Context: an optimization exercise on an open-source flow, tuned for small area and a short achievable clock period. The choices shown serve that exercise and are no tape-out recipe.
At most, simulation tests tie the RTL to the original design; equivalence was not proved.
Not every run is shown, and edits may drop behaviour that the tests do not exercise.
For runs 5 and 6, only the layout was checked, not whether the RTL still works.
No activity file was given, so power comes from the tool's default toggle rates.

### design/flow/config.mk
export PLATFORM = sky130hd
export DESIGN_NAME = riscv_core
export DESIGN_NICKNAME = riscv_core
export VERILOG_FILES = /design/flow/design.v
export SDC_FILE = /design/flow/constraint.sdc
export NUM_CORES = 4
export LEC_CHECK = 0
export CAP_MARGIN = 20
export CORE_MARGIN = 2
export CORE_UTILIZATION = 50
export CTS_CLUSTER_DIAMETER = 60
export CTS_CLUSTER_SIZE = 20
export PLACE_DENSITY = 0.65
export SETUP_SLACK_MARGIN = 0.8
export SLEW_MARGIN = 20
export SYNTH_HIERARCHICAL = 1
### design/flow/constraint.sdc
create_clock -name core_clock -period 26.0 [get_ports {clk_i}]
set_input_delay 5.2000 -clock core_clock [delete_from_list [all_inputs] [get_ports {clk_i}]]
set_output_delay 5.2000 -clock core_clock [all_outputs]
set_load 0.01 [all_outputs]
### design/flow/design.v
module ks_nand2 (input a, input b, output y);
    assign y = ~(a & b);
endmodule
module ks_nor2 (input a, input b, output y);
    assign y = ~(a | b);
endmodule
module ks_xor2 (input a, input b, output y);
    assign y = a ^ b;
endmodule
module ks_xnor2 (input a, input b, output y);
    assign y = ~(a ^ b);
endmodule
module ks_inv (input a, output y);
    assign y = ~a;
endmodule
module ks_o21ai (input a1, input a2, input b1, output y);
    assign y = ~((a1 | a2) & b1);
endmodule
module ks_a21oi (input a1, input a2, input b1, output y);
    assign y = ~((a1 & a2) | b1);
endmodule
module add32 (
    input  [31:0] a,
    input  [31:0] b,
    output [31:0] s
);
    wire g1;
    wire t2;
    wire p3;
    wire g7;
    wire t8;
    wire p9;
    wire g13;
    wire t14;
    wire p15;
    wire g19;
    wire t20;
    wire p21;
    wire g25;
    wire t26;
    wire p27;
    wire g31;
    wire t32;
    wire p33;
    wire g37;
    wire t38;
    wire p39;
    wire g43;
    wire t44;
    wire p45;
    wire g49;
    wire t50;
    wire p51;
    wire g55;
    wire t56;
    wire p57;
    wire g61;
    wire t62;
    wire p63;
    wire g67;
    wire t68;
    wire p69;
    wire g73;
    wire t74;
    wire p75;
    wire g79;
    wire t80;
    wire p81;
    wire g85;
    wire t86;
    wire p87;
    wire g91;
    wire t92;
    wire p93;
    wire g97;
    wire t98;
    wire p99;
    wire g103;
    wire t104;
    wire p105;
    wire g109;
    wire t110;
    wire p111;
    wire g115;
    wire t116;
    wire p117;
    wire g121;
    wire t122;
    wire p123;
    wire g127;
    wire t128;
    wire p129;
    wire g133;
    wire t134;
    wire p135;
    wire g139;
    wire t140;
    wire p141;
    wire g145;
    wire t146;
    wire p147;
    wire g151;
    wire t152;
    wire p153;
    wire g157;
    wire t158;
    wire p159;
    wire g163;
    wire t164;
    wire p165;
    wire g169;
    wire t170;
    wire p171;
    wire g175;
    wire t176;
    wire p177;
    wire g181;
    wire t182;
    wire p183;
    wire g187;
    wire t188;
    wire p189;
    wire g193;
    wire g195;
    wire t197;
    wire g199;
    wire t201;
    wire g203;
    wire t205;
    wire g207;
    wire t209;
    wire g211;
    wire t213;
    wire g215;
    wire t217;
    wire g219;
    wire t221;
    wire g223;
    wire t225;
    wire g227;
    wire t229;
    wire g231;
    wire t233;
    wire g235;
    wire t237;
    wire g239;
    wire t241;
    wire g243;
    wire t245;
    wire g247;
    wire t249;
    wire g251;
    wire t253;
    wire g255;
    wire t257;
    wire g259;
    wire t261;
    wire g263;
    wire t265;
    wire g267;
    wire t269;
    wire g271;
    wire t273;
    wire g275;
    wire t277;
    wire g279;
    wire t281;
    wire g283;
    wire t285;
    wire g287;
    wire t289;
    wire g291;
    wire t293;
    wire g295;
    wire t297;
    wire g299;
    wire t301;
    wire g303;
    wire t305;
    wire g307;
    wire t309;
    wire g311;
    wire t313;
    wire g315;
    wire n316;
    wire g319;
    wire g321;
    wire t323;
    wire g325;
    wire t327;
    wire g329;
    wire t331;
    wire g333;
    wire t335;
    wire g337;
    wire t339;
    wire g341;
    wire t343;
    wire g345;
    wire t347;
    wire g349;
    wire t351;
    wire g353;
    wire t355;
    wire g357;
    wire t359;
    wire g361;
    wire t363;
    wire g365;
    wire t367;
    wire g369;
    wire t371;
    wire g373;
    wire t375;
    wire g377;
    wire t379;
    wire g381;
    wire t383;
    wire g385;
    wire t387;
    wire g389;
    wire t391;
    wire g393;
    wire t395;
    wire g397;
    wire t399;
    wire g401;
    wire t403;
    wire g405;
    wire t407;
    wire g409;
    wire t411;
    wire g413;
    wire t415;
    wire g417;
    wire t419;
    wire g421;
    wire t423;
    wire g425;
    wire t427;
    wire g429;
    wire t431;
    wire g433;
    wire g435;
    wire n436;
    wire g439;
    wire g441;
    wire g443;
    wire t445;
    wire g447;
    wire t449;
    wire g451;
    wire t453;
    wire g455;
    wire t457;
    wire g459;
    wire t461;
    wire g463;
    wire t465;
    wire g467;
    wire t469;
    wire g471;
    wire t473;
    wire g475;
    wire t477;
    wire g479;
    wire t481;
    wire g483;
    wire t485;
    wire g487;
    wire t489;
    wire g491;
    wire t493;
    wire g495;
    wire t497;
    wire g499;
    wire t501;
    wire g503;
    wire t505;
    wire g507;
    wire t509;
    wire g511;
    wire t513;
    wire g515;
    wire t517;
    wire g519;
    wire t521;
    wire g523;
    wire t525;
    wire g527;
    wire t529;
    wire g531;
    wire t533;
    wire g535;
    wire t537;
    wire g539;
    wire g541;
    wire g543;
    wire n544;
    wire g547;
    wire n548;
    wire g551;
    wire g553;
    wire g555;
    wire g557;
    wire g559;
    wire t561;
    wire g563;
    wire t565;
    wire g567;
    wire t569;
    wire g571;
    wire t573;
    wire g575;
    wire t577;
    wire g579;
    wire t581;
    wire g583;
    wire t585;
    wire g587;
    wire t589;
    wire g591;
    wire t593;
    wire g595;
    wire t597;
    wire g599;
    wire t601;
    wire g603;
    wire t605;
    wire g607;
    wire t609;
    wire g611;
    wire t613;
    wire g615;
    wire t617;
    wire g619;
    wire t621;
    wire g623;
    wire g625;
    wire g627;
    wire g629;
    wire g631;
    wire n632;
    wire g635;
    wire n636;
    wire g639;
    wire n640;
    wire g643;
    wire n644;
    wire g647;
    wire g649;
    wire g651;
    wire g653;
    wire g655;
    wire g657;
    wire g659;
    wire g661;
    ks_nand2 c4 (.a(a[0]), .b(b[0]), .y(g1));
    ks_nor2 c5 (.a(a[0]), .b(b[0]), .y(t2));
    ks_xor2 c6 (.a(a[0]), .b(b[0]), .y(p3));
    ks_nand2 c10 (.a(a[1]), .b(b[1]), .y(g7));
    ks_nor2 c11 (.a(a[1]), .b(b[1]), .y(t8));
    ks_xor2 c12 (.a(a[1]), .b(b[1]), .y(p9));
    ks_nand2 c16 (.a(a[2]), .b(b[2]), .y(g13));
    ks_nor2 c17 (.a(a[2]), .b(b[2]), .y(t14));
    ks_xor2 c18 (.a(a[2]), .b(b[2]), .y(p15));
    ks_nand2 c22 (.a(a[3]), .b(b[3]), .y(g19));
    ks_nor2 c23 (.a(a[3]), .b(b[3]), .y(t20));
    ks_xor2 c24 (.a(a[3]), .b(b[3]), .y(p21));
    ks_nand2 c28 (.a(a[4]), .b(b[4]), .y(g25));
    ks_nor2 c29 (.a(a[4]), .b(b[4]), .y(t26));
    ks_xor2 c30 (.a(a[4]), .b(b[4]), .y(p27));
    ks_nand2 c34 (.a(a[5]), .b(b[5]), .y(g31));
    ks_nor2 c35 (.a(a[5]), .b(b[5]), .y(t32));
    ks_xor2 c36 (.a(a[5]), .b(b[5]), .y(p33));
    ks_nand2 c40 (.a(a[6]), .b(b[6]), .y(g37));
    ks_nor2 c41 (.a(a[6]), .b(b[6]), .y(t38));
    ks_xor2 c42 (.a(a[6]), .b(b[6]), .y(p39));
    ks_nand2 c46 (.a(a[7]), .b(b[7]), .y(g43));
    ks_nor2 c47 (.a(a[7]), .b(b[7]), .y(t44));
    ks_xor2 c48 (.a(a[7]), .b(b[7]), .y(p45));
    ks_nand2 c52 (.a(a[8]), .b(b[8]), .y(g49));
    ks_nor2 c53 (.a(a[8]), .b(b[8]), .y(t50));
    ks_xor2 c54 (.a(a[8]), .b(b[8]), .y(p51));
    ks_nand2 c58 (.a(a[9]), .b(b[9]), .y(g55));
    ks_nor2 c59 (.a(a[9]), .b(b[9]), .y(t56));
    ks_xor2 c60 (.a(a[9]), .b(b[9]), .y(p57));
    ks_nand2 c64 (.a(a[10]), .b(b[10]), .y(g61));
    ks_nor2 c65 (.a(a[10]), .b(b[10]), .y(t62));
    ks_xor2 c66 (.a(a[10]), .b(b[10]), .y(p63));
    ks_nand2 c70 (.a(a[11]), .b(b[11]), .y(g67));
    ks_nor2 c71 (.a(a[11]), .b(b[11]), .y(t68));
    ks_xor2 c72 (.a(a[11]), .b(b[11]), .y(p69));
    ks_nand2 c76 (.a(a[12]), .b(b[12]), .y(g73));
    ks_nor2 c77 (.a(a[12]), .b(b[12]), .y(t74));
    ks_xor2 c78 (.a(a[12]), .b(b[12]), .y(p75));
    ks_nand2 c82 (.a(a[13]), .b(b[13]), .y(g79));
    ks_nor2 c83 (.a(a[13]), .b(b[13]), .y(t80));
    ks_xor2 c84 (.a(a[13]), .b(b[13]), .y(p81));
    ks_nand2 c88 (.a(a[14]), .b(b[14]), .y(g85));
    ks_nor2 c89 (.a(a[14]), .b(b[14]), .y(t86));
    ks_xor2 c90 (.a(a[14]), .b(b[14]), .y(p87));
    ks_nand2 c94 (.a(a[15]), .b(b[15]), .y(g91));
    ks_nor2 c95 (.a(a[15]), .b(b[15]), .y(t92));
    ks_xor2 c96 (.a(a[15]), .b(b[15]), .y(p93));
    ks_nand2 c100 (.a(a[16]), .b(b[16]), .y(g97));
    ks_nor2 c101 (.a(a[16]), .b(b[16]), .y(t98));
    ks_xor2 c102 (.a(a[16]), .b(b[16]), .y(p99));
    ks_nand2 c106 (.a(a[17]), .b(b[17]), .y(g103));
    ks_nor2 c107 (.a(a[17]), .b(b[17]), .y(t104));
    ks_xor2 c108 (.a(a[17]), .b(b[17]), .y(p105));
    ks_nand2 c112 (.a(a[18]), .b(b[18]), .y(g109));
    ks_nor2 c113 (.a(a[18]), .b(b[18]), .y(t110));
    ks_xor2 c114 (.a(a[18]), .b(b[18]), .y(p111));
    ks_nand2 c118 (.a(a[19]), .b(b[19]), .y(g115));
    ks_nor2 c119 (.a(a[19]), .b(b[19]), .y(t116));
    ks_xor2 c120 (.a(a[19]), .b(b[19]), .y(p117));
    ks_nand2 c124 (.a(a[20]), .b(b[20]), .y(g121));
    ks_nor2 c125 (.a(a[20]), .b(b[20]), .y(t122));
    ks_xor2 c126 (.a(a[20]), .b(b[20]), .y(p123));
    ks_nand2 c130 (.a(a[21]), .b(b[21]), .y(g127));
    ks_nor2 c131 (.a(a[21]), .b(b[21]), .y(t128));
    ks_xor2 c132 (.a(a[21]), .b(b[21]), .y(p129));
    ks_nand2 c136 (.a(a[22]), .b(b[22]), .y(g133));
    ks_nor2 c137 (.a(a[22]), .b(b[22]), .y(t134));
    ks_xor2 c138 (.a(a[22]), .b(b[22]), .y(p135));
    ks_nand2 c142 (.a(a[23]), .b(b[23]), .y(g139));
    ks_nor2 c143 (.a(a[23]), .b(b[23]), .y(t140));
    ks_xor2 c144 (.a(a[23]), .b(b[23]), .y(p141));
    ks_nand2 c148 (.a(a[24]), .b(b[24]), .y(g145));
    ks_nor2 c149 (.a(a[24]), .b(b[24]), .y(t146));
    ks_xor2 c150 (.a(a[24]), .b(b[24]), .y(p147));
    ks_nand2 c154 (.a(a[25]), .b(b[25]), .y(g151));
    ks_nor2 c155 (.a(a[25]), .b(b[25]), .y(t152));
    ks_xor2 c156 (.a(a[25]), .b(b[25]), .y(p153));
    ks_nand2 c160 (.a(a[26]), .b(b[26]), .y(g157));
    ks_nor2 c161 (.a(a[26]), .b(b[26]), .y(t158));
    ks_xor2 c162 (.a(a[26]), .b(b[26]), .y(p159));
    ks_nand2 c166 (.a(a[27]), .b(b[27]), .y(g163));
    ks_nor2 c167 (.a(a[27]), .b(b[27]), .y(t164));
    ks_xor2 c168 (.a(a[27]), .b(b[27]), .y(p165));
    ks_nand2 c172 (.a(a[28]), .b(b[28]), .y(g169));
    ks_nor2 c173 (.a(a[28]), .b(b[28]), .y(t170));
    ks_xor2 c174 (.a(a[28]), .b(b[28]), .y(p171));
    ks_nand2 c178 (.a(a[29]), .b(b[29]), .y(g175));
    ks_nor2 c179 (.a(a[29]), .b(b[29]), .y(t176));
    ks_xor2 c180 (.a(a[29]), .b(b[29]), .y(p177));
    ks_nand2 c184 (.a(a[30]), .b(b[30]), .y(g181));
    ks_nor2 c185 (.a(a[30]), .b(b[30]), .y(t182));
    ks_xor2 c186 (.a(a[30]), .b(b[30]), .y(p183));
    ks_nand2 c190 (.a(a[31]), .b(b[31]), .y(g187));
    ks_nor2 c191 (.a(a[31]), .b(b[31]), .y(t188));
    ks_xor2 c192 (.a(a[31]), .b(b[31]), .y(p189));
    ks_o21ai c194 (.a1(t8), .a2(g1), .b1(g7), .y(g193));
    ks_o21ai c196 (.a1(t14), .a2(g7), .b1(g13), .y(g195));
    ks_nor2 c198 (.a(t14), .b(t8), .y(t197));
    ks_o21ai c200 (.a1(t20), .a2(g13), .b1(g19), .y(g199));
    ks_nor2 c202 (.a(t20), .b(t14), .y(t201));
    ks_o21ai c204 (.a1(t26), .a2(g19), .b1(g25), .y(g203));
    ks_nor2 c206 (.a(t26), .b(t20), .y(t205));
    ks_o21ai c208 (.a1(t32), .a2(g25), .b1(g31), .y(g207));
    ks_nor2 c210 (.a(t32), .b(t26), .y(t209));
    ks_o21ai c212 (.a1(t38), .a2(g31), .b1(g37), .y(g211));
    ks_nor2 c214 (.a(t38), .b(t32), .y(t213));
    ks_o21ai c216 (.a1(t44), .a2(g37), .b1(g43), .y(g215));
    ks_nor2 c218 (.a(t44), .b(t38), .y(t217));
    ks_o21ai c220 (.a1(t50), .a2(g43), .b1(g49), .y(g219));
    ks_nor2 c222 (.a(t50), .b(t44), .y(t221));
    ks_o21ai c224 (.a1(t56), .a2(g49), .b1(g55), .y(g223));
    ks_nor2 c226 (.a(t56), .b(t50), .y(t225));
    ks_o21ai c228 (.a1(t62), .a2(g55), .b1(g61), .y(g227));
    ks_nor2 c230 (.a(t62), .b(t56), .y(t229));
    ks_o21ai c232 (.a1(t68), .a2(g61), .b1(g67), .y(g231));
    ks_nor2 c234 (.a(t68), .b(t62), .y(t233));
    ks_o21ai c236 (.a1(t74), .a2(g67), .b1(g73), .y(g235));
    ks_nor2 c238 (.a(t74), .b(t68), .y(t237));
    ks_o21ai c240 (.a1(t80), .a2(g73), .b1(g79), .y(g239));
    ks_nor2 c242 (.a(t80), .b(t74), .y(t241));
    ks_o21ai c244 (.a1(t86), .a2(g79), .b1(g85), .y(g243));
    ks_nor2 c246 (.a(t86), .b(t80), .y(t245));
    ks_o21ai c248 (.a1(t92), .a2(g85), .b1(g91), .y(g247));
    ks_nor2 c250 (.a(t92), .b(t86), .y(t249));
    ks_o21ai c252 (.a1(t98), .a2(g91), .b1(g97), .y(g251));
    ks_nor2 c254 (.a(t98), .b(t92), .y(t253));
    ks_o21ai c256 (.a1(t104), .a2(g97), .b1(g103), .y(g255));
    ks_nor2 c258 (.a(t104), .b(t98), .y(t257));
    ks_o21ai c260 (.a1(t110), .a2(g103), .b1(g109), .y(g259));
    ks_nor2 c262 (.a(t110), .b(t104), .y(t261));
    ks_o21ai c264 (.a1(t116), .a2(g109), .b1(g115), .y(g263));
    ks_nor2 c266 (.a(t116), .b(t110), .y(t265));
    ks_o21ai c268 (.a1(t122), .a2(g115), .b1(g121), .y(g267));
    ks_nor2 c270 (.a(t122), .b(t116), .y(t269));
    ks_o21ai c272 (.a1(t128), .a2(g121), .b1(g127), .y(g271));
    ks_nor2 c274 (.a(t128), .b(t122), .y(t273));
    ks_o21ai c276 (.a1(t134), .a2(g127), .b1(g133), .y(g275));
    ks_nor2 c278 (.a(t134), .b(t128), .y(t277));
    ks_o21ai c280 (.a1(t140), .a2(g133), .b1(g139), .y(g279));
    ks_nor2 c282 (.a(t140), .b(t134), .y(t281));
    ks_o21ai c284 (.a1(t146), .a2(g139), .b1(g145), .y(g283));
    ks_nor2 c286 (.a(t146), .b(t140), .y(t285));
    ks_o21ai c288 (.a1(t152), .a2(g145), .b1(g151), .y(g287));
    ks_nor2 c290 (.a(t152), .b(t146), .y(t289));
    ks_o21ai c292 (.a1(t158), .a2(g151), .b1(g157), .y(g291));
    ks_nor2 c294 (.a(t158), .b(t152), .y(t293));
    ks_o21ai c296 (.a1(t164), .a2(g157), .b1(g163), .y(g295));
    ks_nor2 c298 (.a(t164), .b(t158), .y(t297));
    ks_o21ai c300 (.a1(t170), .a2(g163), .b1(g169), .y(g299));
    ks_nor2 c302 (.a(t170), .b(t164), .y(t301));
    ks_o21ai c304 (.a1(t176), .a2(g169), .b1(g175), .y(g303));
    ks_nor2 c306 (.a(t176), .b(t170), .y(t305));
    ks_o21ai c308 (.a1(t182), .a2(g175), .b1(g181), .y(g307));
    ks_nor2 c310 (.a(t182), .b(t176), .y(t309));
    ks_o21ai c312 (.a1(t188), .a2(g181), .b1(g187), .y(g311));
    ks_nor2 c314 (.a(t188), .b(t182), .y(t313));
    ks_inv c317 (.a(g1), .y(n316));
    ks_a21oi c318 (.a1(t197), .a2(n316), .b1(g195), .y(g315));
    ks_a21oi c320 (.a1(t201), .a2(g193), .b1(g199), .y(g319));
    ks_a21oi c322 (.a1(t205), .a2(g195), .b1(g203), .y(g321));
    ks_nand2 c324 (.a(t205), .b(t197), .y(t323));
    ks_a21oi c326 (.a1(t209), .a2(g199), .b1(g207), .y(g325));
    ks_nand2 c328 (.a(t209), .b(t201), .y(t327));
    ks_a21oi c330 (.a1(t213), .a2(g203), .b1(g211), .y(g329));
    ks_nand2 c332 (.a(t213), .b(t205), .y(t331));
    ks_a21oi c334 (.a1(t217), .a2(g207), .b1(g215), .y(g333));
    ks_nand2 c336 (.a(t217), .b(t209), .y(t335));
    ks_a21oi c338 (.a1(t221), .a2(g211), .b1(g219), .y(g337));
    ks_nand2 c340 (.a(t221), .b(t213), .y(t339));
    ks_a21oi c342 (.a1(t225), .a2(g215), .b1(g223), .y(g341));
    ks_nand2 c344 (.a(t225), .b(t217), .y(t343));
    ks_a21oi c346 (.a1(t229), .a2(g219), .b1(g227), .y(g345));
    ks_nand2 c348 (.a(t229), .b(t221), .y(t347));
    ks_a21oi c350 (.a1(t233), .a2(g223), .b1(g231), .y(g349));
    ks_nand2 c352 (.a(t233), .b(t225), .y(t351));
    ks_a21oi c354 (.a1(t237), .a2(g227), .b1(g235), .y(g353));
    ks_nand2 c356 (.a(t237), .b(t229), .y(t355));
    ks_a21oi c358 (.a1(t241), .a2(g231), .b1(g239), .y(g357));
    ks_nand2 c360 (.a(t241), .b(t233), .y(t359));
    ks_a21oi c362 (.a1(t245), .a2(g235), .b1(g243), .y(g361));
    ks_nand2 c364 (.a(t245), .b(t237), .y(t363));
    ks_a21oi c366 (.a1(t249), .a2(g239), .b1(g247), .y(g365));
    ks_nand2 c368 (.a(t249), .b(t241), .y(t367));
    ks_a21oi c370 (.a1(t253), .a2(g243), .b1(g251), .y(g369));
    ks_nand2 c372 (.a(t253), .b(t245), .y(t371));
    ks_a21oi c374 (.a1(t257), .a2(g247), .b1(g255), .y(g373));
    ks_nand2 c376 (.a(t257), .b(t249), .y(t375));
    ks_a21oi c378 (.a1(t261), .a2(g251), .b1(g259), .y(g377));
    ks_nand2 c380 (.a(t261), .b(t253), .y(t379));
    ks_a21oi c382 (.a1(t265), .a2(g255), .b1(g263), .y(g381));
    ks_nand2 c384 (.a(t265), .b(t257), .y(t383));
    ks_a21oi c386 (.a1(t269), .a2(g259), .b1(g267), .y(g385));
    ks_nand2 c388 (.a(t269), .b(t261), .y(t387));
    ks_a21oi c390 (.a1(t273), .a2(g263), .b1(g271), .y(g389));
    ks_nand2 c392 (.a(t273), .b(t265), .y(t391));
    ks_a21oi c394 (.a1(t277), .a2(g267), .b1(g275), .y(g393));
    ks_nand2 c396 (.a(t277), .b(t269), .y(t395));
    ks_a21oi c398 (.a1(t281), .a2(g271), .b1(g279), .y(g397));
    ks_nand2 c400 (.a(t281), .b(t273), .y(t399));
    ks_a21oi c402 (.a1(t285), .a2(g275), .b1(g283), .y(g401));
    ks_nand2 c404 (.a(t285), .b(t277), .y(t403));
    ks_a21oi c406 (.a1(t289), .a2(g279), .b1(g287), .y(g405));
    ks_nand2 c408 (.a(t289), .b(t281), .y(t407));
    ks_a21oi c410 (.a1(t293), .a2(g283), .b1(g291), .y(g409));
    ks_nand2 c412 (.a(t293), .b(t285), .y(t411));
    ks_a21oi c414 (.a1(t297), .a2(g287), .b1(g295), .y(g413));
    ks_nand2 c416 (.a(t297), .b(t289), .y(t415));
    ks_a21oi c418 (.a1(t301), .a2(g291), .b1(g299), .y(g417));
    ks_nand2 c420 (.a(t301), .b(t293), .y(t419));
    ks_a21oi c422 (.a1(t305), .a2(g295), .b1(g303), .y(g421));
    ks_nand2 c424 (.a(t305), .b(t297), .y(t423));
    ks_a21oi c426 (.a1(t309), .a2(g299), .b1(g307), .y(g425));
    ks_nand2 c428 (.a(t309), .b(t301), .y(t427));
    ks_a21oi c430 (.a1(t313), .a2(g303), .b1(g311), .y(g429));
    ks_nand2 c432 (.a(t313), .b(t305), .y(t431));
    ks_o21ai c434 (.a1(t323), .a2(g1), .b1(g321), .y(g433));
    ks_inv c437 (.a(g193), .y(n436));
    ks_o21ai c438 (.a1(t327), .a2(n436), .b1(g325), .y(g435));
    ks_o21ai c440 (.a1(t331), .a2(g315), .b1(g329), .y(g439));
    ks_o21ai c442 (.a1(t335), .a2(g319), .b1(g333), .y(g441));
    ks_o21ai c444 (.a1(t339), .a2(g321), .b1(g337), .y(g443));
    ks_nor2 c446 (.a(t339), .b(t323), .y(t445));
    ks_o21ai c448 (.a1(t343), .a2(g325), .b1(g341), .y(g447));
    ks_nor2 c450 (.a(t343), .b(t327), .y(t449));
    ks_o21ai c452 (.a1(t347), .a2(g329), .b1(g345), .y(g451));
    ks_nor2 c454 (.a(t347), .b(t331), .y(t453));
    ks_o21ai c456 (.a1(t351), .a2(g333), .b1(g349), .y(g455));
    ks_nor2 c458 (.a(t351), .b(t335), .y(t457));
    ks_o21ai c460 (.a1(t355), .a2(g337), .b1(g353), .y(g459));
    ks_nor2 c462 (.a(t355), .b(t339), .y(t461));
    ks_o21ai c464 (.a1(t359), .a2(g341), .b1(g357), .y(g463));
    ks_nor2 c466 (.a(t359), .b(t343), .y(t465));
    ks_o21ai c468 (.a1(t363), .a2(g345), .b1(g361), .y(g467));
    ks_nor2 c470 (.a(t363), .b(t347), .y(t469));
    ks_o21ai c472 (.a1(t367), .a2(g349), .b1(g365), .y(g471));
    ks_nor2 c474 (.a(t367), .b(t351), .y(t473));
    ks_o21ai c476 (.a1(t371), .a2(g353), .b1(g369), .y(g475));
    ks_nor2 c478 (.a(t371), .b(t355), .y(t477));
    ks_o21ai c480 (.a1(t375), .a2(g357), .b1(g373), .y(g479));
    ks_nor2 c482 (.a(t375), .b(t359), .y(t481));
    ks_o21ai c484 (.a1(t379), .a2(g361), .b1(g377), .y(g483));
    ks_nor2 c486 (.a(t379), .b(t363), .y(t485));
    ks_o21ai c488 (.a1(t383), .a2(g365), .b1(g381), .y(g487));
    ks_nor2 c490 (.a(t383), .b(t367), .y(t489));
    ks_o21ai c492 (.a1(t387), .a2(g369), .b1(g385), .y(g491));
    ks_nor2 c494 (.a(t387), .b(t371), .y(t493));
    ks_o21ai c496 (.a1(t391), .a2(g373), .b1(g389), .y(g495));
    ks_nor2 c498 (.a(t391), .b(t375), .y(t497));
    ks_o21ai c500 (.a1(t395), .a2(g377), .b1(g393), .y(g499));
    ks_nor2 c502 (.a(t395), .b(t379), .y(t501));
    ks_o21ai c504 (.a1(t399), .a2(g381), .b1(g397), .y(g503));
    ks_nor2 c506 (.a(t399), .b(t383), .y(t505));
    ks_o21ai c508 (.a1(t403), .a2(g385), .b1(g401), .y(g507));
    ks_nor2 c510 (.a(t403), .b(t387), .y(t509));
    ks_o21ai c512 (.a1(t407), .a2(g389), .b1(g405), .y(g511));
    ks_nor2 c514 (.a(t407), .b(t391), .y(t513));
    ks_o21ai c516 (.a1(t411), .a2(g393), .b1(g409), .y(g515));
    ks_nor2 c518 (.a(t411), .b(t395), .y(t517));
    ks_o21ai c520 (.a1(t415), .a2(g397), .b1(g413), .y(g519));
    ks_nor2 c522 (.a(t415), .b(t399), .y(t521));
    ks_o21ai c524 (.a1(t419), .a2(g401), .b1(g417), .y(g523));
    ks_nor2 c526 (.a(t419), .b(t403), .y(t525));
    ks_o21ai c528 (.a1(t423), .a2(g405), .b1(g421), .y(g527));
    ks_nor2 c530 (.a(t423), .b(t407), .y(t529));
    ks_o21ai c532 (.a1(t427), .a2(g409), .b1(g425), .y(g531));
    ks_nor2 c534 (.a(t427), .b(t411), .y(t533));
    ks_o21ai c536 (.a1(t431), .a2(g413), .b1(g429), .y(g535));
    ks_nor2 c538 (.a(t431), .b(t415), .y(t537));
    ks_a21oi c540 (.a1(t445), .a2(n316), .b1(g443), .y(g539));
    ks_a21oi c542 (.a1(t449), .a2(g193), .b1(g447), .y(g541));
    ks_inv c545 (.a(g315), .y(n544));
    ks_a21oi c546 (.a1(t453), .a2(n544), .b1(g451), .y(g543));
    ks_inv c549 (.a(g319), .y(n548));
    ks_a21oi c550 (.a1(t457), .a2(n548), .b1(g455), .y(g547));
    ks_a21oi c552 (.a1(t461), .a2(g433), .b1(g459), .y(g551));
    ks_a21oi c554 (.a1(t465), .a2(g435), .b1(g463), .y(g553));
    ks_a21oi c556 (.a1(t469), .a2(g439), .b1(g467), .y(g555));
    ks_a21oi c558 (.a1(t473), .a2(g441), .b1(g471), .y(g557));
    ks_a21oi c560 (.a1(t477), .a2(g443), .b1(g475), .y(g559));
    ks_nand2 c562 (.a(t477), .b(t445), .y(t561));
    ks_a21oi c564 (.a1(t481), .a2(g447), .b1(g479), .y(g563));
    ks_nand2 c566 (.a(t481), .b(t449), .y(t565));
    ks_a21oi c568 (.a1(t485), .a2(g451), .b1(g483), .y(g567));
    ks_nand2 c570 (.a(t485), .b(t453), .y(t569));
    ks_a21oi c572 (.a1(t489), .a2(g455), .b1(g487), .y(g571));
    ks_nand2 c574 (.a(t489), .b(t457), .y(t573));
    ks_a21oi c576 (.a1(t493), .a2(g459), .b1(g491), .y(g575));
    ks_nand2 c578 (.a(t493), .b(t461), .y(t577));
    ks_a21oi c580 (.a1(t497), .a2(g463), .b1(g495), .y(g579));
    ks_nand2 c582 (.a(t497), .b(t465), .y(t581));
    ks_a21oi c584 (.a1(t501), .a2(g467), .b1(g499), .y(g583));
    ks_nand2 c586 (.a(t501), .b(t469), .y(t585));
    ks_a21oi c588 (.a1(t505), .a2(g471), .b1(g503), .y(g587));
    ks_nand2 c590 (.a(t505), .b(t473), .y(t589));
    ks_a21oi c592 (.a1(t509), .a2(g475), .b1(g507), .y(g591));
    ks_nand2 c594 (.a(t509), .b(t477), .y(t593));
    ks_a21oi c596 (.a1(t513), .a2(g479), .b1(g511), .y(g595));
    ks_nand2 c598 (.a(t513), .b(t481), .y(t597));
    ks_a21oi c600 (.a1(t517), .a2(g483), .b1(g515), .y(g599));
    ks_nand2 c602 (.a(t517), .b(t485), .y(t601));
    ks_a21oi c604 (.a1(t521), .a2(g487), .b1(g519), .y(g603));
    ks_nand2 c606 (.a(t521), .b(t489), .y(t605));
    ks_a21oi c608 (.a1(t525), .a2(g491), .b1(g523), .y(g607));
    ks_nand2 c610 (.a(t525), .b(t493), .y(t609));
    ks_a21oi c612 (.a1(t529), .a2(g495), .b1(g527), .y(g611));
    ks_nand2 c614 (.a(t529), .b(t497), .y(t613));
    ks_a21oi c616 (.a1(t533), .a2(g499), .b1(g531), .y(g615));
    ks_nand2 c618 (.a(t533), .b(t501), .y(t617));
    ks_a21oi c620 (.a1(t537), .a2(g503), .b1(g535), .y(g619));
    ks_nand2 c622 (.a(t537), .b(t505), .y(t621));
    ks_o21ai c624 (.a1(t561), .a2(g1), .b1(g559), .y(g623));
    ks_o21ai c626 (.a1(t565), .a2(n436), .b1(g563), .y(g625));
    ks_o21ai c628 (.a1(t569), .a2(g315), .b1(g567), .y(g627));
    ks_o21ai c630 (.a1(t573), .a2(g319), .b1(g571), .y(g629));
    ks_inv c633 (.a(g433), .y(n632));
    ks_o21ai c634 (.a1(t577), .a2(n632), .b1(g575), .y(g631));
    ks_inv c637 (.a(g435), .y(n636));
    ks_o21ai c638 (.a1(t581), .a2(n636), .b1(g579), .y(g635));
    ks_inv c641 (.a(g439), .y(n640));
    ks_o21ai c642 (.a1(t585), .a2(n640), .b1(g583), .y(g639));
    ks_inv c645 (.a(g441), .y(n644));
    ks_o21ai c646 (.a1(t589), .a2(n644), .b1(g587), .y(g643));
    ks_o21ai c648 (.a1(t593), .a2(g539), .b1(g591), .y(g647));
    ks_o21ai c650 (.a1(t597), .a2(g541), .b1(g595), .y(g649));
    ks_o21ai c652 (.a1(t601), .a2(g543), .b1(g599), .y(g651));
    ks_o21ai c654 (.a1(t605), .a2(g547), .b1(g603), .y(g653));
    ks_o21ai c656 (.a1(t609), .a2(g551), .b1(g607), .y(g655));
    ks_o21ai c658 (.a1(t613), .a2(g553), .b1(g611), .y(g657));
    ks_o21ai c660 (.a1(t617), .a2(g555), .b1(g615), .y(g659));
    ks_o21ai c662 (.a1(t621), .a2(g557), .b1(g619), .y(g661));
    ks_xnor2 c663 (.a(p9), .b(g1), .y(s[1]));
    ks_xor2 c664 (.a(p15), .b(g193), .y(s[2]));
    ks_xnor2 c665 (.a(p21), .b(g315), .y(s[3]));
    ks_xnor2 c666 (.a(p27), .b(g319), .y(s[4]));
    ks_xor2 c667 (.a(p33), .b(g433), .y(s[5]));
    ks_xor2 c668 (.a(p39), .b(g435), .y(s[6]));
    ks_xor2 c669 (.a(p45), .b(g439), .y(s[7]));
    ks_xor2 c670 (.a(p51), .b(g441), .y(s[8]));
    ks_xnor2 c671 (.a(p57), .b(g539), .y(s[9]));
    ks_xnor2 c672 (.a(p63), .b(g541), .y(s[10]));
    ks_xnor2 c673 (.a(p69), .b(g543), .y(s[11]));
    ks_xnor2 c674 (.a(p75), .b(g547), .y(s[12]));
    ks_xnor2 c675 (.a(p81), .b(g551), .y(s[13]));
    ks_xnor2 c676 (.a(p87), .b(g553), .y(s[14]));
    ks_xnor2 c677 (.a(p93), .b(g555), .y(s[15]));
    ks_xnor2 c678 (.a(p99), .b(g557), .y(s[16]));
    ks_xor2 c679 (.a(p105), .b(g623), .y(s[17]));
    ks_xor2 c680 (.a(p111), .b(g625), .y(s[18]));
    ks_xor2 c681 (.a(p117), .b(g627), .y(s[19]));
    ks_xor2 c682 (.a(p123), .b(g629), .y(s[20]));
    ks_xor2 c683 (.a(p129), .b(g631), .y(s[21]));
    ks_xor2 c684 (.a(p135), .b(g635), .y(s[22]));
    ks_xor2 c685 (.a(p141), .b(g639), .y(s[23]));
    ks_xor2 c686 (.a(p147), .b(g643), .y(s[24]));
    ks_xor2 c687 (.a(p153), .b(g647), .y(s[25]));
    ks_xor2 c688 (.a(p159), .b(g649), .y(s[26]));
    ks_xor2 c689 (.a(p165), .b(g651), .y(s[27]));
    ks_xor2 c690 (.a(p171), .b(g653), .y(s[28]));
    ks_xor2 c691 (.a(p177), .b(g655), .y(s[29]));
    ks_xor2 c692 (.a(p183), .b(g657), .y(s[30]));
    ks_xor2 c693 (.a(p189), .b(g659), .y(s[31]));
    assign s[0] = p3;
endmodule
module add32bk (
    input  [31:0] a,
    input  [31:0] b,
    input         ci,
    output [31:0] s
);
    wire g1;
    wire t2;
    wire p3;
    wire g7;
    wire t8;
    wire p9;
    wire g13;
    wire t14;
    wire p15;
    wire g19;
    wire t20;
    wire p21;
    wire g25;
    wire t26;
    wire p27;
    wire g31;
    wire t32;
    wire p33;
    wire g37;
    wire t38;
    wire p39;
    wire g43;
    wire t44;
    wire p45;
    wire g49;
    wire t50;
    wire p51;
    wire g55;
    wire t56;
    wire p57;
    wire g61;
    wire t62;
    wire p63;
    wire g67;
    wire t68;
    wire p69;
    wire g73;
    wire t74;
    wire p75;
    wire g79;
    wire t80;
    wire p81;
    wire g85;
    wire t86;
    wire p87;
    wire g91;
    wire t92;
    wire p93;
    wire g97;
    wire t98;
    wire p99;
    wire g103;
    wire t104;
    wire p105;
    wire g109;
    wire t110;
    wire p111;
    wire g115;
    wire t116;
    wire p117;
    wire g121;
    wire t122;
    wire p123;
    wire g127;
    wire t128;
    wire p129;
    wire g133;
    wire t134;
    wire p135;
    wire g139;
    wire t140;
    wire p141;
    wire g145;
    wire t146;
    wire p147;
    wire g151;
    wire t152;
    wire p153;
    wire g157;
    wire t158;
    wire p159;
    wire g163;
    wire t164;
    wire p165;
    wire g169;
    wire t170;
    wire p171;
    wire g175;
    wire t176;
    wire p177;
    wire g181;
    wire t182;
    wire p183;
    wire g187;
    wire t188;
    wire p189;
    wire g193;
    wire n194;
    wire g197;
    wire n198;
    wire g201;
    wire t203;
    wire g205;
    wire t207;
    wire g209;
    wire t211;
    wire g213;
    wire t215;
    wire g217;
    wire t219;
    wire g221;
    wire t223;
    wire g225;
    wire t227;
    wire g229;
    wire t231;
    wire g233;
    wire t235;
    wire g237;
    wire t239;
    wire g241;
    wire t243;
    wire g245;
    wire t247;
    wire g249;
    wire t251;
    wire g253;
    wire t255;
    wire g257;
    wire t259;
    wire g261;
    wire g263;
    wire t265;
    wire g267;
    wire t269;
    wire g271;
    wire t273;
    wire g275;
    wire t277;
    wire g279;
    wire t281;
    wire g283;
    wire t285;
    wire g287;
    wire t289;
    wire g291;
    wire g293;
    wire t295;
    wire g297;
    wire t299;
    wire g301;
    wire t303;
    wire g305;
    wire g307;
    wire t309;
    wire g311;
    wire g313;
    wire n314;
    wire g317;
    wire n318;
    wire g321;
    wire g323;
    wire g325;
    wire n326;
    wire g329;
    wire g331;
    wire g333;
    wire g335;
    wire g337;
    wire n338;
    wire g341;
    wire g343;
    wire n344;
    wire g347;
    wire g349;
    wire g351;
    wire g353;
    wire g355;
    wire n356;
    wire g359;
    wire g361;
    wire g363;
    wire g365;
    wire n366;
    wire g369;
    wire g371;
    wire g373;
    wire g375;
    wire n376;
    wire g379;
    ks_nand2 c4 (.a(a[0]), .b(b[0]), .y(g1));
    ks_nor2 c5 (.a(a[0]), .b(b[0]), .y(t2));
    ks_xor2 c6 (.a(a[0]), .b(b[0]), .y(p3));
    ks_nand2 c10 (.a(a[1]), .b(b[1]), .y(g7));
    ks_nor2 c11 (.a(a[1]), .b(b[1]), .y(t8));
    ks_xor2 c12 (.a(a[1]), .b(b[1]), .y(p9));
    ks_nand2 c16 (.a(a[2]), .b(b[2]), .y(g13));
    ks_nor2 c17 (.a(a[2]), .b(b[2]), .y(t14));
    ks_xor2 c18 (.a(a[2]), .b(b[2]), .y(p15));
    ks_nand2 c22 (.a(a[3]), .b(b[3]), .y(g19));
    ks_nor2 c23 (.a(a[3]), .b(b[3]), .y(t20));
    ks_xor2 c24 (.a(a[3]), .b(b[3]), .y(p21));
    ks_nand2 c28 (.a(a[4]), .b(b[4]), .y(g25));
    ks_nor2 c29 (.a(a[4]), .b(b[4]), .y(t26));
    ks_xor2 c30 (.a(a[4]), .b(b[4]), .y(p27));
    ks_nand2 c34 (.a(a[5]), .b(b[5]), .y(g31));
    ks_nor2 c35 (.a(a[5]), .b(b[5]), .y(t32));
    ks_xor2 c36 (.a(a[5]), .b(b[5]), .y(p33));
    ks_nand2 c40 (.a(a[6]), .b(b[6]), .y(g37));
    ks_nor2 c41 (.a(a[6]), .b(b[6]), .y(t38));
    ks_xor2 c42 (.a(a[6]), .b(b[6]), .y(p39));
    ks_nand2 c46 (.a(a[7]), .b(b[7]), .y(g43));
    ks_nor2 c47 (.a(a[7]), .b(b[7]), .y(t44));
    ks_xor2 c48 (.a(a[7]), .b(b[7]), .y(p45));
    ks_nand2 c52 (.a(a[8]), .b(b[8]), .y(g49));
    ks_nor2 c53 (.a(a[8]), .b(b[8]), .y(t50));
    ks_xor2 c54 (.a(a[8]), .b(b[8]), .y(p51));
    ks_nand2 c58 (.a(a[9]), .b(b[9]), .y(g55));
    ks_nor2 c59 (.a(a[9]), .b(b[9]), .y(t56));
    ks_xor2 c60 (.a(a[9]), .b(b[9]), .y(p57));
    ks_nand2 c64 (.a(a[10]), .b(b[10]), .y(g61));
    ks_nor2 c65 (.a(a[10]), .b(b[10]), .y(t62));
    ks_xor2 c66 (.a(a[10]), .b(b[10]), .y(p63));
    ks_nand2 c70 (.a(a[11]), .b(b[11]), .y(g67));
    ks_nor2 c71 (.a(a[11]), .b(b[11]), .y(t68));
    ks_xor2 c72 (.a(a[11]), .b(b[11]), .y(p69));
    ks_nand2 c76 (.a(a[12]), .b(b[12]), .y(g73));
    ks_nor2 c77 (.a(a[12]), .b(b[12]), .y(t74));
    ks_xor2 c78 (.a(a[12]), .b(b[12]), .y(p75));
    ks_nand2 c82 (.a(a[13]), .b(b[13]), .y(g79));
    ks_nor2 c83 (.a(a[13]), .b(b[13]), .y(t80));
    ks_xor2 c84 (.a(a[13]), .b(b[13]), .y(p81));
    ks_nand2 c88 (.a(a[14]), .b(b[14]), .y(g85));
    ks_nor2 c89 (.a(a[14]), .b(b[14]), .y(t86));
    ks_xor2 c90 (.a(a[14]), .b(b[14]), .y(p87));
    ks_nand2 c94 (.a(a[15]), .b(b[15]), .y(g91));
    ks_nor2 c95 (.a(a[15]), .b(b[15]), .y(t92));
    ks_xor2 c96 (.a(a[15]), .b(b[15]), .y(p93));
    ks_nand2 c100 (.a(a[16]), .b(b[16]), .y(g97));
    ks_nor2 c101 (.a(a[16]), .b(b[16]), .y(t98));
    ks_xor2 c102 (.a(a[16]), .b(b[16]), .y(p99));
    ks_nand2 c106 (.a(a[17]), .b(b[17]), .y(g103));
    ks_nor2 c107 (.a(a[17]), .b(b[17]), .y(t104));
    ks_xor2 c108 (.a(a[17]), .b(b[17]), .y(p105));
    ks_nand2 c112 (.a(a[18]), .b(b[18]), .y(g109));
    ks_nor2 c113 (.a(a[18]), .b(b[18]), .y(t110));
    ks_xor2 c114 (.a(a[18]), .b(b[18]), .y(p111));
    ks_nand2 c118 (.a(a[19]), .b(b[19]), .y(g115));
    ks_nor2 c119 (.a(a[19]), .b(b[19]), .y(t116));
    ks_xor2 c120 (.a(a[19]), .b(b[19]), .y(p117));
    ks_nand2 c124 (.a(a[20]), .b(b[20]), .y(g121));
    ks_nor2 c125 (.a(a[20]), .b(b[20]), .y(t122));
    ks_xor2 c126 (.a(a[20]), .b(b[20]), .y(p123));
    ks_nand2 c130 (.a(a[21]), .b(b[21]), .y(g127));
    ks_nor2 c131 (.a(a[21]), .b(b[21]), .y(t128));
    ks_xor2 c132 (.a(a[21]), .b(b[21]), .y(p129));
    ks_nand2 c136 (.a(a[22]), .b(b[22]), .y(g133));
    ks_nor2 c137 (.a(a[22]), .b(b[22]), .y(t134));
    ks_xor2 c138 (.a(a[22]), .b(b[22]), .y(p135));
    ks_nand2 c142 (.a(a[23]), .b(b[23]), .y(g139));
    ks_nor2 c143 (.a(a[23]), .b(b[23]), .y(t140));
    ks_xor2 c144 (.a(a[23]), .b(b[23]), .y(p141));
    ks_nand2 c148 (.a(a[24]), .b(b[24]), .y(g145));
    ks_nor2 c149 (.a(a[24]), .b(b[24]), .y(t146));
    ks_xor2 c150 (.a(a[24]), .b(b[24]), .y(p147));
    ks_nand2 c154 (.a(a[25]), .b(b[25]), .y(g151));
    ks_nor2 c155 (.a(a[25]), .b(b[25]), .y(t152));
    ks_xor2 c156 (.a(a[25]), .b(b[25]), .y(p153));
    ks_nand2 c160 (.a(a[26]), .b(b[26]), .y(g157));
    ks_nor2 c161 (.a(a[26]), .b(b[26]), .y(t158));
    ks_xor2 c162 (.a(a[26]), .b(b[26]), .y(p159));
    ks_nand2 c166 (.a(a[27]), .b(b[27]), .y(g163));
    ks_nor2 c167 (.a(a[27]), .b(b[27]), .y(t164));
    ks_xor2 c168 (.a(a[27]), .b(b[27]), .y(p165));
    ks_nand2 c172 (.a(a[28]), .b(b[28]), .y(g169));
    ks_nor2 c173 (.a(a[28]), .b(b[28]), .y(t170));
    ks_xor2 c174 (.a(a[28]), .b(b[28]), .y(p171));
    ks_nand2 c178 (.a(a[29]), .b(b[29]), .y(g175));
    ks_nor2 c179 (.a(a[29]), .b(b[29]), .y(t176));
    ks_xor2 c180 (.a(a[29]), .b(b[29]), .y(p177));
    ks_nand2 c184 (.a(a[30]), .b(b[30]), .y(g181));
    ks_nor2 c185 (.a(a[30]), .b(b[30]), .y(t182));
    ks_xor2 c186 (.a(a[30]), .b(b[30]), .y(p183));
    ks_nand2 c190 (.a(a[31]), .b(b[31]), .y(g187));
    ks_nor2 c191 (.a(a[31]), .b(b[31]), .y(t188));
    ks_xor2 c192 (.a(a[31]), .b(b[31]), .y(p189));
    ks_inv c195 (.a(ci), .y(n194));
    ks_o21ai c196 (.a1(t2), .a2(n194), .b1(g1), .y(g193));
    ks_inv c199 (.a(g193), .y(n198));
    ks_o21ai c200 (.a1(t8), .a2(n198), .b1(g7), .y(g197));
    ks_o21ai c202 (.a1(t20), .a2(g13), .b1(g19), .y(g201));
    ks_nor2 c204 (.a(t20), .b(t14), .y(t203));
    ks_o21ai c206 (.a1(t32), .a2(g25), .b1(g31), .y(g205));
    ks_nor2 c208 (.a(t32), .b(t26), .y(t207));
    ks_o21ai c210 (.a1(t44), .a2(g37), .b1(g43), .y(g209));
    ks_nor2 c212 (.a(t44), .b(t38), .y(t211));
    ks_o21ai c214 (.a1(t56), .a2(g49), .b1(g55), .y(g213));
    ks_nor2 c216 (.a(t56), .b(t50), .y(t215));
    ks_o21ai c218 (.a1(t68), .a2(g61), .b1(g67), .y(g217));
    ks_nor2 c220 (.a(t68), .b(t62), .y(t219));
    ks_o21ai c222 (.a1(t80), .a2(g73), .b1(g79), .y(g221));
    ks_nor2 c224 (.a(t80), .b(t74), .y(t223));
    ks_o21ai c226 (.a1(t92), .a2(g85), .b1(g91), .y(g225));
    ks_nor2 c228 (.a(t92), .b(t86), .y(t227));
    ks_o21ai c230 (.a1(t104), .a2(g97), .b1(g103), .y(g229));
    ks_nor2 c232 (.a(t104), .b(t98), .y(t231));
    ks_o21ai c234 (.a1(t116), .a2(g109), .b1(g115), .y(g233));
    ks_nor2 c236 (.a(t116), .b(t110), .y(t235));
    ks_o21ai c238 (.a1(t128), .a2(g121), .b1(g127), .y(g237));
    ks_nor2 c240 (.a(t128), .b(t122), .y(t239));
    ks_o21ai c242 (.a1(t140), .a2(g133), .b1(g139), .y(g241));
    ks_nor2 c244 (.a(t140), .b(t134), .y(t243));
    ks_o21ai c246 (.a1(t152), .a2(g145), .b1(g151), .y(g245));
    ks_nor2 c248 (.a(t152), .b(t146), .y(t247));
    ks_o21ai c250 (.a1(t164), .a2(g157), .b1(g163), .y(g249));
    ks_nor2 c252 (.a(t164), .b(t158), .y(t251));
    ks_o21ai c254 (.a1(t176), .a2(g169), .b1(g175), .y(g253));
    ks_nor2 c256 (.a(t176), .b(t170), .y(t255));
    ks_o21ai c258 (.a1(t188), .a2(g181), .b1(g187), .y(g257));
    ks_nor2 c260 (.a(t188), .b(t182), .y(t259));
    ks_a21oi c262 (.a1(t203), .a2(g197), .b1(g201), .y(g261));
    ks_a21oi c264 (.a1(t211), .a2(g205), .b1(g209), .y(g263));
    ks_nand2 c266 (.a(t211), .b(t207), .y(t265));
    ks_a21oi c268 (.a1(t219), .a2(g213), .b1(g217), .y(g267));
    ks_nand2 c270 (.a(t219), .b(t215), .y(t269));
    ks_a21oi c272 (.a1(t227), .a2(g221), .b1(g225), .y(g271));
    ks_nand2 c274 (.a(t227), .b(t223), .y(t273));
    ks_a21oi c276 (.a1(t235), .a2(g229), .b1(g233), .y(g275));
    ks_nand2 c278 (.a(t235), .b(t231), .y(t277));
    ks_a21oi c280 (.a1(t243), .a2(g237), .b1(g241), .y(g279));
    ks_nand2 c282 (.a(t243), .b(t239), .y(t281));
    ks_a21oi c284 (.a1(t251), .a2(g245), .b1(g249), .y(g283));
    ks_nand2 c286 (.a(t251), .b(t247), .y(t285));
    ks_a21oi c288 (.a1(t259), .a2(g253), .b1(g257), .y(g287));
    ks_nand2 c290 (.a(t259), .b(t255), .y(t289));
    ks_o21ai c292 (.a1(t265), .a2(g261), .b1(g263), .y(g291));
    ks_o21ai c294 (.a1(t273), .a2(g267), .b1(g271), .y(g293));
    ks_nor2 c296 (.a(t273), .b(t269), .y(t295));
    ks_o21ai c298 (.a1(t281), .a2(g275), .b1(g279), .y(g297));
    ks_nor2 c300 (.a(t281), .b(t277), .y(t299));
    ks_o21ai c302 (.a1(t289), .a2(g283), .b1(g287), .y(g301));
    ks_nor2 c304 (.a(t289), .b(t285), .y(t303));
    ks_a21oi c306 (.a1(t295), .a2(g291), .b1(g293), .y(g305));
    ks_a21oi c308 (.a1(t303), .a2(g297), .b1(g301), .y(g307));
    ks_nand2 c310 (.a(t303), .b(t299), .y(t309));
    ks_o21ai c312 (.a1(t309), .a2(g305), .b1(g307), .y(g311));
    ks_inv c315 (.a(g305), .y(n314));
    ks_a21oi c316 (.a1(t299), .a2(n314), .b1(g297), .y(g313));
    ks_inv c319 (.a(g291), .y(n318));
    ks_o21ai c320 (.a1(t269), .a2(n318), .b1(g267), .y(g317));
    ks_o21ai c322 (.a1(t277), .a2(g305), .b1(g275), .y(g321));
    ks_o21ai c324 (.a1(t285), .a2(g313), .b1(g283), .y(g323));
    ks_inv c327 (.a(g261), .y(n326));
    ks_a21oi c328 (.a1(t207), .a2(n326), .b1(g205), .y(g325));
    ks_a21oi c330 (.a1(t215), .a2(g291), .b1(g213), .y(g329));
    ks_a21oi c332 (.a1(t223), .a2(g317), .b1(g221), .y(g331));
    ks_a21oi c334 (.a1(t231), .a2(n314), .b1(g229), .y(g333));
    ks_a21oi c336 (.a1(t239), .a2(g321), .b1(g237), .y(g335));
    ks_inv c339 (.a(g313), .y(n338));
    ks_a21oi c340 (.a1(t247), .a2(n338), .b1(g245), .y(g337));
    ks_a21oi c342 (.a1(t255), .a2(g323), .b1(g253), .y(g341));
    ks_inv c345 (.a(g197), .y(n344));
    ks_o21ai c346 (.a1(t14), .a2(n344), .b1(g13), .y(g343));
    ks_o21ai c348 (.a1(t26), .a2(g261), .b1(g25), .y(g347));
    ks_o21ai c350 (.a1(t38), .a2(g325), .b1(g37), .y(g349));
    ks_o21ai c352 (.a1(t50), .a2(n318), .b1(g49), .y(g351));
    ks_o21ai c354 (.a1(t62), .a2(g329), .b1(g61), .y(g353));
    ks_inv c357 (.a(g317), .y(n356));
    ks_o21ai c358 (.a1(t74), .a2(n356), .b1(g73), .y(g355));
    ks_o21ai c360 (.a1(t86), .a2(g331), .b1(g85), .y(g359));
    ks_o21ai c362 (.a1(t98), .a2(g305), .b1(g97), .y(g361));
    ks_o21ai c364 (.a1(t110), .a2(g333), .b1(g109), .y(g363));
    ks_inv c367 (.a(g321), .y(n366));
    ks_o21ai c368 (.a1(t122), .a2(n366), .b1(g121), .y(g365));
    ks_o21ai c370 (.a1(t134), .a2(g335), .b1(g133), .y(g369));
    ks_o21ai c372 (.a1(t146), .a2(g313), .b1(g145), .y(g371));
    ks_o21ai c374 (.a1(t158), .a2(g337), .b1(g157), .y(g373));
    ks_inv c377 (.a(g323), .y(n376));
    ks_o21ai c378 (.a1(t170), .a2(n376), .b1(g169), .y(g375));
    ks_o21ai c380 (.a1(t182), .a2(g341), .b1(g181), .y(g379));
    ks_xor2 c381 (.a(p3), .b(ci), .y(s[0]));
    ks_xor2 c382 (.a(p9), .b(g193), .y(s[1]));
    ks_xor2 c383 (.a(p15), .b(g197), .y(s[2]));
    ks_xor2 c384 (.a(p21), .b(g343), .y(s[3]));
    ks_xnor2 c385 (.a(p27), .b(g261), .y(s[4]));
    ks_xor2 c386 (.a(p33), .b(g347), .y(s[5]));
    ks_xnor2 c387 (.a(p39), .b(g325), .y(s[6]));
    ks_xor2 c388 (.a(p45), .b(g349), .y(s[7]));
    ks_xor2 c389 (.a(p51), .b(g291), .y(s[8]));
    ks_xor2 c390 (.a(p57), .b(g351), .y(s[9]));
    ks_xnor2 c391 (.a(p63), .b(g329), .y(s[10]));
    ks_xor2 c392 (.a(p69), .b(g353), .y(s[11]));
    ks_xor2 c393 (.a(p75), .b(g317), .y(s[12]));
    ks_xor2 c394 (.a(p81), .b(g355), .y(s[13]));
    ks_xnor2 c395 (.a(p87), .b(g331), .y(s[14]));
    ks_xor2 c396 (.a(p93), .b(g359), .y(s[15]));
    ks_xnor2 c397 (.a(p99), .b(g305), .y(s[16]));
    ks_xor2 c398 (.a(p105), .b(g361), .y(s[17]));
    ks_xnor2 c399 (.a(p111), .b(g333), .y(s[18]));
    ks_xor2 c400 (.a(p117), .b(g363), .y(s[19]));
    ks_xor2 c401 (.a(p123), .b(g321), .y(s[20]));
    ks_xor2 c402 (.a(p129), .b(g365), .y(s[21]));
    ks_xnor2 c403 (.a(p135), .b(g335), .y(s[22]));
    ks_xor2 c404 (.a(p141), .b(g369), .y(s[23]));
    ks_xnor2 c405 (.a(p147), .b(g313), .y(s[24]));
    ks_xor2 c406 (.a(p153), .b(g371), .y(s[25]));
    ks_xnor2 c407 (.a(p159), .b(g337), .y(s[26]));
    ks_xor2 c408 (.a(p165), .b(g373), .y(s[27]));
    ks_xor2 c409 (.a(p171), .b(g323), .y(s[28]));
    ks_xor2 c410 (.a(p177), .b(g375), .y(s[29]));
    ks_xnor2 c411 (.a(p183), .b(g341), .y(s[30]));
    ks_xor2 c412 (.a(p189), .b(g379), .y(s[31]));
endmodule
module add32bkn (
    input  [31:0] a,
    input  [31:0] b,
    output [31:0] s
);
    wire g1;
    wire t2;
    wire p3;
    wire g7;
    wire t8;
    wire p9;
    wire g13;
    wire t14;
    wire p15;
    wire g19;
    wire t20;
    wire p21;
    wire g25;
    wire t26;
    wire p27;
    wire g31;
    wire t32;
    wire p33;
    wire g37;
    wire t38;
    wire p39;
    wire g43;
    wire t44;
    wire p45;
    wire g49;
    wire t50;
    wire p51;
    wire g55;
    wire t56;
    wire p57;
    wire g61;
    wire t62;
    wire p63;
    wire g67;
    wire t68;
    wire p69;
    wire g73;
    wire t74;
    wire p75;
    wire g79;
    wire t80;
    wire p81;
    wire g85;
    wire t86;
    wire p87;
    wire g91;
    wire t92;
    wire p93;
    wire g97;
    wire t98;
    wire p99;
    wire g103;
    wire t104;
    wire p105;
    wire g109;
    wire t110;
    wire p111;
    wire g115;
    wire t116;
    wire p117;
    wire g121;
    wire t122;
    wire p123;
    wire g127;
    wire t128;
    wire p129;
    wire g133;
    wire t134;
    wire p135;
    wire g139;
    wire t140;
    wire p141;
    wire g145;
    wire t146;
    wire p147;
    wire g151;
    wire t152;
    wire p153;
    wire g157;
    wire t158;
    wire p159;
    wire g163;
    wire t164;
    wire p165;
    wire g169;
    wire t170;
    wire p171;
    wire g175;
    wire t176;
    wire p177;
    wire g181;
    wire t182;
    wire p183;
    wire g187;
    wire t188;
    wire p189;
    wire g193;
    wire g195;
    wire t197;
    wire g199;
    wire t201;
    wire g203;
    wire t205;
    wire g207;
    wire t209;
    wire g211;
    wire t213;
    wire g215;
    wire t217;
    wire g219;
    wire t221;
    wire g223;
    wire t225;
    wire g227;
    wire t229;
    wire g231;
    wire t233;
    wire g235;
    wire t237;
    wire g239;
    wire t241;
    wire g243;
    wire t245;
    wire g247;
    wire t249;
    wire g251;
    wire t253;
    wire g255;
    wire g257;
    wire t259;
    wire g261;
    wire t263;
    wire g265;
    wire t267;
    wire g269;
    wire t271;
    wire g273;
    wire t275;
    wire g277;
    wire t279;
    wire g281;
    wire t283;
    wire g285;
    wire g287;
    wire t289;
    wire g291;
    wire t293;
    wire g295;
    wire t297;
    wire g299;
    wire g301;
    wire t303;
    wire g305;
    wire g307;
    wire n308;
    wire g311;
    wire n312;
    wire g315;
    wire g317;
    wire g319;
    wire n320;
    wire g323;
    wire g325;
    wire g327;
    wire g329;
    wire g331;
    wire n332;
    wire g335;
    wire g337;
    wire n338;
    wire g341;
    wire g343;
    wire g345;
    wire g347;
    wire g349;
    wire n350;
    wire g353;
    wire g355;
    wire g357;
    wire g359;
    wire n360;
    wire g363;
    wire g365;
    wire g367;
    wire g369;
    wire n370;
    wire g373;
    ks_nand2 c4 (.a(a[0]), .b(b[0]), .y(g1));
    ks_nor2 c5 (.a(a[0]), .b(b[0]), .y(t2));
    ks_xor2 c6 (.a(a[0]), .b(b[0]), .y(p3));
    ks_nand2 c10 (.a(a[1]), .b(b[1]), .y(g7));
    ks_nor2 c11 (.a(a[1]), .b(b[1]), .y(t8));
    ks_xor2 c12 (.a(a[1]), .b(b[1]), .y(p9));
    ks_nand2 c16 (.a(a[2]), .b(b[2]), .y(g13));
    ks_nor2 c17 (.a(a[2]), .b(b[2]), .y(t14));
    ks_xor2 c18 (.a(a[2]), .b(b[2]), .y(p15));
    ks_nand2 c22 (.a(a[3]), .b(b[3]), .y(g19));
    ks_nor2 c23 (.a(a[3]), .b(b[3]), .y(t20));
    ks_xor2 c24 (.a(a[3]), .b(b[3]), .y(p21));
    ks_nand2 c28 (.a(a[4]), .b(b[4]), .y(g25));
    ks_nor2 c29 (.a(a[4]), .b(b[4]), .y(t26));
    ks_xor2 c30 (.a(a[4]), .b(b[4]), .y(p27));
    ks_nand2 c34 (.a(a[5]), .b(b[5]), .y(g31));
    ks_nor2 c35 (.a(a[5]), .b(b[5]), .y(t32));
    ks_xor2 c36 (.a(a[5]), .b(b[5]), .y(p33));
    ks_nand2 c40 (.a(a[6]), .b(b[6]), .y(g37));
    ks_nor2 c41 (.a(a[6]), .b(b[6]), .y(t38));
    ks_xor2 c42 (.a(a[6]), .b(b[6]), .y(p39));
    ks_nand2 c46 (.a(a[7]), .b(b[7]), .y(g43));
    ks_nor2 c47 (.a(a[7]), .b(b[7]), .y(t44));
    ks_xor2 c48 (.a(a[7]), .b(b[7]), .y(p45));
    ks_nand2 c52 (.a(a[8]), .b(b[8]), .y(g49));
    ks_nor2 c53 (.a(a[8]), .b(b[8]), .y(t50));
    ks_xor2 c54 (.a(a[8]), .b(b[8]), .y(p51));
    ks_nand2 c58 (.a(a[9]), .b(b[9]), .y(g55));
    ks_nor2 c59 (.a(a[9]), .b(b[9]), .y(t56));
    ks_xor2 c60 (.a(a[9]), .b(b[9]), .y(p57));
    ks_nand2 c64 (.a(a[10]), .b(b[10]), .y(g61));
    ks_nor2 c65 (.a(a[10]), .b(b[10]), .y(t62));
    ks_xor2 c66 (.a(a[10]), .b(b[10]), .y(p63));
    ks_nand2 c70 (.a(a[11]), .b(b[11]), .y(g67));
    ks_nor2 c71 (.a(a[11]), .b(b[11]), .y(t68));
    ks_xor2 c72 (.a(a[11]), .b(b[11]), .y(p69));
    ks_nand2 c76 (.a(a[12]), .b(b[12]), .y(g73));
    ks_nor2 c77 (.a(a[12]), .b(b[12]), .y(t74));
    ks_xor2 c78 (.a(a[12]), .b(b[12]), .y(p75));
    ks_nand2 c82 (.a(a[13]), .b(b[13]), .y(g79));
    ks_nor2 c83 (.a(a[13]), .b(b[13]), .y(t80));
    ks_xor2 c84 (.a(a[13]), .b(b[13]), .y(p81));
    ks_nand2 c88 (.a(a[14]), .b(b[14]), .y(g85));
    ks_nor2 c89 (.a(a[14]), .b(b[14]), .y(t86));
    ks_xor2 c90 (.a(a[14]), .b(b[14]), .y(p87));
    ks_nand2 c94 (.a(a[15]), .b(b[15]), .y(g91));
    ks_nor2 c95 (.a(a[15]), .b(b[15]), .y(t92));
    ks_xor2 c96 (.a(a[15]), .b(b[15]), .y(p93));
    ks_nand2 c100 (.a(a[16]), .b(b[16]), .y(g97));
    ks_nor2 c101 (.a(a[16]), .b(b[16]), .y(t98));
    ks_xor2 c102 (.a(a[16]), .b(b[16]), .y(p99));
    ks_nand2 c106 (.a(a[17]), .b(b[17]), .y(g103));
    ks_nor2 c107 (.a(a[17]), .b(b[17]), .y(t104));
    ks_xor2 c108 (.a(a[17]), .b(b[17]), .y(p105));
    ks_nand2 c112 (.a(a[18]), .b(b[18]), .y(g109));
    ks_nor2 c113 (.a(a[18]), .b(b[18]), .y(t110));
    ks_xor2 c114 (.a(a[18]), .b(b[18]), .y(p111));
    ks_nand2 c118 (.a(a[19]), .b(b[19]), .y(g115));
    ks_nor2 c119 (.a(a[19]), .b(b[19]), .y(t116));
    ks_xor2 c120 (.a(a[19]), .b(b[19]), .y(p117));
    ks_nand2 c124 (.a(a[20]), .b(b[20]), .y(g121));
    ks_nor2 c125 (.a(a[20]), .b(b[20]), .y(t122));
    ks_xor2 c126 (.a(a[20]), .b(b[20]), .y(p123));
    ks_nand2 c130 (.a(a[21]), .b(b[21]), .y(g127));
    ks_nor2 c131 (.a(a[21]), .b(b[21]), .y(t128));
    ks_xor2 c132 (.a(a[21]), .b(b[21]), .y(p129));
    ks_nand2 c136 (.a(a[22]), .b(b[22]), .y(g133));
    ks_nor2 c137 (.a(a[22]), .b(b[22]), .y(t134));
    ks_xor2 c138 (.a(a[22]), .b(b[22]), .y(p135));
    ks_nand2 c142 (.a(a[23]), .b(b[23]), .y(g139));
    ks_nor2 c143 (.a(a[23]), .b(b[23]), .y(t140));
    ks_xor2 c144 (.a(a[23]), .b(b[23]), .y(p141));
    ks_nand2 c148 (.a(a[24]), .b(b[24]), .y(g145));
    ks_nor2 c149 (.a(a[24]), .b(b[24]), .y(t146));
    ks_xor2 c150 (.a(a[24]), .b(b[24]), .y(p147));
    ks_nand2 c154 (.a(a[25]), .b(b[25]), .y(g151));
    ks_nor2 c155 (.a(a[25]), .b(b[25]), .y(t152));
    ks_xor2 c156 (.a(a[25]), .b(b[25]), .y(p153));
    ks_nand2 c160 (.a(a[26]), .b(b[26]), .y(g157));
    ks_nor2 c161 (.a(a[26]), .b(b[26]), .y(t158));
    ks_xor2 c162 (.a(a[26]), .b(b[26]), .y(p159));
    ks_nand2 c166 (.a(a[27]), .b(b[27]), .y(g163));
    ks_nor2 c167 (.a(a[27]), .b(b[27]), .y(t164));
    ks_xor2 c168 (.a(a[27]), .b(b[27]), .y(p165));
    ks_nand2 c172 (.a(a[28]), .b(b[28]), .y(g169));
    ks_nor2 c173 (.a(a[28]), .b(b[28]), .y(t170));
    ks_xor2 c174 (.a(a[28]), .b(b[28]), .y(p171));
    ks_nand2 c178 (.a(a[29]), .b(b[29]), .y(g175));
    ks_nor2 c179 (.a(a[29]), .b(b[29]), .y(t176));
    ks_xor2 c180 (.a(a[29]), .b(b[29]), .y(p177));
    ks_nand2 c184 (.a(a[30]), .b(b[30]), .y(g181));
    ks_nor2 c185 (.a(a[30]), .b(b[30]), .y(t182));
    ks_xor2 c186 (.a(a[30]), .b(b[30]), .y(p183));
    ks_nand2 c190 (.a(a[31]), .b(b[31]), .y(g187));
    ks_nor2 c191 (.a(a[31]), .b(b[31]), .y(t188));
    ks_xor2 c192 (.a(a[31]), .b(b[31]), .y(p189));
    ks_o21ai c194 (.a1(t8), .a2(g1), .b1(g7), .y(g193));
    ks_o21ai c196 (.a1(t20), .a2(g13), .b1(g19), .y(g195));
    ks_nor2 c198 (.a(t20), .b(t14), .y(t197));
    ks_o21ai c200 (.a1(t32), .a2(g25), .b1(g31), .y(g199));
    ks_nor2 c202 (.a(t32), .b(t26), .y(t201));
    ks_o21ai c204 (.a1(t44), .a2(g37), .b1(g43), .y(g203));
    ks_nor2 c206 (.a(t44), .b(t38), .y(t205));
    ks_o21ai c208 (.a1(t56), .a2(g49), .b1(g55), .y(g207));
    ks_nor2 c210 (.a(t56), .b(t50), .y(t209));
    ks_o21ai c212 (.a1(t68), .a2(g61), .b1(g67), .y(g211));
    ks_nor2 c214 (.a(t68), .b(t62), .y(t213));
    ks_o21ai c216 (.a1(t80), .a2(g73), .b1(g79), .y(g215));
    ks_nor2 c218 (.a(t80), .b(t74), .y(t217));
    ks_o21ai c220 (.a1(t92), .a2(g85), .b1(g91), .y(g219));
    ks_nor2 c222 (.a(t92), .b(t86), .y(t221));
    ks_o21ai c224 (.a1(t104), .a2(g97), .b1(g103), .y(g223));
    ks_nor2 c226 (.a(t104), .b(t98), .y(t225));
    ks_o21ai c228 (.a1(t116), .a2(g109), .b1(g115), .y(g227));
    ks_nor2 c230 (.a(t116), .b(t110), .y(t229));
    ks_o21ai c232 (.a1(t128), .a2(g121), .b1(g127), .y(g231));
    ks_nor2 c234 (.a(t128), .b(t122), .y(t233));
    ks_o21ai c236 (.a1(t140), .a2(g133), .b1(g139), .y(g235));
    ks_nor2 c238 (.a(t140), .b(t134), .y(t237));
    ks_o21ai c240 (.a1(t152), .a2(g145), .b1(g151), .y(g239));
    ks_nor2 c242 (.a(t152), .b(t146), .y(t241));
    ks_o21ai c244 (.a1(t164), .a2(g157), .b1(g163), .y(g243));
    ks_nor2 c246 (.a(t164), .b(t158), .y(t245));
    ks_o21ai c248 (.a1(t176), .a2(g169), .b1(g175), .y(g247));
    ks_nor2 c250 (.a(t176), .b(t170), .y(t249));
    ks_o21ai c252 (.a1(t188), .a2(g181), .b1(g187), .y(g251));
    ks_nor2 c254 (.a(t188), .b(t182), .y(t253));
    ks_a21oi c256 (.a1(t197), .a2(g193), .b1(g195), .y(g255));
    ks_a21oi c258 (.a1(t205), .a2(g199), .b1(g203), .y(g257));
    ks_nand2 c260 (.a(t205), .b(t201), .y(t259));
    ks_a21oi c262 (.a1(t213), .a2(g207), .b1(g211), .y(g261));
    ks_nand2 c264 (.a(t213), .b(t209), .y(t263));
    ks_a21oi c266 (.a1(t221), .a2(g215), .b1(g219), .y(g265));
    ks_nand2 c268 (.a(t221), .b(t217), .y(t267));
    ks_a21oi c270 (.a1(t229), .a2(g223), .b1(g227), .y(g269));
    ks_nand2 c272 (.a(t229), .b(t225), .y(t271));
    ks_a21oi c274 (.a1(t237), .a2(g231), .b1(g235), .y(g273));
    ks_nand2 c276 (.a(t237), .b(t233), .y(t275));
    ks_a21oi c278 (.a1(t245), .a2(g239), .b1(g243), .y(g277));
    ks_nand2 c280 (.a(t245), .b(t241), .y(t279));
    ks_a21oi c282 (.a1(t253), .a2(g247), .b1(g251), .y(g281));
    ks_nand2 c284 (.a(t253), .b(t249), .y(t283));
    ks_o21ai c286 (.a1(t259), .a2(g255), .b1(g257), .y(g285));
    ks_o21ai c288 (.a1(t267), .a2(g261), .b1(g265), .y(g287));
    ks_nor2 c290 (.a(t267), .b(t263), .y(t289));
    ks_o21ai c292 (.a1(t275), .a2(g269), .b1(g273), .y(g291));
    ks_nor2 c294 (.a(t275), .b(t271), .y(t293));
    ks_o21ai c296 (.a1(t283), .a2(g277), .b1(g281), .y(g295));
    ks_nor2 c298 (.a(t283), .b(t279), .y(t297));
    ks_a21oi c300 (.a1(t289), .a2(g285), .b1(g287), .y(g299));
    ks_a21oi c302 (.a1(t297), .a2(g291), .b1(g295), .y(g301));
    ks_nand2 c304 (.a(t297), .b(t293), .y(t303));
    ks_o21ai c306 (.a1(t303), .a2(g299), .b1(g301), .y(g305));
    ks_inv c309 (.a(g299), .y(n308));
    ks_a21oi c310 (.a1(t293), .a2(n308), .b1(g291), .y(g307));
    ks_inv c313 (.a(g285), .y(n312));
    ks_o21ai c314 (.a1(t263), .a2(n312), .b1(g261), .y(g311));
    ks_o21ai c316 (.a1(t271), .a2(g299), .b1(g269), .y(g315));
    ks_o21ai c318 (.a1(t279), .a2(g307), .b1(g277), .y(g317));
    ks_inv c321 (.a(g255), .y(n320));
    ks_a21oi c322 (.a1(t201), .a2(n320), .b1(g199), .y(g319));
    ks_a21oi c324 (.a1(t209), .a2(g285), .b1(g207), .y(g323));
    ks_a21oi c326 (.a1(t217), .a2(g311), .b1(g215), .y(g325));
    ks_a21oi c328 (.a1(t225), .a2(n308), .b1(g223), .y(g327));
    ks_a21oi c330 (.a1(t233), .a2(g315), .b1(g231), .y(g329));
    ks_inv c333 (.a(g307), .y(n332));
    ks_a21oi c334 (.a1(t241), .a2(n332), .b1(g239), .y(g331));
    ks_a21oi c336 (.a1(t249), .a2(g317), .b1(g247), .y(g335));
    ks_inv c339 (.a(g193), .y(n338));
    ks_o21ai c340 (.a1(t14), .a2(n338), .b1(g13), .y(g337));
    ks_o21ai c342 (.a1(t26), .a2(g255), .b1(g25), .y(g341));
    ks_o21ai c344 (.a1(t38), .a2(g319), .b1(g37), .y(g343));
    ks_o21ai c346 (.a1(t50), .a2(n312), .b1(g49), .y(g345));
    ks_o21ai c348 (.a1(t62), .a2(g323), .b1(g61), .y(g347));
    ks_inv c351 (.a(g311), .y(n350));
    ks_o21ai c352 (.a1(t74), .a2(n350), .b1(g73), .y(g349));
    ks_o21ai c354 (.a1(t86), .a2(g325), .b1(g85), .y(g353));
    ks_o21ai c356 (.a1(t98), .a2(g299), .b1(g97), .y(g355));
    ks_o21ai c358 (.a1(t110), .a2(g327), .b1(g109), .y(g357));
    ks_inv c361 (.a(g315), .y(n360));
    ks_o21ai c362 (.a1(t122), .a2(n360), .b1(g121), .y(g359));
    ks_o21ai c364 (.a1(t134), .a2(g329), .b1(g133), .y(g363));
    ks_o21ai c366 (.a1(t146), .a2(g307), .b1(g145), .y(g365));
    ks_o21ai c368 (.a1(t158), .a2(g331), .b1(g157), .y(g367));
    ks_inv c371 (.a(g317), .y(n370));
    ks_o21ai c372 (.a1(t170), .a2(n370), .b1(g169), .y(g369));
    ks_o21ai c374 (.a1(t182), .a2(g335), .b1(g181), .y(g373));
    ks_xnor2 c375 (.a(p9), .b(g1), .y(s[1]));
    ks_xor2 c376 (.a(p15), .b(g193), .y(s[2]));
    ks_xor2 c377 (.a(p21), .b(g337), .y(s[3]));
    ks_xnor2 c378 (.a(p27), .b(g255), .y(s[4]));
    ks_xor2 c379 (.a(p33), .b(g341), .y(s[5]));
    ks_xnor2 c380 (.a(p39), .b(g319), .y(s[6]));
    ks_xor2 c381 (.a(p45), .b(g343), .y(s[7]));
    ks_xor2 c382 (.a(p51), .b(g285), .y(s[8]));
    ks_xor2 c383 (.a(p57), .b(g345), .y(s[9]));
    ks_xnor2 c384 (.a(p63), .b(g323), .y(s[10]));
    ks_xor2 c385 (.a(p69), .b(g347), .y(s[11]));
    ks_xor2 c386 (.a(p75), .b(g311), .y(s[12]));
    ks_xor2 c387 (.a(p81), .b(g349), .y(s[13]));
    ks_xnor2 c388 (.a(p87), .b(g325), .y(s[14]));
    ks_xor2 c389 (.a(p93), .b(g353), .y(s[15]));
    ks_xnor2 c390 (.a(p99), .b(g299), .y(s[16]));
    ks_xor2 c391 (.a(p105), .b(g355), .y(s[17]));
    ks_xnor2 c392 (.a(p111), .b(g327), .y(s[18]));
    ks_xor2 c393 (.a(p117), .b(g357), .y(s[19]));
    ks_xor2 c394 (.a(p123), .b(g315), .y(s[20]));
    ks_xor2 c395 (.a(p129), .b(g359), .y(s[21]));
    ks_xnor2 c396 (.a(p135), .b(g329), .y(s[22]));
    ks_xor2 c397 (.a(p141), .b(g363), .y(s[23]));
    ks_xnor2 c398 (.a(p147), .b(g307), .y(s[24]));
    ks_xor2 c399 (.a(p153), .b(g365), .y(s[25]));
    ks_xnor2 c400 (.a(p159), .b(g331), .y(s[26]));
    ks_xor2 c401 (.a(p165), .b(g367), .y(s[27]));
    ks_xor2 c402 (.a(p171), .b(g317), .y(s[28]));
    ks_xor2 c403 (.a(p177), .b(g369), .y(s[29]));
    ks_xnor2 c404 (.a(p183), .b(g335), .y(s[30]));
    ks_xor2 c405 (.a(p189), .b(g373), .y(s[31]));
    assign s[0] = p3;
endmodule
module alu_riscv (
    input  [31:0] a,
    input  [31:0] b,
    input  [2:0]  f3,
    input         sub,       
    input         arith,     
    output reg [31:0] y,
    output        eq,
    output        lts,
    output        ltu
);
    wire [31:0] bx = b ^ {32{sub}};
    wire [31:0] sum;
    add32bk u_add (.a(a), .b(bx), .ci(sub), .s(sum));
    wire [31:0] x = a ^ b;
    assign eq  = ~|x;
    assign ltu = (a[31] ^ b[31]) ? b[31] : sum[31];
    assign lts = (a[31] ^ b[31]) ? a[31] : sum[31];
    wire [31:0] shres_n;
    shifter u_sh (.a(a), .sh(b[4:0]), .left(~f3[2]), .arith(arith), .yn(shres_n));
    wire [31:0] shres = ~shres_n;
    always @(*) begin
        case (f3)
            3'd0: y = sum;
            3'd1: y = shres;
            3'd2: y = {31'd0, lts};
            3'd3: y = {31'd0, ltu};
            3'd4: y = x;
            3'd5: y = shres;
            3'd6: y = a | b;
            default: y = a & b;
        endcase
    end
endmodule
module sh_a222oi (input a1, input a2, input b1, input b2, input c1, input c2, output y);
    assign y = ~((a1 & a2) | (b1 & b2) | (c1 & c2));
endmodule
module shifter (
    input  [31:0] a,
    input  [4:0]  sh,
    input         left,
    input         arith,
    output [31:0] yn
);
    wire [31:0] d0 = a;         
    wire [31:0] d1, d2, d3, d4, d5;
    sh_stage #(.S(1),  .INV(0)) s0 (.d(d0), .amt(sh[0]), .left(left), .arith(arith), .q(d1));
    sh_stage #(.S(16), .INV(1)) s1 (.d(d1), .amt(sh[4]), .left(left), .arith(arith), .q(d2));
    sh_stage #(.S(2),  .INV(0)) s2 (.d(d2), .amt(sh[1]), .left(left), .arith(arith), .q(d3));
    sh_stage #(.S(8),  .INV(1)) s3 (.d(d3), .amt(sh[3]), .left(left), .arith(arith), .q(d4));
    sh_stage #(.S(4),  .INV(0)) s4 (.d(d4), .amt(sh[2]), .left(left), .arith(arith), .q(d5));
    assign yn = d5;
endmodule
module sh_stage #(parameter S = 1, parameter INV = 0) (
    input  [31:0] d,
    input         amt,
    input         left,
    input         arith,
    output [31:0] q
);
    wire n = ~amt;
    wire l = amt & left;
    wire r = amt & ~left;
    wire fill_r = INV ? (~arith | d[31]) : (arith & d[31]);
    wire fill_l = INV ? 1'b1 : 1'b0;
    genvar i;
    generate for (i = 0; i < 32; i = i + 1) begin : g_bit
        wire from_l = (i - S >= 0) ? d[(i - S >= 0) ? i - S : 0] : fill_l;
        wire from_r = (i + S <= 31) ? d[(i + S <= 31) ? i + S : 31] : fill_r;
        sh_a222oi c (.a1(n), .a2(d[i]), .b1(l), .b2(from_l), .c1(r), .c2(from_r), .y(q[i]));
    end endgenerate
endmodule
module dec5n (
    input  [4:0]  a,
    output [31:0] yn
);
    genvar g;
    generate for (g = 0; g < 32; g = g + 1) begin : g_dec
        assign yn[g] = ~(a == g);
    end endgenerate
endmodule
module rf_o22ai (input a1, input a2, input b1, input b2, output y);
    assign y = ~((a1 | a2) & (b1 | b2));
endmodule
module rf_o21ai (input a1, input a2, input b1, output y);
    assign y = ~((a1 | a2) & b1);
endmodule
module rf_nor2 (input a, input b, output y);
    assign y = ~(a | b);
endmodule
module rf_nand4 (input a, input b, input c, input d, output y);
    assign y = ~(a & b & c & d);
endmodule
module rf_or4 (input a, input b, input c, input d, output y);
    assign y = a | b | c | d;
endmodule
module rf_nor4 (input a, input b, input c, input d, output y);
    assign y = ~(a | b | c | d);
endmodule
module rdbit (
    input  [30:0] q,
    input  [31:0] seln,
    output        y
);
    wire [15:0] t;
    wire [3:0]  u;
    genvar p;
    generate for (p = 0; p < 15; p = p + 1) begin : g_pair
        rf_o22ai c (.a1(q[2*p]), .a2(seln[2*p+1]), .b1(q[2*p+1]), .b2(seln[2*p+2]), .y(t[p]));
    end endgenerate
    rf_o21ai c31 (.a1(q[30]), .a2(seln[31]), .b1(seln[0]), .y(t[15]));
    generate for (p = 0; p < 4; p = p + 1) begin : g_or
        rf_or4 c (.a(t[4*p]), .b(t[4*p+1]), .c(t[4*p+2]), .d(t[4*p+3]), .y(u[p]));
    end endgenerate
    rf_nor4 c_out (.a(u[0]), .b(u[1]), .c(u[2]), .d(u[3]), .y(y));
endmodule
module rdbit_fast (
    input  [30:0] q,
    input  [31:0] seln,
    output        y
);
    wire [15:0] t;
    wire [7:0]  u;
    wire [1:0]  v;
    genvar p;
    generate for (p = 0; p < 15; p = p + 1) begin : g_pair
        rf_o22ai c (.a1(q[2*p]), .a2(seln[2*p+1]), .b1(q[2*p+1]), .b2(seln[2*p+2]), .y(t[p]));
    end endgenerate
    rf_o21ai c31 (.a1(q[30]), .a2(seln[31]), .b1(seln[0]), .y(t[15]));
    generate for (p = 0; p < 8; p = p + 1) begin : g_nor
        rf_nor2 c (.a(t[2*p]), .b(t[2*p+1]), .y(u[p]));
    end endgenerate
    generate for (p = 0; p < 2; p = p + 1) begin : g_nand
        rf_nand4 c (.a(u[4*p]), .b(u[4*p+1]), .c(u[4*p+2]), .d(u[4*p+3]), .y(v[p]));
    end endgenerate
    rf_nor2 c_out (.a(v[0]), .b(v[1]), .y(y));
endmodule
module rdmux #(parameter FAST = 0) (
    input  [31:0]      seln,
    input  [31*32-1:0] d,
    output [31:0]      y
);
    genvar b, k;
    generate for (b = 0; b < 32; b = b + 1) begin : g_bit
        wire [30:0] q;
        for (k = 0; k < 31; k = k + 1) begin : g_q
            assign q[k] = d[k*32 + b];
        end
        if (FAST) begin : g_fast
            rdbit_fast u (.q(q), .seln(seln), .y(y[b]));
        end else begin : g_small
            rdbit u (.q(q), .seln(seln), .y(y[b]));
        end
    end endgenerate
endmodule
module pc_add (
    input  [31:0] pc,
    input  [31:0] imm,
    output [31:0] pc4,
    output [31:0] pcimm
);
    assign pc4   = {pc[31:2] + 30'd1, pc[1:0]};
    add32bkn u_add (.a(pc), .b(imm), .s(pcimm));
endmodule
module riscv_core(
    input clk_i,
    input rst_i,
    input   [31:0] instr_i,
    input   [31:0] RD_i,
    output  WE_o,
    output  [31:0] WD_o,
    output  [31:0] instr_addr_o,
    output  [31:0] data_addr_o,
    output  [2:0] size_o
);
    wire [6:0] opc  = instr_i[6:0];
    wire [2:0] f3   = instr_i[14:12];
    wire [6:0] f7   = instr_i[31:25];
    wire [4:0] rs1a = instr_i[19:15];
    wire [4:0] rs2a = instr_i[24:20];
    wire [4:0] rda  = instr_i[11:7];
    wire f7z  = (f7 == 7'h00);
    wire f7s  = (f7 == 7'h20);
    wire is_op    = (opc == 7'b0110011) & (f7z | (f7s & (f3 == 3'd0 | f3 == 3'd5)));
    wire is_opimm = (opc == 7'b0010011) & ~((f3 == 3'd1) & ~f7z) & ~((f3 == 3'd5) & ~f7z & ~f7s);
    wire is_load  = (opc == 7'b0000011) & (f3 != 3'd3) & (f3 != 3'd6) & (f3 != 3'd7);
    wire is_store = (opc == 7'b0100011) & ~f3[2] & ~(f3[1] & f3[0]);
    wire is_br    = (opc == 7'b1100011) & (f3[2:1] != 2'b01);
    wire is_jal   = (opc == 7'b1101111);
    wire is_jalr  = (opc == 7'b1100111) & (f3 == 3'd0);
    wire is_lui   = (opc == 7'b0110111);
    wire is_auipc = (opc == 7'b0010111);
    assign WE_o   = is_store;
    assign size_o = f3;
    wire [31:0] imm_i = {{20{instr_i[31]}}, instr_i[31:20]};
    reg  [31:0] regs [1:31];
    wire [31:0] dec1n, dec2n, decw;
    wire [31*32-1:0] regs_flat;
    wire [31:0] rs1, rs2;
    genvar g;
    dec5n u_dec1 (.a(rs1a), .yn(dec1n));
    dec5n u_dec2 (.a(rs2a), .yn(dec2n));
    generate for (g = 0; g < 32; g = g + 1) begin : g_decw
        assign decw[g] = (rda == g);
    end endgenerate
    generate for (g = 1; g < 32; g = g + 1) begin : g_flat
        assign regs_flat[(g-1)*32 +: 32] = regs[g];
    end endgenerate
    rdmux #(.FAST(1)) u_rd1 (.seln(dec1n), .d(regs_flat), .y(rs1));
    rdmux u_rd2 (.seln(dec2n), .d(regs_flat), .y(rs2));
    wire sel_s = ~instr_i[6] & instr_i[5];
    wire [31:0] imm_ls = {imm_i[31:5], sel_s ? instr_i[11:7] : instr_i[24:20]};
    wire [31:0] addr;
    add32 u_addr (.a(rs1), .b(imm_ls), .s(addr));
    assign data_addr_o = addr;
    assign WD_o = rs2;
    wire [31:0] opb = instr_i[5] ? rs2 : imm_i;
    wire sub = ~(f3 == 3'd0) | (instr_i[5] & (instr_i[30] | instr_i[6]));
    wire [31:0] alu;
    wire eq, lts, ltu;
    alu_riscv u_alu (.a(rs1), .b(opb), .f3(f3), .sub(sub), .arith(instr_i[30]),
                     .y(alu), .eq(eq), .lts(lts), .ltu(ltu));
    reg  [31:1] pc_q;
    wire [31:0] pc = {pc_q, 1'b0};
    assign instr_addr_o = pc;
    wire [31:0] imm_b = {{20{instr_i[31]}}, instr_i[7], instr_i[30:25], instr_i[11:8], 1'b0};
    wire [31:0] imm_j = {{12{instr_i[31]}}, instr_i[19:12], instr_i[20], instr_i[30:21], 1'b0};
    wire [31:0] imm_u = {instr_i[31:12], 12'd0};
    wire [31:0] imm_pc = ~instr_i[2] ? imm_b : (instr_i[3] ? imm_j : imm_u);
    wire [31:0] pc4, pcimm;
    pc_add u_pc (.pc(pc), .imm(imm_pc), .pc4(pc4), .pcimm(pcimm));
    reg taken;
    always @(*) begin
        case (f3)
            3'd0: taken = eq;
            3'd1: taken = ~eq;
            3'd4: taken = lts;
            3'd5: taken = ~lts;
            3'd6: taken = ltu;
            default: taken = ~ltu;
        endcase
    end
    wire [31:0] pc_next = is_jalr ? {addr[31:1], 1'b0} :
                          ((is_br & taken) | is_jal) ? pcimm : pc4;
    always @(posedge clk_i) begin
        if (rst_i) pc_q <= 31'd0;
        else       pc_q <= pc_next[31:1];
    end
    wire [31:0] wd = is_load ? RD_i :
                     is_lui ? imm_u :
                     is_auipc ? pcimm :
                     (is_jal | is_jalr) ? pc4 : alu;
    wire we = is_op | is_opimm | is_load | is_jal | is_jalr | is_lui | is_auipc;
    generate for (g = 1; g < 32; g = g + 1) begin : g_rf
        always @(posedge clk_i) begin
            if (we & decw[g]) regs[g] <= wd;
        end
    end endgenerate
endmodule
### design/flow/flow/run.sh
#!/bin/bash
cd "$(dirname "$0")/.."
source flow/extra.sh
{
  printf 'through cts:\n'; printf '  %s\n' "${CTS_EXTRA[@]}"
  printf 'route and finish:\n'; printf '  %s\n' "${ROUTE_EXTRA[@]}"
} > run.log
bash standard.sh "${CTS_EXTRA[@]}" cts > standard_cts.log 2>&1
echo "standard.sh cts exit $?" >> run.log
bash standard.sh "${ROUTE_EXTRA[@]}" finish > standard_finish.log 2>&1
echo "standard.sh finish exit $?" >> run.log
### design/flow/flow/extra.sh
# Port buffers: buf_2 cells.
PORTS="BUFFER_PORTS_ARGS=-buffer_cell sky130_fd_sc_hd__buf_2"
# Through clock tree synthesis: timing repair aims for 12.2 ns of setup slack,
# working on the worst 5% of the failing endpoints.
CTS_EXTRA=(
  "SETUP_SLACK_MARGIN=12.2"
  "TNS_END_PERCENT=5"
  "$PORTS"
)
# After global routing: repair only up to 12 ns of setup slack.
ROUTE_EXTRA=(
  "SETUP_SLACK_MARGIN=12"
  "TNS_END_PERCENT=5"
  "$PORTS"
)
### design/flow/standard.sh
#!/bin/bash
# synth_recipe.tcl (not shown) runs the flow's synth.tcl, then flattens the netlist and writes it again
# the make line also repeats each setting of config.mk as NAME=value (left out here)
make -C /OpenROAD-flow-scripts/flow DESIGN_CONFIG=/design/flow/config.mk WORK_HOME=/design/flow/orfs CLKGATE_MAP_FILE= SYNTH_SCRIPT=/design/flow/synth_recipe.tcl "${@:-finish}"
==> run_1/zoom.png <==
Region (70, 70) to (95, 95) um. Cells in gray, sequential cells in the stronger gray; small squares are vias.
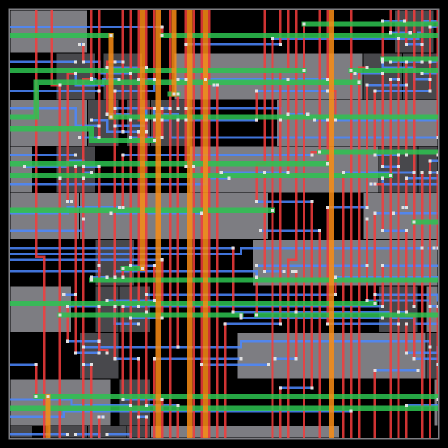
legend:
  red:
    layer: met2
  green:
    layer: met3
  orange:
    layer: met4
  blue:
    layer: met1
sequential cells in the window: 7
most frequent: o22ai_1 (8), edfxtp_1 (7), o21ai_1 (4)
cells with their middle in the window: 24
netlist names of flops here include: regs (7)

==> run_1/metal_stack.png <==
Two of the layers only.
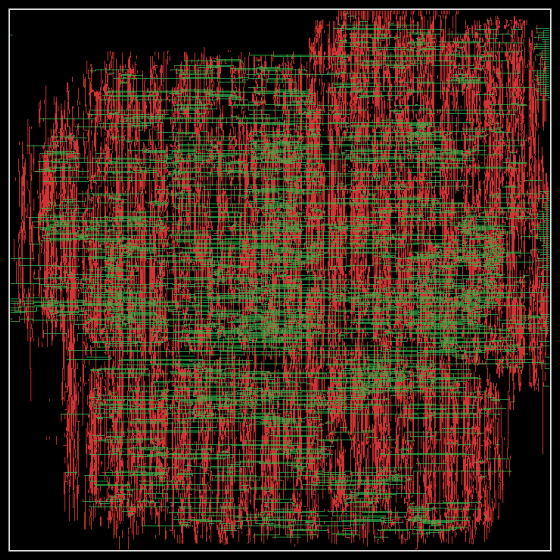
legend:
  green:
    layer: met3
    wire_length: 35.4 mm
  red:
    layer: met2
    wire_length: 93.8 mm

==> summary.md, run 1 <==
| Metric | Value |
|---|---|
| Proportion of power drawn by flip-flops and latches | between 40% and 50% |
| Leading post-synthesis cells by cell area | sky130_fd_sc_hd__edfxtp_1 (57%), sky130_fd_sc_hd__o22ai_1 (12%), sky130_fd_sc_hd__nor2_1 (3.6%), sky130_fd_sc_hd__xor2_1 (3.3%), sky130_fd_sc_hd__a222oi_1 (3.0%) |
| Reported net switching power | roughly 1.4 mW |
| Max-slew violations | 0 |
| DRC violation total after the first TritonRoute iteration | about 10000 |
| Mux share of post-synthesis cell area | approximately 2% |
| Critical Path End Type | output port |
| Number of enable-type register cells in the synthesized netlist | ~990 |
| Number of global-route vias before repair | around 42000 |
| Worst setup path category | input pin to output port |
| Final Routed Wirelength | about 220000 um |
| Multi-input combinational cell count | between 3000 and 4000 |
| Max H-tree Level | 3 |
| Launch point of the critical path | instr_i[24] |
| Area of combinational cells with multiple inputs | about 22000 um^2 |
| Number of library cell types mapped by synthesis | 68 |
| Clock buffer count from CTS | 83 |
| Gpl congestion | just over 1 |
| Depth of the worst register-to-register path | 19 |
| Fin Setup TNS | 0 ns |
| Total via count after detailed routing | between 40000 and 50000 |
| Cell Area, Placed | about 56000 um^2 |
| Hold Crit Depth | 2 |
| Most frequent cell after synthesis | sky130_fd_sc_hd__edfxtp_1 |
| Synthesis warning total | 9 |
| Slew of the pin with the lowest slew margin | between 1 and 1.5 ns |
| Run status | complete, no violations |
==> run_1/final_placement.png <==
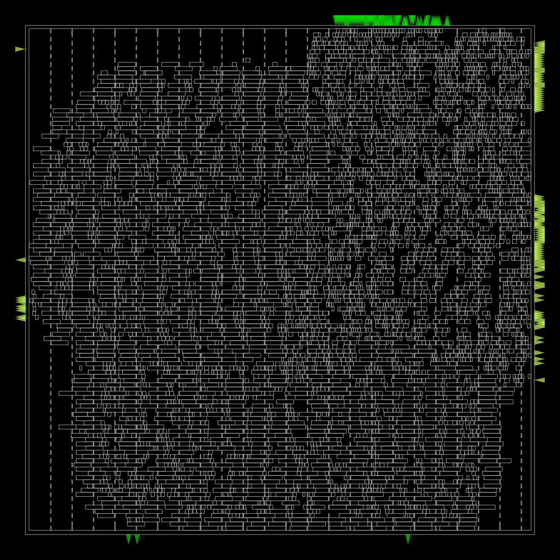
sequential share of cell area: 50.78%
number of tap cells added at floorplan: 1391
final cell count without fillers: 6390

## run 1: worst reg2reg max path: stages (launching register included)
cell and delay (ns):
sky130_fd_sc_hd__edfxtp_1 0.37, sky130_fd_sc_hd__o22ai_1 0.08, sky130_fd_sc_hd__or4_1 0.69, sky130_fd_sc_hd__nor4_2 0.68, sky130_fd_sc_hd__mux2_2 0.39, sky130_fd_sc_hd__and2b_2 0.57, sky130_fd_sc_hd__a222oi_1 0.25, sky130_fd_sc_hd__nand2b_1 0.52
sky130_fd_sc_hd__a222oi_1 0.60, sky130_fd_sc_hd__and2_1 0.23, sky130_fd_sc_hd__a222oi_1 0.13, sky130_fd_sc_hd__nand2b_1 0.34, sky130_fd_sc_hd__a222oi_1 0.47, sky130_fd_sc_hd__and2_1 0.27, sky130_fd_sc_hd__a222oi_1 0.15, sky130_fd_sc_hd__a2bb2oi_1 0.19
sky130_fd_sc_hd__o22ai_1 0.47, sky130_fd_sc_hd__mux2i_1 0.15, sky130_fd_sc_hd__nand2_1 0.10, sky130_fd_sc_hd__a22o_2 0.78
## run 1: sequential cells by signal, summed over array words and instances, names as in the netlist
signal,count
regs,992
pc_q,31
--- run 2 (diff from run 1) ---
--- a/design/flow/design.v
+++ b/design/flow/design.v
@@ -1555,6 +1555,7 @@
     input  [31:0] b,
-    input  [2:0]  f3,
+    input         left,      
     input         sub,       
     input         arith,     
-    output reg [31:0] y,
+    output [31:0] sum,
+    output [31:0] shres_n,   
     output        eq,
@@ -1564,23 +1565,65 @@
     wire [31:0] bx = b ^ {32{sub}};
-    wire [31:0] sum;
     add32bk u_add (.a(a), .b(bx), .ci(sub), .s(sum));
-    wire [31:0] x = a ^ b;
-    assign eq  = ~|x;
+    assign eq  = ~|sum;      
     assign ltu = (a[31] ^ b[31]) ? b[31] : sum[31];
     assign lts = (a[31] ^ b[31]) ? a[31] : sum[31];
-    wire [31:0] shres_n;
-    shifter u_sh (.a(a), .sh(b[4:0]), .left(~f3[2]), .arith(arith), .yn(shres_n));
-    wire [31:0] shres = ~shres_n;
-    always @(*) begin
-        case (f3)
-            3'd0: y = sum;
-            3'd1: y = shres;
-            3'd2: y = {31'd0, lts};
-            3'd3: y = {31'd0, ltu};
-            3'd4: y = x;
-            3'd5: y = shres;
-            3'd6: y = a | b;
-            default: y = a & b;
-        endcase
-    end
+    shifter u_sh (.a(a), .sh(b[4:0]), .left(left), .arith(arith), .yn(shres_n));
+endmodule
+module wb_logic (input a, input b, input s_xor, input s_or, input s_and_n, output l);
+    wire n, o, kn;
+    wb_nand2  c0 (.a(a), .b(b), .y(n));
+    wb_nor2   c1 (.a(a), .b(b), .y(o));
+    wb_a21oi  c2 (.a1(s_xor), .a2(n), .b1(s_or), .y(kn));
+    wb_o22ai  c3 (.a1(n), .a2(s_and_n), .b1(o), .b2(kn), .y(l));
+endmodule
+module wb_nand2 (input a, input b, output y);
+    assign y = ~(a & b);
+endmodule
+module wb_a21oi (input a1, input a2, input b1, output y);
+    assign y = ~((a1 & a2) | b1);
+endmodule
+module wb_o22ai (input a1, input a2, input b1, input b2, output y);
+    assign y = ~((a1 | a2) & (b1 | b2));
+endmodule
+module wb_nand3b (input a_n, input b, input c, output y);
+    assign y = ~(~a_n & b & c);
+endmodule
+module wb_nand4b (input a_n, input b, input c, input d, output y);
+    assign y = ~(~a_n & b & c & d);
+endmodule
+module wb_a2bb2oi (input a1_n, input a2_n, input b1, input b2, output y);
+    assign y = ~((~a1_n & ~a2_n) | (b1 & b2));
+endmodule
+module wb_nor2 (input a, input b, output y);
+    assign y = ~(a | b);
+endmodule
+module wb_bit #(parameter LO = 0, parameter BIT0 = 0) (
+    input  sum, input sh_n, input a, input b, input rd, input u, input pcimm, input pc4,
+    input  ext_n,
+    input  s_sum, input s_sh_n, input s_xor, input s_or, input s_and_n,
+    input  s_ld, input s_lui, input s_auipc, input s_link,
+    output y
+);
+    wire t0, t1, l, un;
+    wb_a2bb2oi c0 (.a1_n(s_sh_n), .a2_n(sh_n), .b1(s_sum), .b2(sum), .y(t0));
+    sh_a222oi  c1 (.a1(s_ld), .a2(rd), .b1(s_auipc), .b2(pcimm), .c1(s_link), .c2(pc4), .y(t1));
+    wb_logic   c2 (.a(a), .b(b), .s_xor(s_xor), .s_or(s_or), .s_and_n(s_and_n), .l(l));
+    generate
+        if (BIT0) begin : g_b0
+            wb_nand4b c3 (.a_n(l), .b(t0), .c(t1), .d(ext_n), .y(y));
+        end else if (LO) begin : g_lo
+            wb_nand3b c3 (.a_n(l), .b(t0), .c(t1), .y(y));
+        end else begin : g_hi
+            wb_nand2  c4 (.a(s_lui), .b(u), .y(un));
+            wb_nand4b c3 (.a_n(l), .b(t0), .c(t1), .d(un), .y(y));
+        end
+    endgenerate
+endmodule
+module pc_bit (
+    input rst, input s_jalr, input jalr_t, input s_tk, input tgt, input s_nx, input pc4,
+    output d
+);
+    wire t;
+    sh_a222oi c0 (.a1(s_jalr), .a2(jalr_t), .b1(s_tk), .b2(tgt), .c1(s_nx), .c2(pc4), .y(t));
+    wb_nor2   c1 (.a(rst), .b(t), .y(d));
 endmodule
@@ -1770,6 +1813,6 @@
     wire sub = ~(f3 == 3'd0) | (instr_i[5] & (instr_i[30] | instr_i[6]));
-    wire [31:0] alu;
+    wire [31:0] sum, shres_n;
     wire eq, lts, ltu;
-    alu_riscv u_alu (.a(rs1), .b(opb), .f3(f3), .sub(sub), .arith(instr_i[30]),
-                     .y(alu), .eq(eq), .lts(lts), .ltu(ltu));
+    alu_riscv u_alu (.a(rs1), .b(opb), .left(~f3[2]), .sub(sub), .arith(instr_i[30]),
+                     .sum(sum), .shres_n(shres_n), .eq(eq), .lts(lts), .ltu(ltu));
     reg  [31:1] pc_q;
@@ -1794,12 +1837,31 @@
     end
-    wire [31:0] pc_next = is_jalr ? {addr[31:1], 1'b0} :
-                          ((is_br & taken) | is_jal) ? pcimm : pc4;
+    wire jump = (is_br & taken) | is_jal;
+    wire s_jalr = is_jalr;
+    wire s_tk = ~is_jalr & jump;
+    wire s_nx = ~is_jalr & ~jump;
+    wire [31:1] pc_d;
+    generate for (g = 1; g < 32; g = g + 1) begin : g_pc
+        pc_bit u (.rst(rst_i), .s_jalr(s_jalr), .jalr_t(addr[g]), .s_tk(s_tk), .tgt(pcimm[g]),
+                  .s_nx(s_nx), .pc4(pc4[g]), .d(pc_d[g]));
+    end endgenerate
     always @(posedge clk_i) begin
-        if (rst_i) pc_q <= 31'd0;
-        else       pc_q <= pc_next[31:1];
+        pc_q <= pc_d;
     end
-    wire [31:0] wd = is_load ? RD_i :
-                     is_lui ? imm_u :
-                     is_auipc ? pcimm :
-                     (is_jal | is_jalr) ? pc4 : alu;
+    wire alu_op  = is_op | is_opimm;
+    wire s_sum   = alu_op & (f3 == 3'd0);
+    wire s_sh_n  = ~(alu_op & (f3[1:0] == 2'd1));
+    wire s_slt   = alu_op & (f3[2:1] == 2'd1);
+    wire s_xor   = alu_op & (f3 == 3'd4);
+    wire s_or    = alu_op & (f3 == 3'd6);
+    wire s_and_n = ~(alu_op & (f3 == 3'd7));
+    wire s_link  = is_jal | is_jalr;
+    wire slt_n   = ~(s_slt & (f3[0] ? ltu : lts));
+    wire [31:0] wd;
+    generate for (g = 0; g < 32; g = g + 1) begin : g_wb
+        wb_bit #(.LO(g < 12), .BIT0(g == 0)) u (
+            .sum(sum[g]), .sh_n(shres_n[g]), .a(rs1[g]), .b(opb[g]), .rd(RD_i[g]), .u(imm_u[g]),
+            .pcimm(pcimm[g]), .pc4(pc4[g]), .ext_n(slt_n),
+            .s_sum(s_sum), .s_sh_n(s_sh_n), .s_xor(s_xor), .s_or(s_or), .s_and_n(s_and_n),
+            .s_ld(is_load), .s_lui(is_lui), .s_auipc(is_auipc), .s_link(s_link), .y(wd[g]));
+    end endgenerate
     wire we = is_op | is_opimm | is_load | is_jal | is_jalr | is_lui | is_auipc;
--- a/design/flow/config.mk
+++ b/design/flow/config.mk
@@ -10,4 +10,4 @@
 export CORE_UTILIZATION = 50
-export CTS_CLUSTER_DIAMETER = 60
-export CTS_CLUSTER_SIZE = 20
+export CTS_CLUSTER_DIAMETER = 70
+export CTS_CLUSTER_SIZE = 26
 export PLACE_DENSITY = 0.65
==> run_2/final_placement.png <==
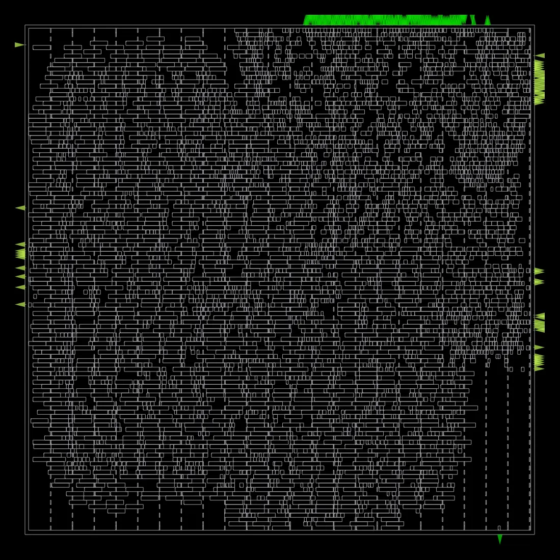
Util after Layout: 57.51%
Site Rows: 117
final cell count without fillers: 6133

==> run 2 against run 1 <==
  * Critical path type unchanged
  * Total power down 13%
  * Clock skew up 0.0025 ns
  * Clock power down 17%
  * Count of clock-buffer cells in the layout down 22
  * Sequential power down 6%
  * Routed wire length down 2.3%
  * Critical path depth unchanged
  * Maximum frequency up 1.8%
  * Global-route usage about the same
  * Via count down 2.6%
==> summary.md, run 2 <==
| Metric | Value |
|---|---|
| Critical Path End Type | output port |
| Run status | complete, no violations |
| Reg-to-reg endpoint | pc_q[15]$_DFF_P_ |
| Hold Crit Depth | 2 |
| DIE HEIGHT | ~320 um |
| Fill cell count | between 8000 and 9000 |
| Gpl congestion | ~1.0 |
| Worst setup path category | input pin to output port |
| Number of library cell types mapped by synthesis | slightly below 60 |
| Slew of the pin with the lowest slew margin | 1.281 ns |
| Reported net switching power | ~1.2 mW |
| First-pass GRT wire length | roughly 300000 um |
| GRT Residual Overflow | 0 |
| Number of tap cells added at floorplan | ~1400 |
| Max H-tree Level | 2 |
| Largest reg by FF count | regs |
| Fin Setup TNS | 0 ns |
| Nets@finish | approximately 4800 |
| Startpoint Class | input pin |
| Highest-power group | sequential cells |
| Max-slew violations | 0 |
| Leading post-synthesis cells by cell area | sky130_fd_sc_hd__edfxtp_1 (59%), sky130_fd_sc_hd__o22ai_1 (12%), sky130_fd_sc_hd__a222oi_1 (4.4%), sky130_fd_sc_hd__nor2_1 (4.1%), sky130_fd_sc_hd__xor2_1 (3.4%) |
| Area of combinational cells with multiple inputs | 20970 um^2 |
| Synthesis warning total | 8 |
| Detailed-routed wire length on met3 | around 35000 um |
| Depth of the worst register-to-register path | 29 |
| Number of enable-type register cells in the synthesized netlist | ~1000 |
| Final Routed Wirelength | about 220000 um |
| Proportion of power drawn by flip-flops and latches | between 40% and 50% |
| Flip-flop count of the largest register, all copies and words added | just under 1000 |
| Total via count after detailed routing | around 46000 |
| Number of nets with antenna violations after detailed routing | 0 |
| Multi-input combinational cell count | roughly 3200 |
| Switching Share | between 30 and 40% |
| Launch point of the critical path | instr_i[23] |
| Largest cell class by area | flip-flops and latches |
| Cell Area, Placed | 54890 um^2 |
| Fin crit share | between 50 and 60% |
| Sequential cell count | around 1000 |
| Clock-cell share | ~3.6% |
| Largest regs | regs x992, pc_q x31 |
| Number of buffers inserted for hold repair after clock tree synthesis | 0 |
| Minimum setup slack after placement | 11.16 ns |
| DRC violation total after the first TritonRoute iteration | 9555 |
| Unrepaired setup endpoints after global routing | yes |
| Sequential share of cell area | between 50% and 60% |
| Number of global-route vias before repair | approximately 40000 |
| Headroom to the max-slew limit | 14.60% |
| Clock buffer count from CTS | 60 |
==> run_2/pins.png <==
Scale bar: 100 um. Pins as bars across the die edge, other pins in gray.
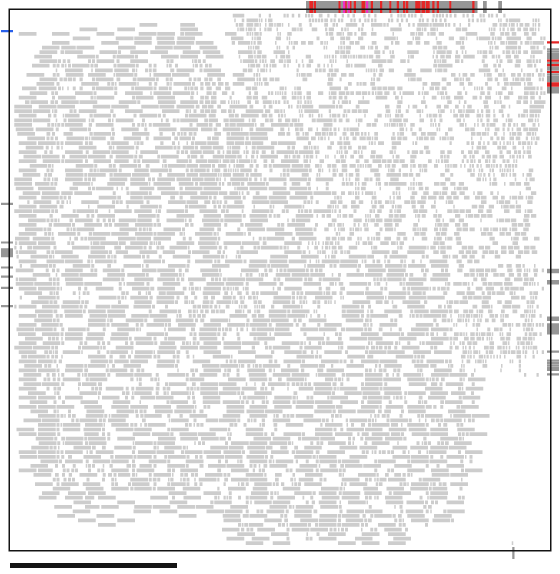
legend:
  red:
    port: RD_i
    pins: 32
    direction: input
    edge: 26 top, 6 right
  blue:
    port: clk_i
    pins: 1
    direction: input
    edge: left
  magenta:
    port: size_o
    pins: 3
    direction: output
    edge: top

## run 2: changes by cell type in the layout (fill, tap and decap cells not counted), sizes merged, moves of 22 or more
cell,before,now
a222oi,160,223
o21ai,273,222
o22a,22,0
mux2i,83,2
ha,65,1
nor2,502,551
nand4b,0,22
inv,130,55
## run 2: Yosys stat by module, one instance, submodules excluded, excerpt
module | cells | flops+latches
wb_nand3b | 1 | 0
rf_or4 | 1 | 0
wb_o22ai | 1 | 0
ks_xnor2 | 1 | 0
pc_add | 83 | 0
rf_o21ai | 1 | 0
ks_nor2 | 1 | 0
ks_o21ai | 1 | 0
riscv_core | 1257 | 1023
ks_a21oi | 1 | 0
ks_nand2 | 1 | 0
wb_nand4b | 1 | 0
wb_nand2 | 1 | 0
rf_o22ai | 1 | 0
alu_riscv | 53 | 0
## run 2: kinds of logic after synthesis
| group | count (synthesis) | share of synthesized area [%] |
|---|---|---|
| AOI/OAI and AO/OA | 1603 | 22.01 |
| xor gates and xnor gates | 252 | 4.337 |
| adders and majority gates | 1 | 0.02458 |
| buffers and inverters | 77 | 0.8016 |
| DFF | 1023 | 59.76 |
| muxes | 13 | 0.2828 |
| other | 6 | 0.04426 |
| and+or+nand+nor | 1308 | 12.74 |
--- run 3 (diff from run 2) ---
--- a/design/flow/design.v
+++ b/design/flow/design.v
@@ -1804,3 +1804,3 @@
     rdmux #(.FAST(1)) u_rd1 (.seln(dec1n), .d(regs_flat), .y(rs1));
-    rdmux u_rd2 (.seln(dec2n), .d(regs_flat), .y(rs2));
+    rdmux #(.FAST(1)) u_rd2 (.seln(dec2n), .d(regs_flat), .y(rs2));
     wire sel_s = ~instr_i[6] & instr_i[5];
==> run_3/metal_stack.png <==
Two of the layers only.
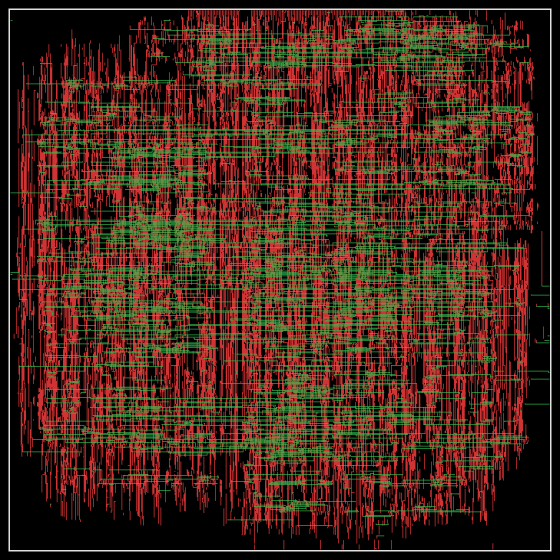
legend:
  red:
    layer: met2
    wire_length: 91.0 mm
  green:
    layer: met3
    wire_length: 32.6 mm

==> run 3 against run 2 <==
  * Critical path type unchanged
  * Critical path depth rose by 8
  * Non-clock buffer count fell by 9
  * Total power down 1.7%
  * Highest routed layer unchanged
  * Critical endpoint is now data_addr_o[16]
==> summary.md, run 3 <==
| Metric | Value |
|---|---|
| Clock-cell share | roughly 3.2% |
| Number of buffers inserted for hold repair after clock tree synthesis | 0 |
| Gpl congestion | 0.9919 |
| Reg-to-reg endpoint | pc_q[14]$_DFF_P_ |
| Largest regs | regs x992, pc_q x31 |
| Slew of the pin with the lowest slew margin | 1.090 ns |
| GRT Residual Overflow | 0 |
| Minimum setup slack after placement | 11.34 ns |
| Unrepaired setup endpoints after global routing | yes |
| Pleak | approximately 20 nW |
| Clock buffer count from CTS | 55 |
| Area of combinational cells with multiple inputs | between 20000 and 25000 um^2 |
| Main combinational cell family by area after synthesis | compound AO/OA/AOI/OAI gates |
| Max H-tree Level | 2 |
| Synthesis warning total | 8 |
| Basic-gate share of the synthesized area counting and, or, nand and nor cells | around 13% |
| Hold Crit Depth | 2 |
| Critical Path End Type | output port |
| Number of tap cells added at floorplan | roughly 1400 |
| DRC violation total after the first TritonRoute iteration | approximately 9500 |
| Buffers & Inverters on Critical Path | 4 |
| Nets@finish | about 5000 |
| Site Rows | between 100 and 150 |
| Depth of the worst register-to-register path | 27 |
| Fin crit share | a little over half |
| Detailed-routed wire length on met3 | roughly 33000 um |
| Mux share of post-synthesis cell area | less than 1% |
| Final Routed Wirelength | roughly 210000 um |
| Multi-input combinational cell count | 3406 |
| Synthesized-area fraction occupied by adder cells | less than 1% |
| Sequential share of cell area | a little over half |
| Number of global-route vias before repair | approximately 41000 |
| Area growth from synthesis to layout | 13.73% |
| Reported net switching power | ~1.1 mW |
| Largest reg by FF count | regs |
| Final cell count without fillers | between 6000 and 7000 |
| Total via count after detailed routing | between 40000 and 50000 |
| Flip-flop count of the largest register, all copies and words added | 992 |
| Compound-gate portion of the synthesized area | approximately 22% |
| Leading post-synthesis cells by cell area | sky130_fd_sc_hd__edfxtp_1 (58%), sky130_fd_sc_hd__o22ai_1 (12%), sky130_fd_sc_hd__nor2_1 (6.2%), sky130_fd_sc_hd__a222oi_1 (4.4%), sky130_fd_sc_hd__xor2_1 (3.4%) |
| Number of library cell types mapped by synthesis | 58 |
| Number of nets with antenna violations after detailed routing | 0 |
| First-pass GRT wire length | just under 300000 um |
| Cell-internal power | between 2 and 2.5 mW |
| DIE HEIGHT | roughly 320 um |
| Number of enable-type register cells in the synthesized netlist | a little under 1000 |
| Max-slew violations | 0 |
| Number of inserted diodes | 6 |
| Fill cell count | approximately 8400 |
| Post-synthesis share of cell area spent on xor and xnor gates | under 10% |
| Run status | complete, no violations |
| Launch point of the critical path | instr_i[18] |
==> run_3/zoom.png <==
Region (68, 68) to (93, 93) um. Cells in gray, sequential cells in the stronger gray; small squares are vias.
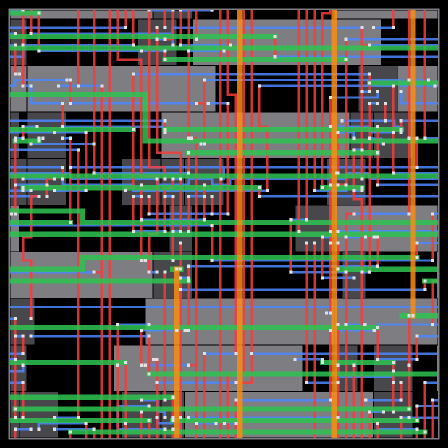
legend:
  orange:
    layer: met4
  blue:
    layer: met1
  red:
    layer: met2
  green:
    layer: met3
sequential cells in the window: 9
cells with their middle in the window: 32
most frequent: o22ai_1 (11), edfxtp_1 (9), nor2_1 (8)
netlist names of flops here include: regs (9)

run 3: stage by stage:
step	hold slack, ns	total power, mW	instance area, um^2	util (%)
final	0.7306	3.623	58010	57.18
after global routing	0.7715	3.718	58000	57.17
after CTS	0.7223	3.575	57480	56.66
after detailed placement	0.7112	2.561	54870	54.09
after global placement	0.6998	2.558	54860	54.08
after floorplan	0.6646	2.272	51120	-
run 3: repair_timing:
item                       in CTS  in global routing
cloned                          4                  8
pin swaps                      21                 24
setup buffers                   3                 12
resized for setup             154                 57
setup endpoints to repair      30                 24
run 3: per-module statistics from Yosys, one instance, submodules excluded, a selection:
module,cell area (um^2),cells,flip-flops and latches,times used
riscv_core,31710,1257,1023,1
pc_add,580.6,83,0,1
dec5n,236.5,47,0,2
wb_a2bb2oi,15.01,1,0,32
ks_xor2,8.758,1,0,158
ks_xnor2,8.758,1,0,32
wb_a21oi,8.758,1,0,32
wb_nand3b,7.507,1,0,11
add32bkn,7.507,1,0,1
rf_o22ai,6.256,1,0,960
wb_nand2,3.754,1,0,52
ks_nand2,3.754,1,0,147
ks_inv,3.754,1,0,26
wb_nor2,3.754,1,0,63
--- run 4 (diff from run 3) ---
--- a/design/flow/config.mk
+++ b/design/flow/config.mk
@@ -9,6 +9,6 @@
 export CORE_MARGIN = 2
-export CORE_UTILIZATION = 50
+export CORE_UTILIZATION = 55
 export CTS_CLUSTER_DIAMETER = 70
 export CTS_CLUSTER_SIZE = 26
-export PLACE_DENSITY = 0.65
+export PLACE_DENSITY = 0.7
 export SETUP_SLACK_MARGIN = 0.8
==> run_4/registers.png <==
Scale bar: 100 um.
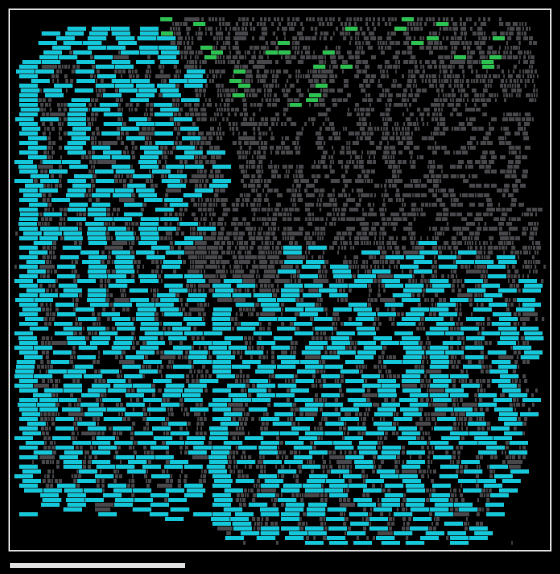
legend:
  green:
    name_in_the_netlist: pc_q
    flops: 31
  cyan:
    name_in_the_netlist: regs
    flops: 992
    where: spread over the die

==> run 4 against run 3 <==
  * Still clean
  * Synthesized area did not move
  * Synthesized cell count did not move
  * Non-clock buffer count rose by 1
  * Setup slack got worse by 0.0037 ns
  * Clock power about the same
  * Largest cell class unchanged
==> summary.md, run 4 <==
| Metric | Value |
|---|---|
| Run status | complete, no violations |
| Number of tap cells added at floorplan | 1243 |
| Worst setup path category | input pin to output port |
| DIE HEIGHT | between 300 and 400 um |
| Hold Worst Slack | approximately 0.75 ns |
| Final Power | approximately 3.6 mW |
| Final-report hold violation count | 0 |
| Site Rows | around 110 |
| Post-synthesis share of cell area spent on xor and xnor gates | about 4.3% |
| Fraction of power consumed by the clock network | between 20% and 30% |
| Depth of the worst register-to-register path | 28 |
| Max-slew violations | 0 |
| Final Routed Wirelength | between 200000 and 250000 um |
| Minimum setup slack after placement | around 11 ns |
| Sequential cell count | between 1000 and 1500 |
| Number of instances resized during post-cts repair | 130 |
| Number of buffers inserted for hold repair after clock tree synthesis | 0 |
| Final cell count without fillers | 6171 |
| Total via count after detailed routing | 46170 |
| Synthesized-area fraction occupied by adder cells | less than 1% |
| Largest cell class by area | flip-flops and latches |
| Clock-cell share | under 10% |
| Area growth from synthesis to layout | 12.90% |
| Flip-flop count of the largest register, all copies and words added | between 900 and 1000 |
| DRC violation total after the first TritonRoute iteration | approximately 11000 |
| Main combinational cell family by area after synthesis | compound AO/OA/AOI/OAI gates |
| Critical Path End Type | output port |
| Multi-input combinational cell count | about 3400 |
| Mux share of post-synthesis cell area | less than 1% |
| Largest regs | regs x992, pc_q x31 |
| Pleak | 19.73 nW |
| Slew of the pin with the lowest slew margin | roughly 1.1 ns |
| Number of primary I/O pins | approximately 170 |
| Area of combinational cells with multiple inputs | about 21000 um^2 |
| Basic-gate share of the synthesized area counting and, or, nand and nor cells | around 13% |
| Number of inserted diodes | 9 |
| Util after Layout | a little over three fifths |
| Gpl congestion | approximately 1.0 |
| Startpoint Class | input pin |
| Leading post-synthesis cells by cell area | sky130_fd_sc_hd__edfxtp_1 (58%), sky130_fd_sc_hd__o22ai_1 (12%), sky130_fd_sc_hd__nor2_1 (6.2%), sky130_fd_sc_hd__a222oi_1 (4.4%), sky130_fd_sc_hd__xor2_1 (3.4%) |
| Cell-internal power | roughly 2.5 mW |
| Proportion of power drawn by flip-flops and latches | around 50% |
| Number of nets with antenna violations after detailed routing | 0 |
| First-pass GRT wire length | approximately 280000 um |
| Sequential share of cell area | ~53% |
| Compound-gate portion of the synthesized area | around 22% |
| GRT Residual Overflow | 0 |
| Hold Crit Depth | 3 |
| Reg-to-reg endpoint | pc_q[10]$_DFF_P_ |
| Number of enable-type register cells in the synthesized netlist | 992 |
| Fill cell count | 7229 |
| Fmax achieved | approximately 0.071 GHz |
| Number of global-route vias before repair | between 40000 and 50000 |
| Max H-tree Level | 2 |
| Switching Share | a little under a third |
| Headroom to the max-slew limit | 26.80% |
| Fin crit share | 54.23% |
| Detailed-routed wire length on met3 | 33460 um |
| Number of library cell types mapped by synthesis | between 50 and 60 |
| Nets@finish | just under 5000 |
==> run_4/final_worst_path.png <==
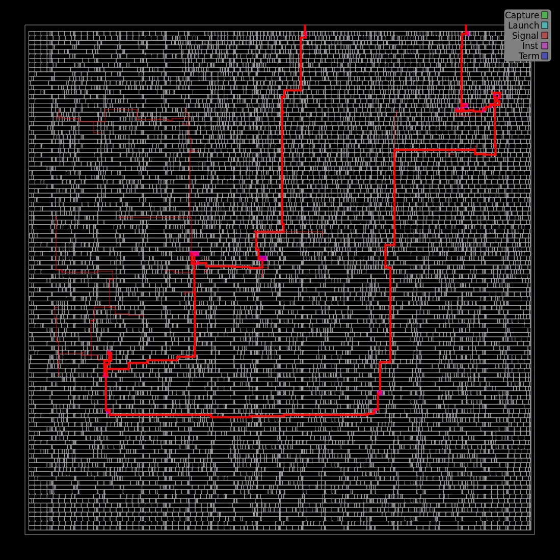
Fin Setup TNS: 0 ns
Period minus WS final: 14.10 ns
PnR worst setup slack: 11.90 ns

## run 4: cell counts after synthesis
No cell type changed its count.
## run 4: worst max path at each step
stage | from | to | slack (ns) | cells after the start
after floorplan | instr_i[15] | data_addr_o[24] | 12.58 | 14
after global placement | instr_i[19] | data_addr_o[15] | 11.60 | 15
after detailed placement | instr_i[18] | data_addr_o[24] | 11.47 | 16
after CTS | instr_i[17] | data_addr_o[30] | 12.18 | 16
after global routing | instr_i[16] | data_addr_o[31] | 11.93 | 17
final | instr_i[16] | data_addr_o[29] | 11.90 | 17
## run 4: worst max-delay path, delay by kind of cell
| family | cells | cell delay [ns] |
|---|---|---|
| xor+xnor | 1 | 0.29 |
| compound gates | 2 | 0.32 |
| buf+inv | 4 | 1.08 |
| simple gates | 10 | 1.98 |
## run 4: power groups by stage
stage / logic [mW] / clock network, mW / registers (mW)
after floorplan: 0.448 / 0 / 1.82
final: 0.778 / 1.03 / 1.79
after global routing: 0.803 / 1.07 / 1.79
after detailed placement: 0.707 / 0 / 1.82
after global placement: 0.705 / 0 / 1.82
after CTS: 0.724 / 1.02 / 1.79
## Run 5: large edit since run 4, in outline
design/flow/design.v: 1873 -> 174 lines; modules unchanged: 0
  add32: edited, 700 -> 7 lines
  alu_riscv: edited, 19 -> 45 lines
  dec5: new, 9 lines
  rdmux: edited, 18 -> 12 lines
  pc_add: edited, 9 -> 9 lines
  riscv_core: edited, 114 -> 92 lines
  removed: ks_nand2, ks_nor2, ks_xor2, ks_xnor2, ks_inv, ks_o21ai, ks_a21oi, add32bk, add32bkn, wb_logic, wb_nand2, wb_a21oi, wb_o22ai, wb_nand3b, wb_nand4b, wb_a2bb2oi, wb_nor2, wb_bit, pc_bit, sh_a222oi, shifter, sh_stage, dec5n, rf_o22ai, rf_o21ai, rf_nor2, rf_nand4, rf_or4, rf_nor4, rdbit and 1 more
==> module dec5 as of run 5 <==
module dec5 (
    input  [4:0]  a,
    output [31:0] y
);
    genvar g;
    generate for (g = 0; g < 32; g = g + 1) begin : g_dec
        assign y[g] = (a == g);
    end endgenerate
endmodule
==> module alu_riscv as of run 5 <==
module alu_riscv (
    input  [31:0] a,
    input  [31:0] b,
    input  [2:0]  f3,
    input         sub,       
    input         arith,     
    output reg [31:0] y,
    output        eq,
    output        lts,
    output        ltu
);
    wire [31:0] bx = b ^ {32{sub}};
    wire [32:0] sum1 = {a, 1'b1} + {bx, sub};
    wire [31:0] sum = sum1[32:1];
    wire [31:0] x = a ^ b;
    assign eq  = ~|x;
    assign ltu = (a[31] ^ b[31]) ? b[31] : sum[31];
    assign lts = (a[31] ^ b[31]) ? a[31] : sum[31];
    wire left = ~f3[2];
    reg  [31:0] a_rev, shr_rev;
    integer k;
    always @(*) begin
        for (k = 0; k < 32; k = k + 1) a_rev[k] = a[31-k];
    end
    wire [31:0] shin = left ? a_rev : a;
    wire fill = arith & a[31] & ~left;
    wire [32:0] shx = $signed({fill, shin}) >>> b[4:0];
    wire [31:0] shr = shx[31:0];
    always @(*) begin
        for (k = 0; k < 32; k = k + 1) shr_rev[k] = shr[31-k];
    end
    wire [31:0] shres = left ? shr_rev : shr;
    always @(*) begin
        case (f3)
            3'd0: y = sum;
            3'd1: y = shres;
            3'd2: y = {31'd0, lts};
            3'd3: y = {31'd0, ltu};
            3'd4: y = x;
            3'd5: y = shres;
            3'd6: y = a | b;
            default: y = a & b;
        endcase
    end
endmodule
==> module add32 as of run 5 <==
module add32 (
    input  [31:0] a,
    input  [31:0] b,
    output [31:0] s
);
    assign s = a + b;
endmodule
==> module pc_add as of run 5 <==
module pc_add (
    input  [31:0] pc,
    input  [31:0] imm,
    output [31:0] pc4,
    output [31:0] pcimm
);
    assign pc4   = {pc[31:2] + 30'd1, pc[1:0]};
    assign pcimm = pc + imm;
endmodule
==> module rdmux as of run 5 <==
module rdmux (
    input      [31:0]      sel,
    input      [31*32-1:0] d,
    output reg [31:0]      y
);
    integer k;
    always @(*) begin
        y = 32'd0;
        for (k = 1; k < 32; k = k + 1)
            y = y | ({32{sel[k]}} & d[(k-1)*32 +: 32]);
    end
endmodule
==> design/flow/flow/run.sh (replaced) <==
#!/bin/bash
# Layout flow: the standard flow (standard.sh), with the extra ORFS make
# variables listed in flow/extra.mk (one NAME=VALUE per line) added on the make
# command line, where they override the same settings from config.mk.
cd "$(dirname "$0")/.."
extra=$(grep -v '^#' flow/extra.mk | xargs)
echo "extra make variables: $extra" > run.log
bash standard.sh $extra finish > standard.log 2>&1
echo "standard.sh exit $?" >> run.log
==> design/flow/flow/extra.mk (new file) <==
SETUP_SLACK_MARGIN=12
TNS_END_PERCENT=5
--- a/design/flow/config.mk
+++ b/design/flow/config.mk
@@ -8,8 +8,6 @@
 export CAP_MARGIN = 20
 export CORE_MARGIN = 2
-export CORE_UTILIZATION = 55
-export CTS_CLUSTER_DIAMETER = 70
-export CTS_CLUSTER_SIZE = 26
-export PLACE_DENSITY = 0.7
+export CORE_UTILIZATION = 40
+export PLACE_DENSITY = 0.6
 export SETUP_SLACK_MARGIN = 0.8
 export SLEW_MARGIN = 20
removed: design/flow/flow/extra.sh
==> run_5/final_placement.png <==
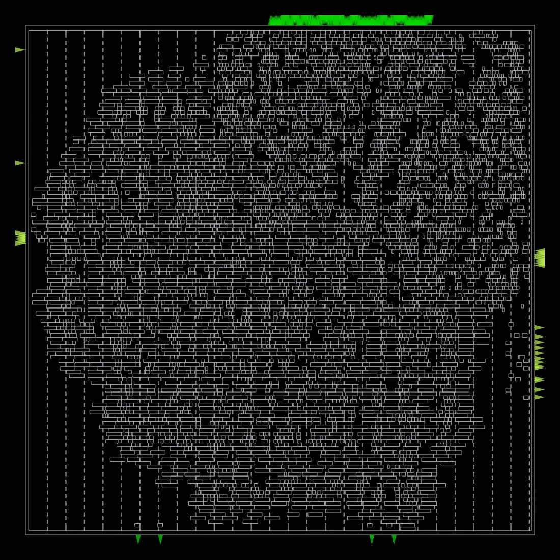
sequential share of cell area: 45.71%
sequential cell count: 1024
number of tap cells added at floorplan: 1876
Util after Layout: 47.71%

==> run 5 against run 4 <==
  * Critical path type unchanged
  * First-iteration DRC count shrank 22%
  * Synthesized cell count grew 4.9%
  * Still clean
  * Flip-flop and latch count grew 1
  * Register-to-register slack gained 0.72 ns
  * Setup slack lost 0.54 ns
  * Die area grew 51%
  * Total power grew 28%
  * Non-clock buffer count grew 104
  * Combinational power grew 48%
  * Critical endpoint is now WD_o[29]
  * Largest cell class unchanged
  * Sequential power grew 6%
  * Maximum frequency shrank 3.7%
  * Synthesized area grew 10%
==> summary.md, run 5 <==
| Metric | Value |
|---|---|
| Gpl congestion | 0.9927 |
| Critical Path Stages | 9 |
| DIE HEIGHT | about 380 um |
| Number of nets with antenna violations after detailed routing | 0 |
| Area of combinational cells with multiple inputs | 25480 um^2 |
| Reg-to-reg endpoint | regs[24][30]$_DFFE_PP_ |
| Headroom to the max-slew limit | about a fifth |
| Number of global-route vias before repair | approximately 45000 |
| Proportion of power drawn by flip-flops and latches | between 40% and 50% |
| Buffers & Inverters on Critical Path | 4 |
| Fin Setup TNS | 0 ns |
| Nets@finish | around 5000 |
| Number of primary I/O pins | 166 |
| Worst setup path category | input pin to output port |
| Fin crit share | a little under three fifths |
| Setup clock skew after layout | 0.04127 ns |
| Reported net switching power | between 1 and 1.5 mW |
| Fill cell count | about 12000 |
| Minimum setup slack after placement | 9.272 ns |
| Switching Share | about a third |
| Cell-internal power | approximately 3.1 mW |
| DRC violation total after the first TritonRoute iteration | slightly below 9000 |
| Pleak | ~23 nW |
| Final std cell area, no fill | roughly 67000 um^2 |
| Largest regs | regs x992, pc x32 |
| Total global-route track usage | a little over a third |
| Top Family by Delay on Critical Path | simple AND/OR/NAND/NOR gates |
| Launch point of the critical path | instr_i[22] |
| Max-slew violations | 0 |
| Hold Worst Slack | 0.5320 ns |
| Slew of the pin with the lowest slew margin | ~1.2 ns |
| Clock buffer count from CTS | approximately 110 |
| Unrepaired setup endpoints after global routing | yes |
| Multi-input combinational cell count | around 3200 |
| Number of buffers inserted for hold repair after clock tree synthesis | 0 |
| Startpoint Class | input pin |
| Fmax achieved | between 0.06 and 0.07 GHz |
| Final Power | 4.593 mW |
| Final Routed Wirelength | ~260000 um |
| Largest reg by FF count | regs |
| Site Rows | between 100 and 150 |
| Critical Path End Type | output port |
| Hold Crit Depth | 2 |
| Cell Area, Placed | approximately 61000 um^2 |
| Max H-tree Level | 3 |
| Run status | complete, no violations |
| Final-report hold violation count | 0 |
| Largest cell class by area | flip-flops and latches |
==> run_5/final_worst_path.png <==
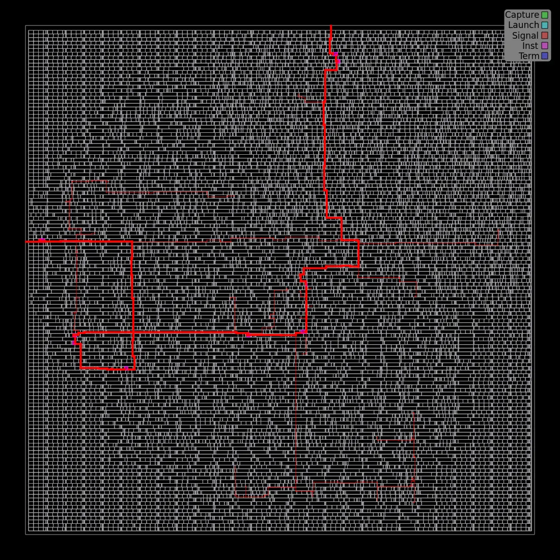
Period minus WS final: 14.64 ns
PnR worst setup slack: 11.36 ns
final cell count without fillers: 6893

[run 5: routing by layer]
| layer | share of wire, % | track usage (%) | wire length [um] | vias to the layer above |
|---|---|---|---|---|
| met2 | 43 | 51.15 | 110400 | 4227 |
| met3 | 14 | 10.93 | 36280 | 973 |
| met5 | 0.047 | 0.1372 | 121 | - |
| li1 | - | - | - | 19630 |
| met1 | 36 | 44.68 | 93660 | 24110 |
| met4 | 7.3 | 21.37 | 18870 | 16 |
[run 5: worst register-to-register path: cells and delay by family (launching register included)]
kind            cells  cell delay (ns)
fa+ha+maj           1             0.39
buf+inv             2             0.62
compound gates     10             3.51
flops               1             0.39
simple gates        3             1.06
mux                 1             0.34
xor+xnor            2             0.38
[run 5: what timing repair did]
action | 4_1_cts | 5_1_grt
buffers inserted | 84 | 38
setup endpoints to repair | 64 | 62
pin swaps | 74 | 51
gates resized for setup | 279 | 53
cloned | 3 | 6
[run 5: power groups by stage]
stage	registers, mW	logic [mW]	clock network [mW]
global route	1.90	1.19	1.61
CTS	1.90	1.09	1.55
floorplan	1.94	0.564	0
finish	1.90	1.15	1.55
global placement	1.94	1.02	0
detailed placement	1.94	1.02	0
--- run 6 (diff from run 5) ---
==> design/flow/flow/extra.mk (replaced) <==
SETUP_SLACK_MARGIN=12
TNS_END_PERCENT=5
CTS_CLUSTER_SIZE=30
CTS_CLUSTER_DIAMETER=100
==> run_6/final_worst_path.png <==
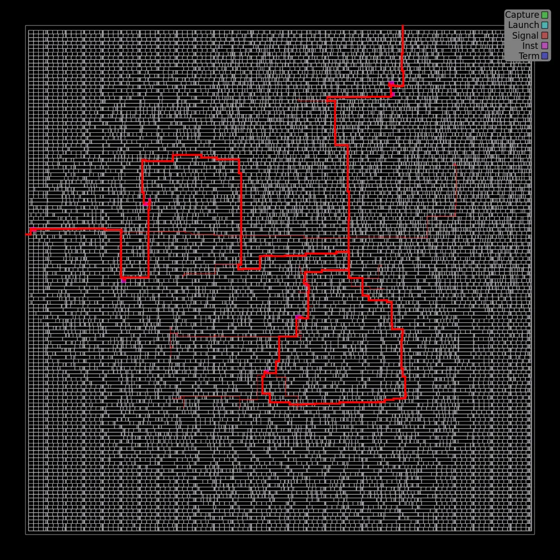
Util after Layout: 45.99%
PnR worst setup slack: 11.46 ns
Period minus WS final: 14.54 ns
final cell count without fillers: 6733

==> run 6 against run 5 <==
  * Synthesized area did not move
  * Via count fell by 1.7%
  * Total power fell by 15%
  * Combinational power barely moved
  * Global-route usage fell by 0.56 points
  * Cell count fell by 2.3%
  * Non-clock buffer count fell by 15
  * Flip-flop and latch count did not move
  * Critical endpoint is now WD_o[22]
==> summary.md, run 6 <==
| Metric | Value |
|---|---|
| Capture point of the critical path | WD_o[22] |
| Number of buffers inserted for hold repair after clock tree synthesis | 0 |
| Hold Worst Slack | between 0.5 and 0.6 ns |
| Fill cell count | between 10000 and 15000 |
| Worst setup path category | input pin to output port |
| Max-slew violations | 0 |
| GRT Residual Overflow | 0 |
| Top Family by Delay on Critical Path | simple AND/OR/NAND/NOR gates |
| Total via count after detailed routing | 48120 |
| DIE HEIGHT | about 380 um |
| Site Rows | approximately 140 |
| Nets@finish | around 5100 |
| Clock buffer count from CTS | between 40 and 50 |
| Number of global-route vias before repair | between 40000 and 50000 |
| Final Routed Wirelength | about 250000 um |
| Cell Area, Placed | about 61000 um^2 |
| Slew of the pin with the lowest slew margin | around 1.2 ns |
| First-pass GRT wire length | about 350000 um |
| Final Power | slightly below 4 mW |
| DRC violation total after the first TritonRoute iteration | around 8800 |
| Flip-flop count of the largest register, all copies and words added | ~990 |
| Total global-route track usage | 34.26% |
| Pleak | 21.35 nW |
| Detailed-routed wire length on met3 | about 36000 um |
| Met2 wirelength from detailed routing | 108800 um |
| Run status | complete, no violations |
| Grt met3 use | about a tenth |
| Fin Setup TNS | 0 ns |
| Final-report hold violation count | 0 |
==> run_6/zoom.png <==
Region (82, 82) to (107, 107) um. Cells in gray, sequential cells in the stronger gray; small squares are vias.
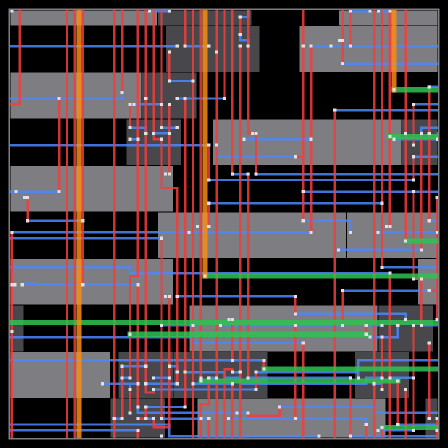
legend:
  blue:
    layer: met1
  green:
    layer: met3
  orange:
    layer: met4
  red:
    layer: met2
sequential cells in the window: 9
most frequent: edfxtp_1 (9), a22o_1 (6), a221oi_2 (2)
cells with their middle in the window: 18
netlist names of flops here include: regs (9)

-- run 6: area by class of cell --
cell class                 instances  share of cell area [%]
clock buffer                      49                   1.745
timing repair buffer             452                   6.568
antenna                            9                 0.03509
multi-input combinational       3216                   39.73
inverter                          95                  0.5557
tap                             1876                   3.658
sequential                      1024                   47.42
clock inverter                    12                  0.2886
-- run 6: worst min-delay path by stage --
stage	endpoint	cells after the start
6_report	pc[0]$_SDFF_PP0_	2
2_1_floorplan	pc[2]$_SDFF_PP0_	3
4_1_cts	pc[0]$_SDFF_PP0_	2
5_1_grt	pc[0]$_SDFF_PP0_	2
3_5_place_dp	pc[0]$_SDFF_PP0_	2
3_3_place_gp	pc[0]$_SDFF_PP0_	2
-- run 6: timing repair --
item	in CTS	in global routing
buffers inserted	89	22
hold endpoints to repair	0	0
pin swaps	87	63
gates resized for setup	281	60
gates cloned	2	3
setup endpoints to repair	64	62
-- run 6: power by group --
part / internal, mW / switching, mW
Clock: 0.333 / 0.538
Combinational: 0.393 / 0.754
Sequential: 1.90 / 0.00235
Total: 2.62 / 1.29

## port drivers added, routing unchanged
In the flow no input, the clock included, has a driving cell. The finished layouts below were timed again as built, in two steps. Step 1: set_driving_cell puts a clkbuf_16 on clk_i and a buf_2 on each other input, an assumption about the parent block. Step 2 times the ports against the registers' clock, not the clock port: input delays grow and output delays shrink by t, the midpoint of the rising clock arrivals with the driver on. Three values: ideal ports, drivers, drivers and shift; two values: the first two.
| run | t (ns) | setup WS [ns] | worst register clock-pin slew, ns |
|---|---|---|---|
| run 1 | 0.743 | 11.590 / 11.561 / 11.523 | 0.08 / 0.08 |
| run 2 | 0.781 | 11.838 / 11.810 / 11.174 | 0.11 / 0.11 |
| run 3 | 0.766 | 11.903 / 11.876 / 11.876 | 0.10 / 0.10 |
| run 4 | 0.778 | 11.899 / 11.877 / 11.877 | 0.10 / 0.10 |
| run 5 | 0.780 | 11.364 / 11.308 / 11.308 | 0.08 / 0.08 |
| run 6 | 0.763 | 11.462 / 11.388 / 11.388 | 0.12 / 0.12 |
After both steps every run listed still meets setup and hold. For run 2, which loses most, drivers alone change the setup slack by -0.028 ns; drivers and shift together by -0.664 ns.
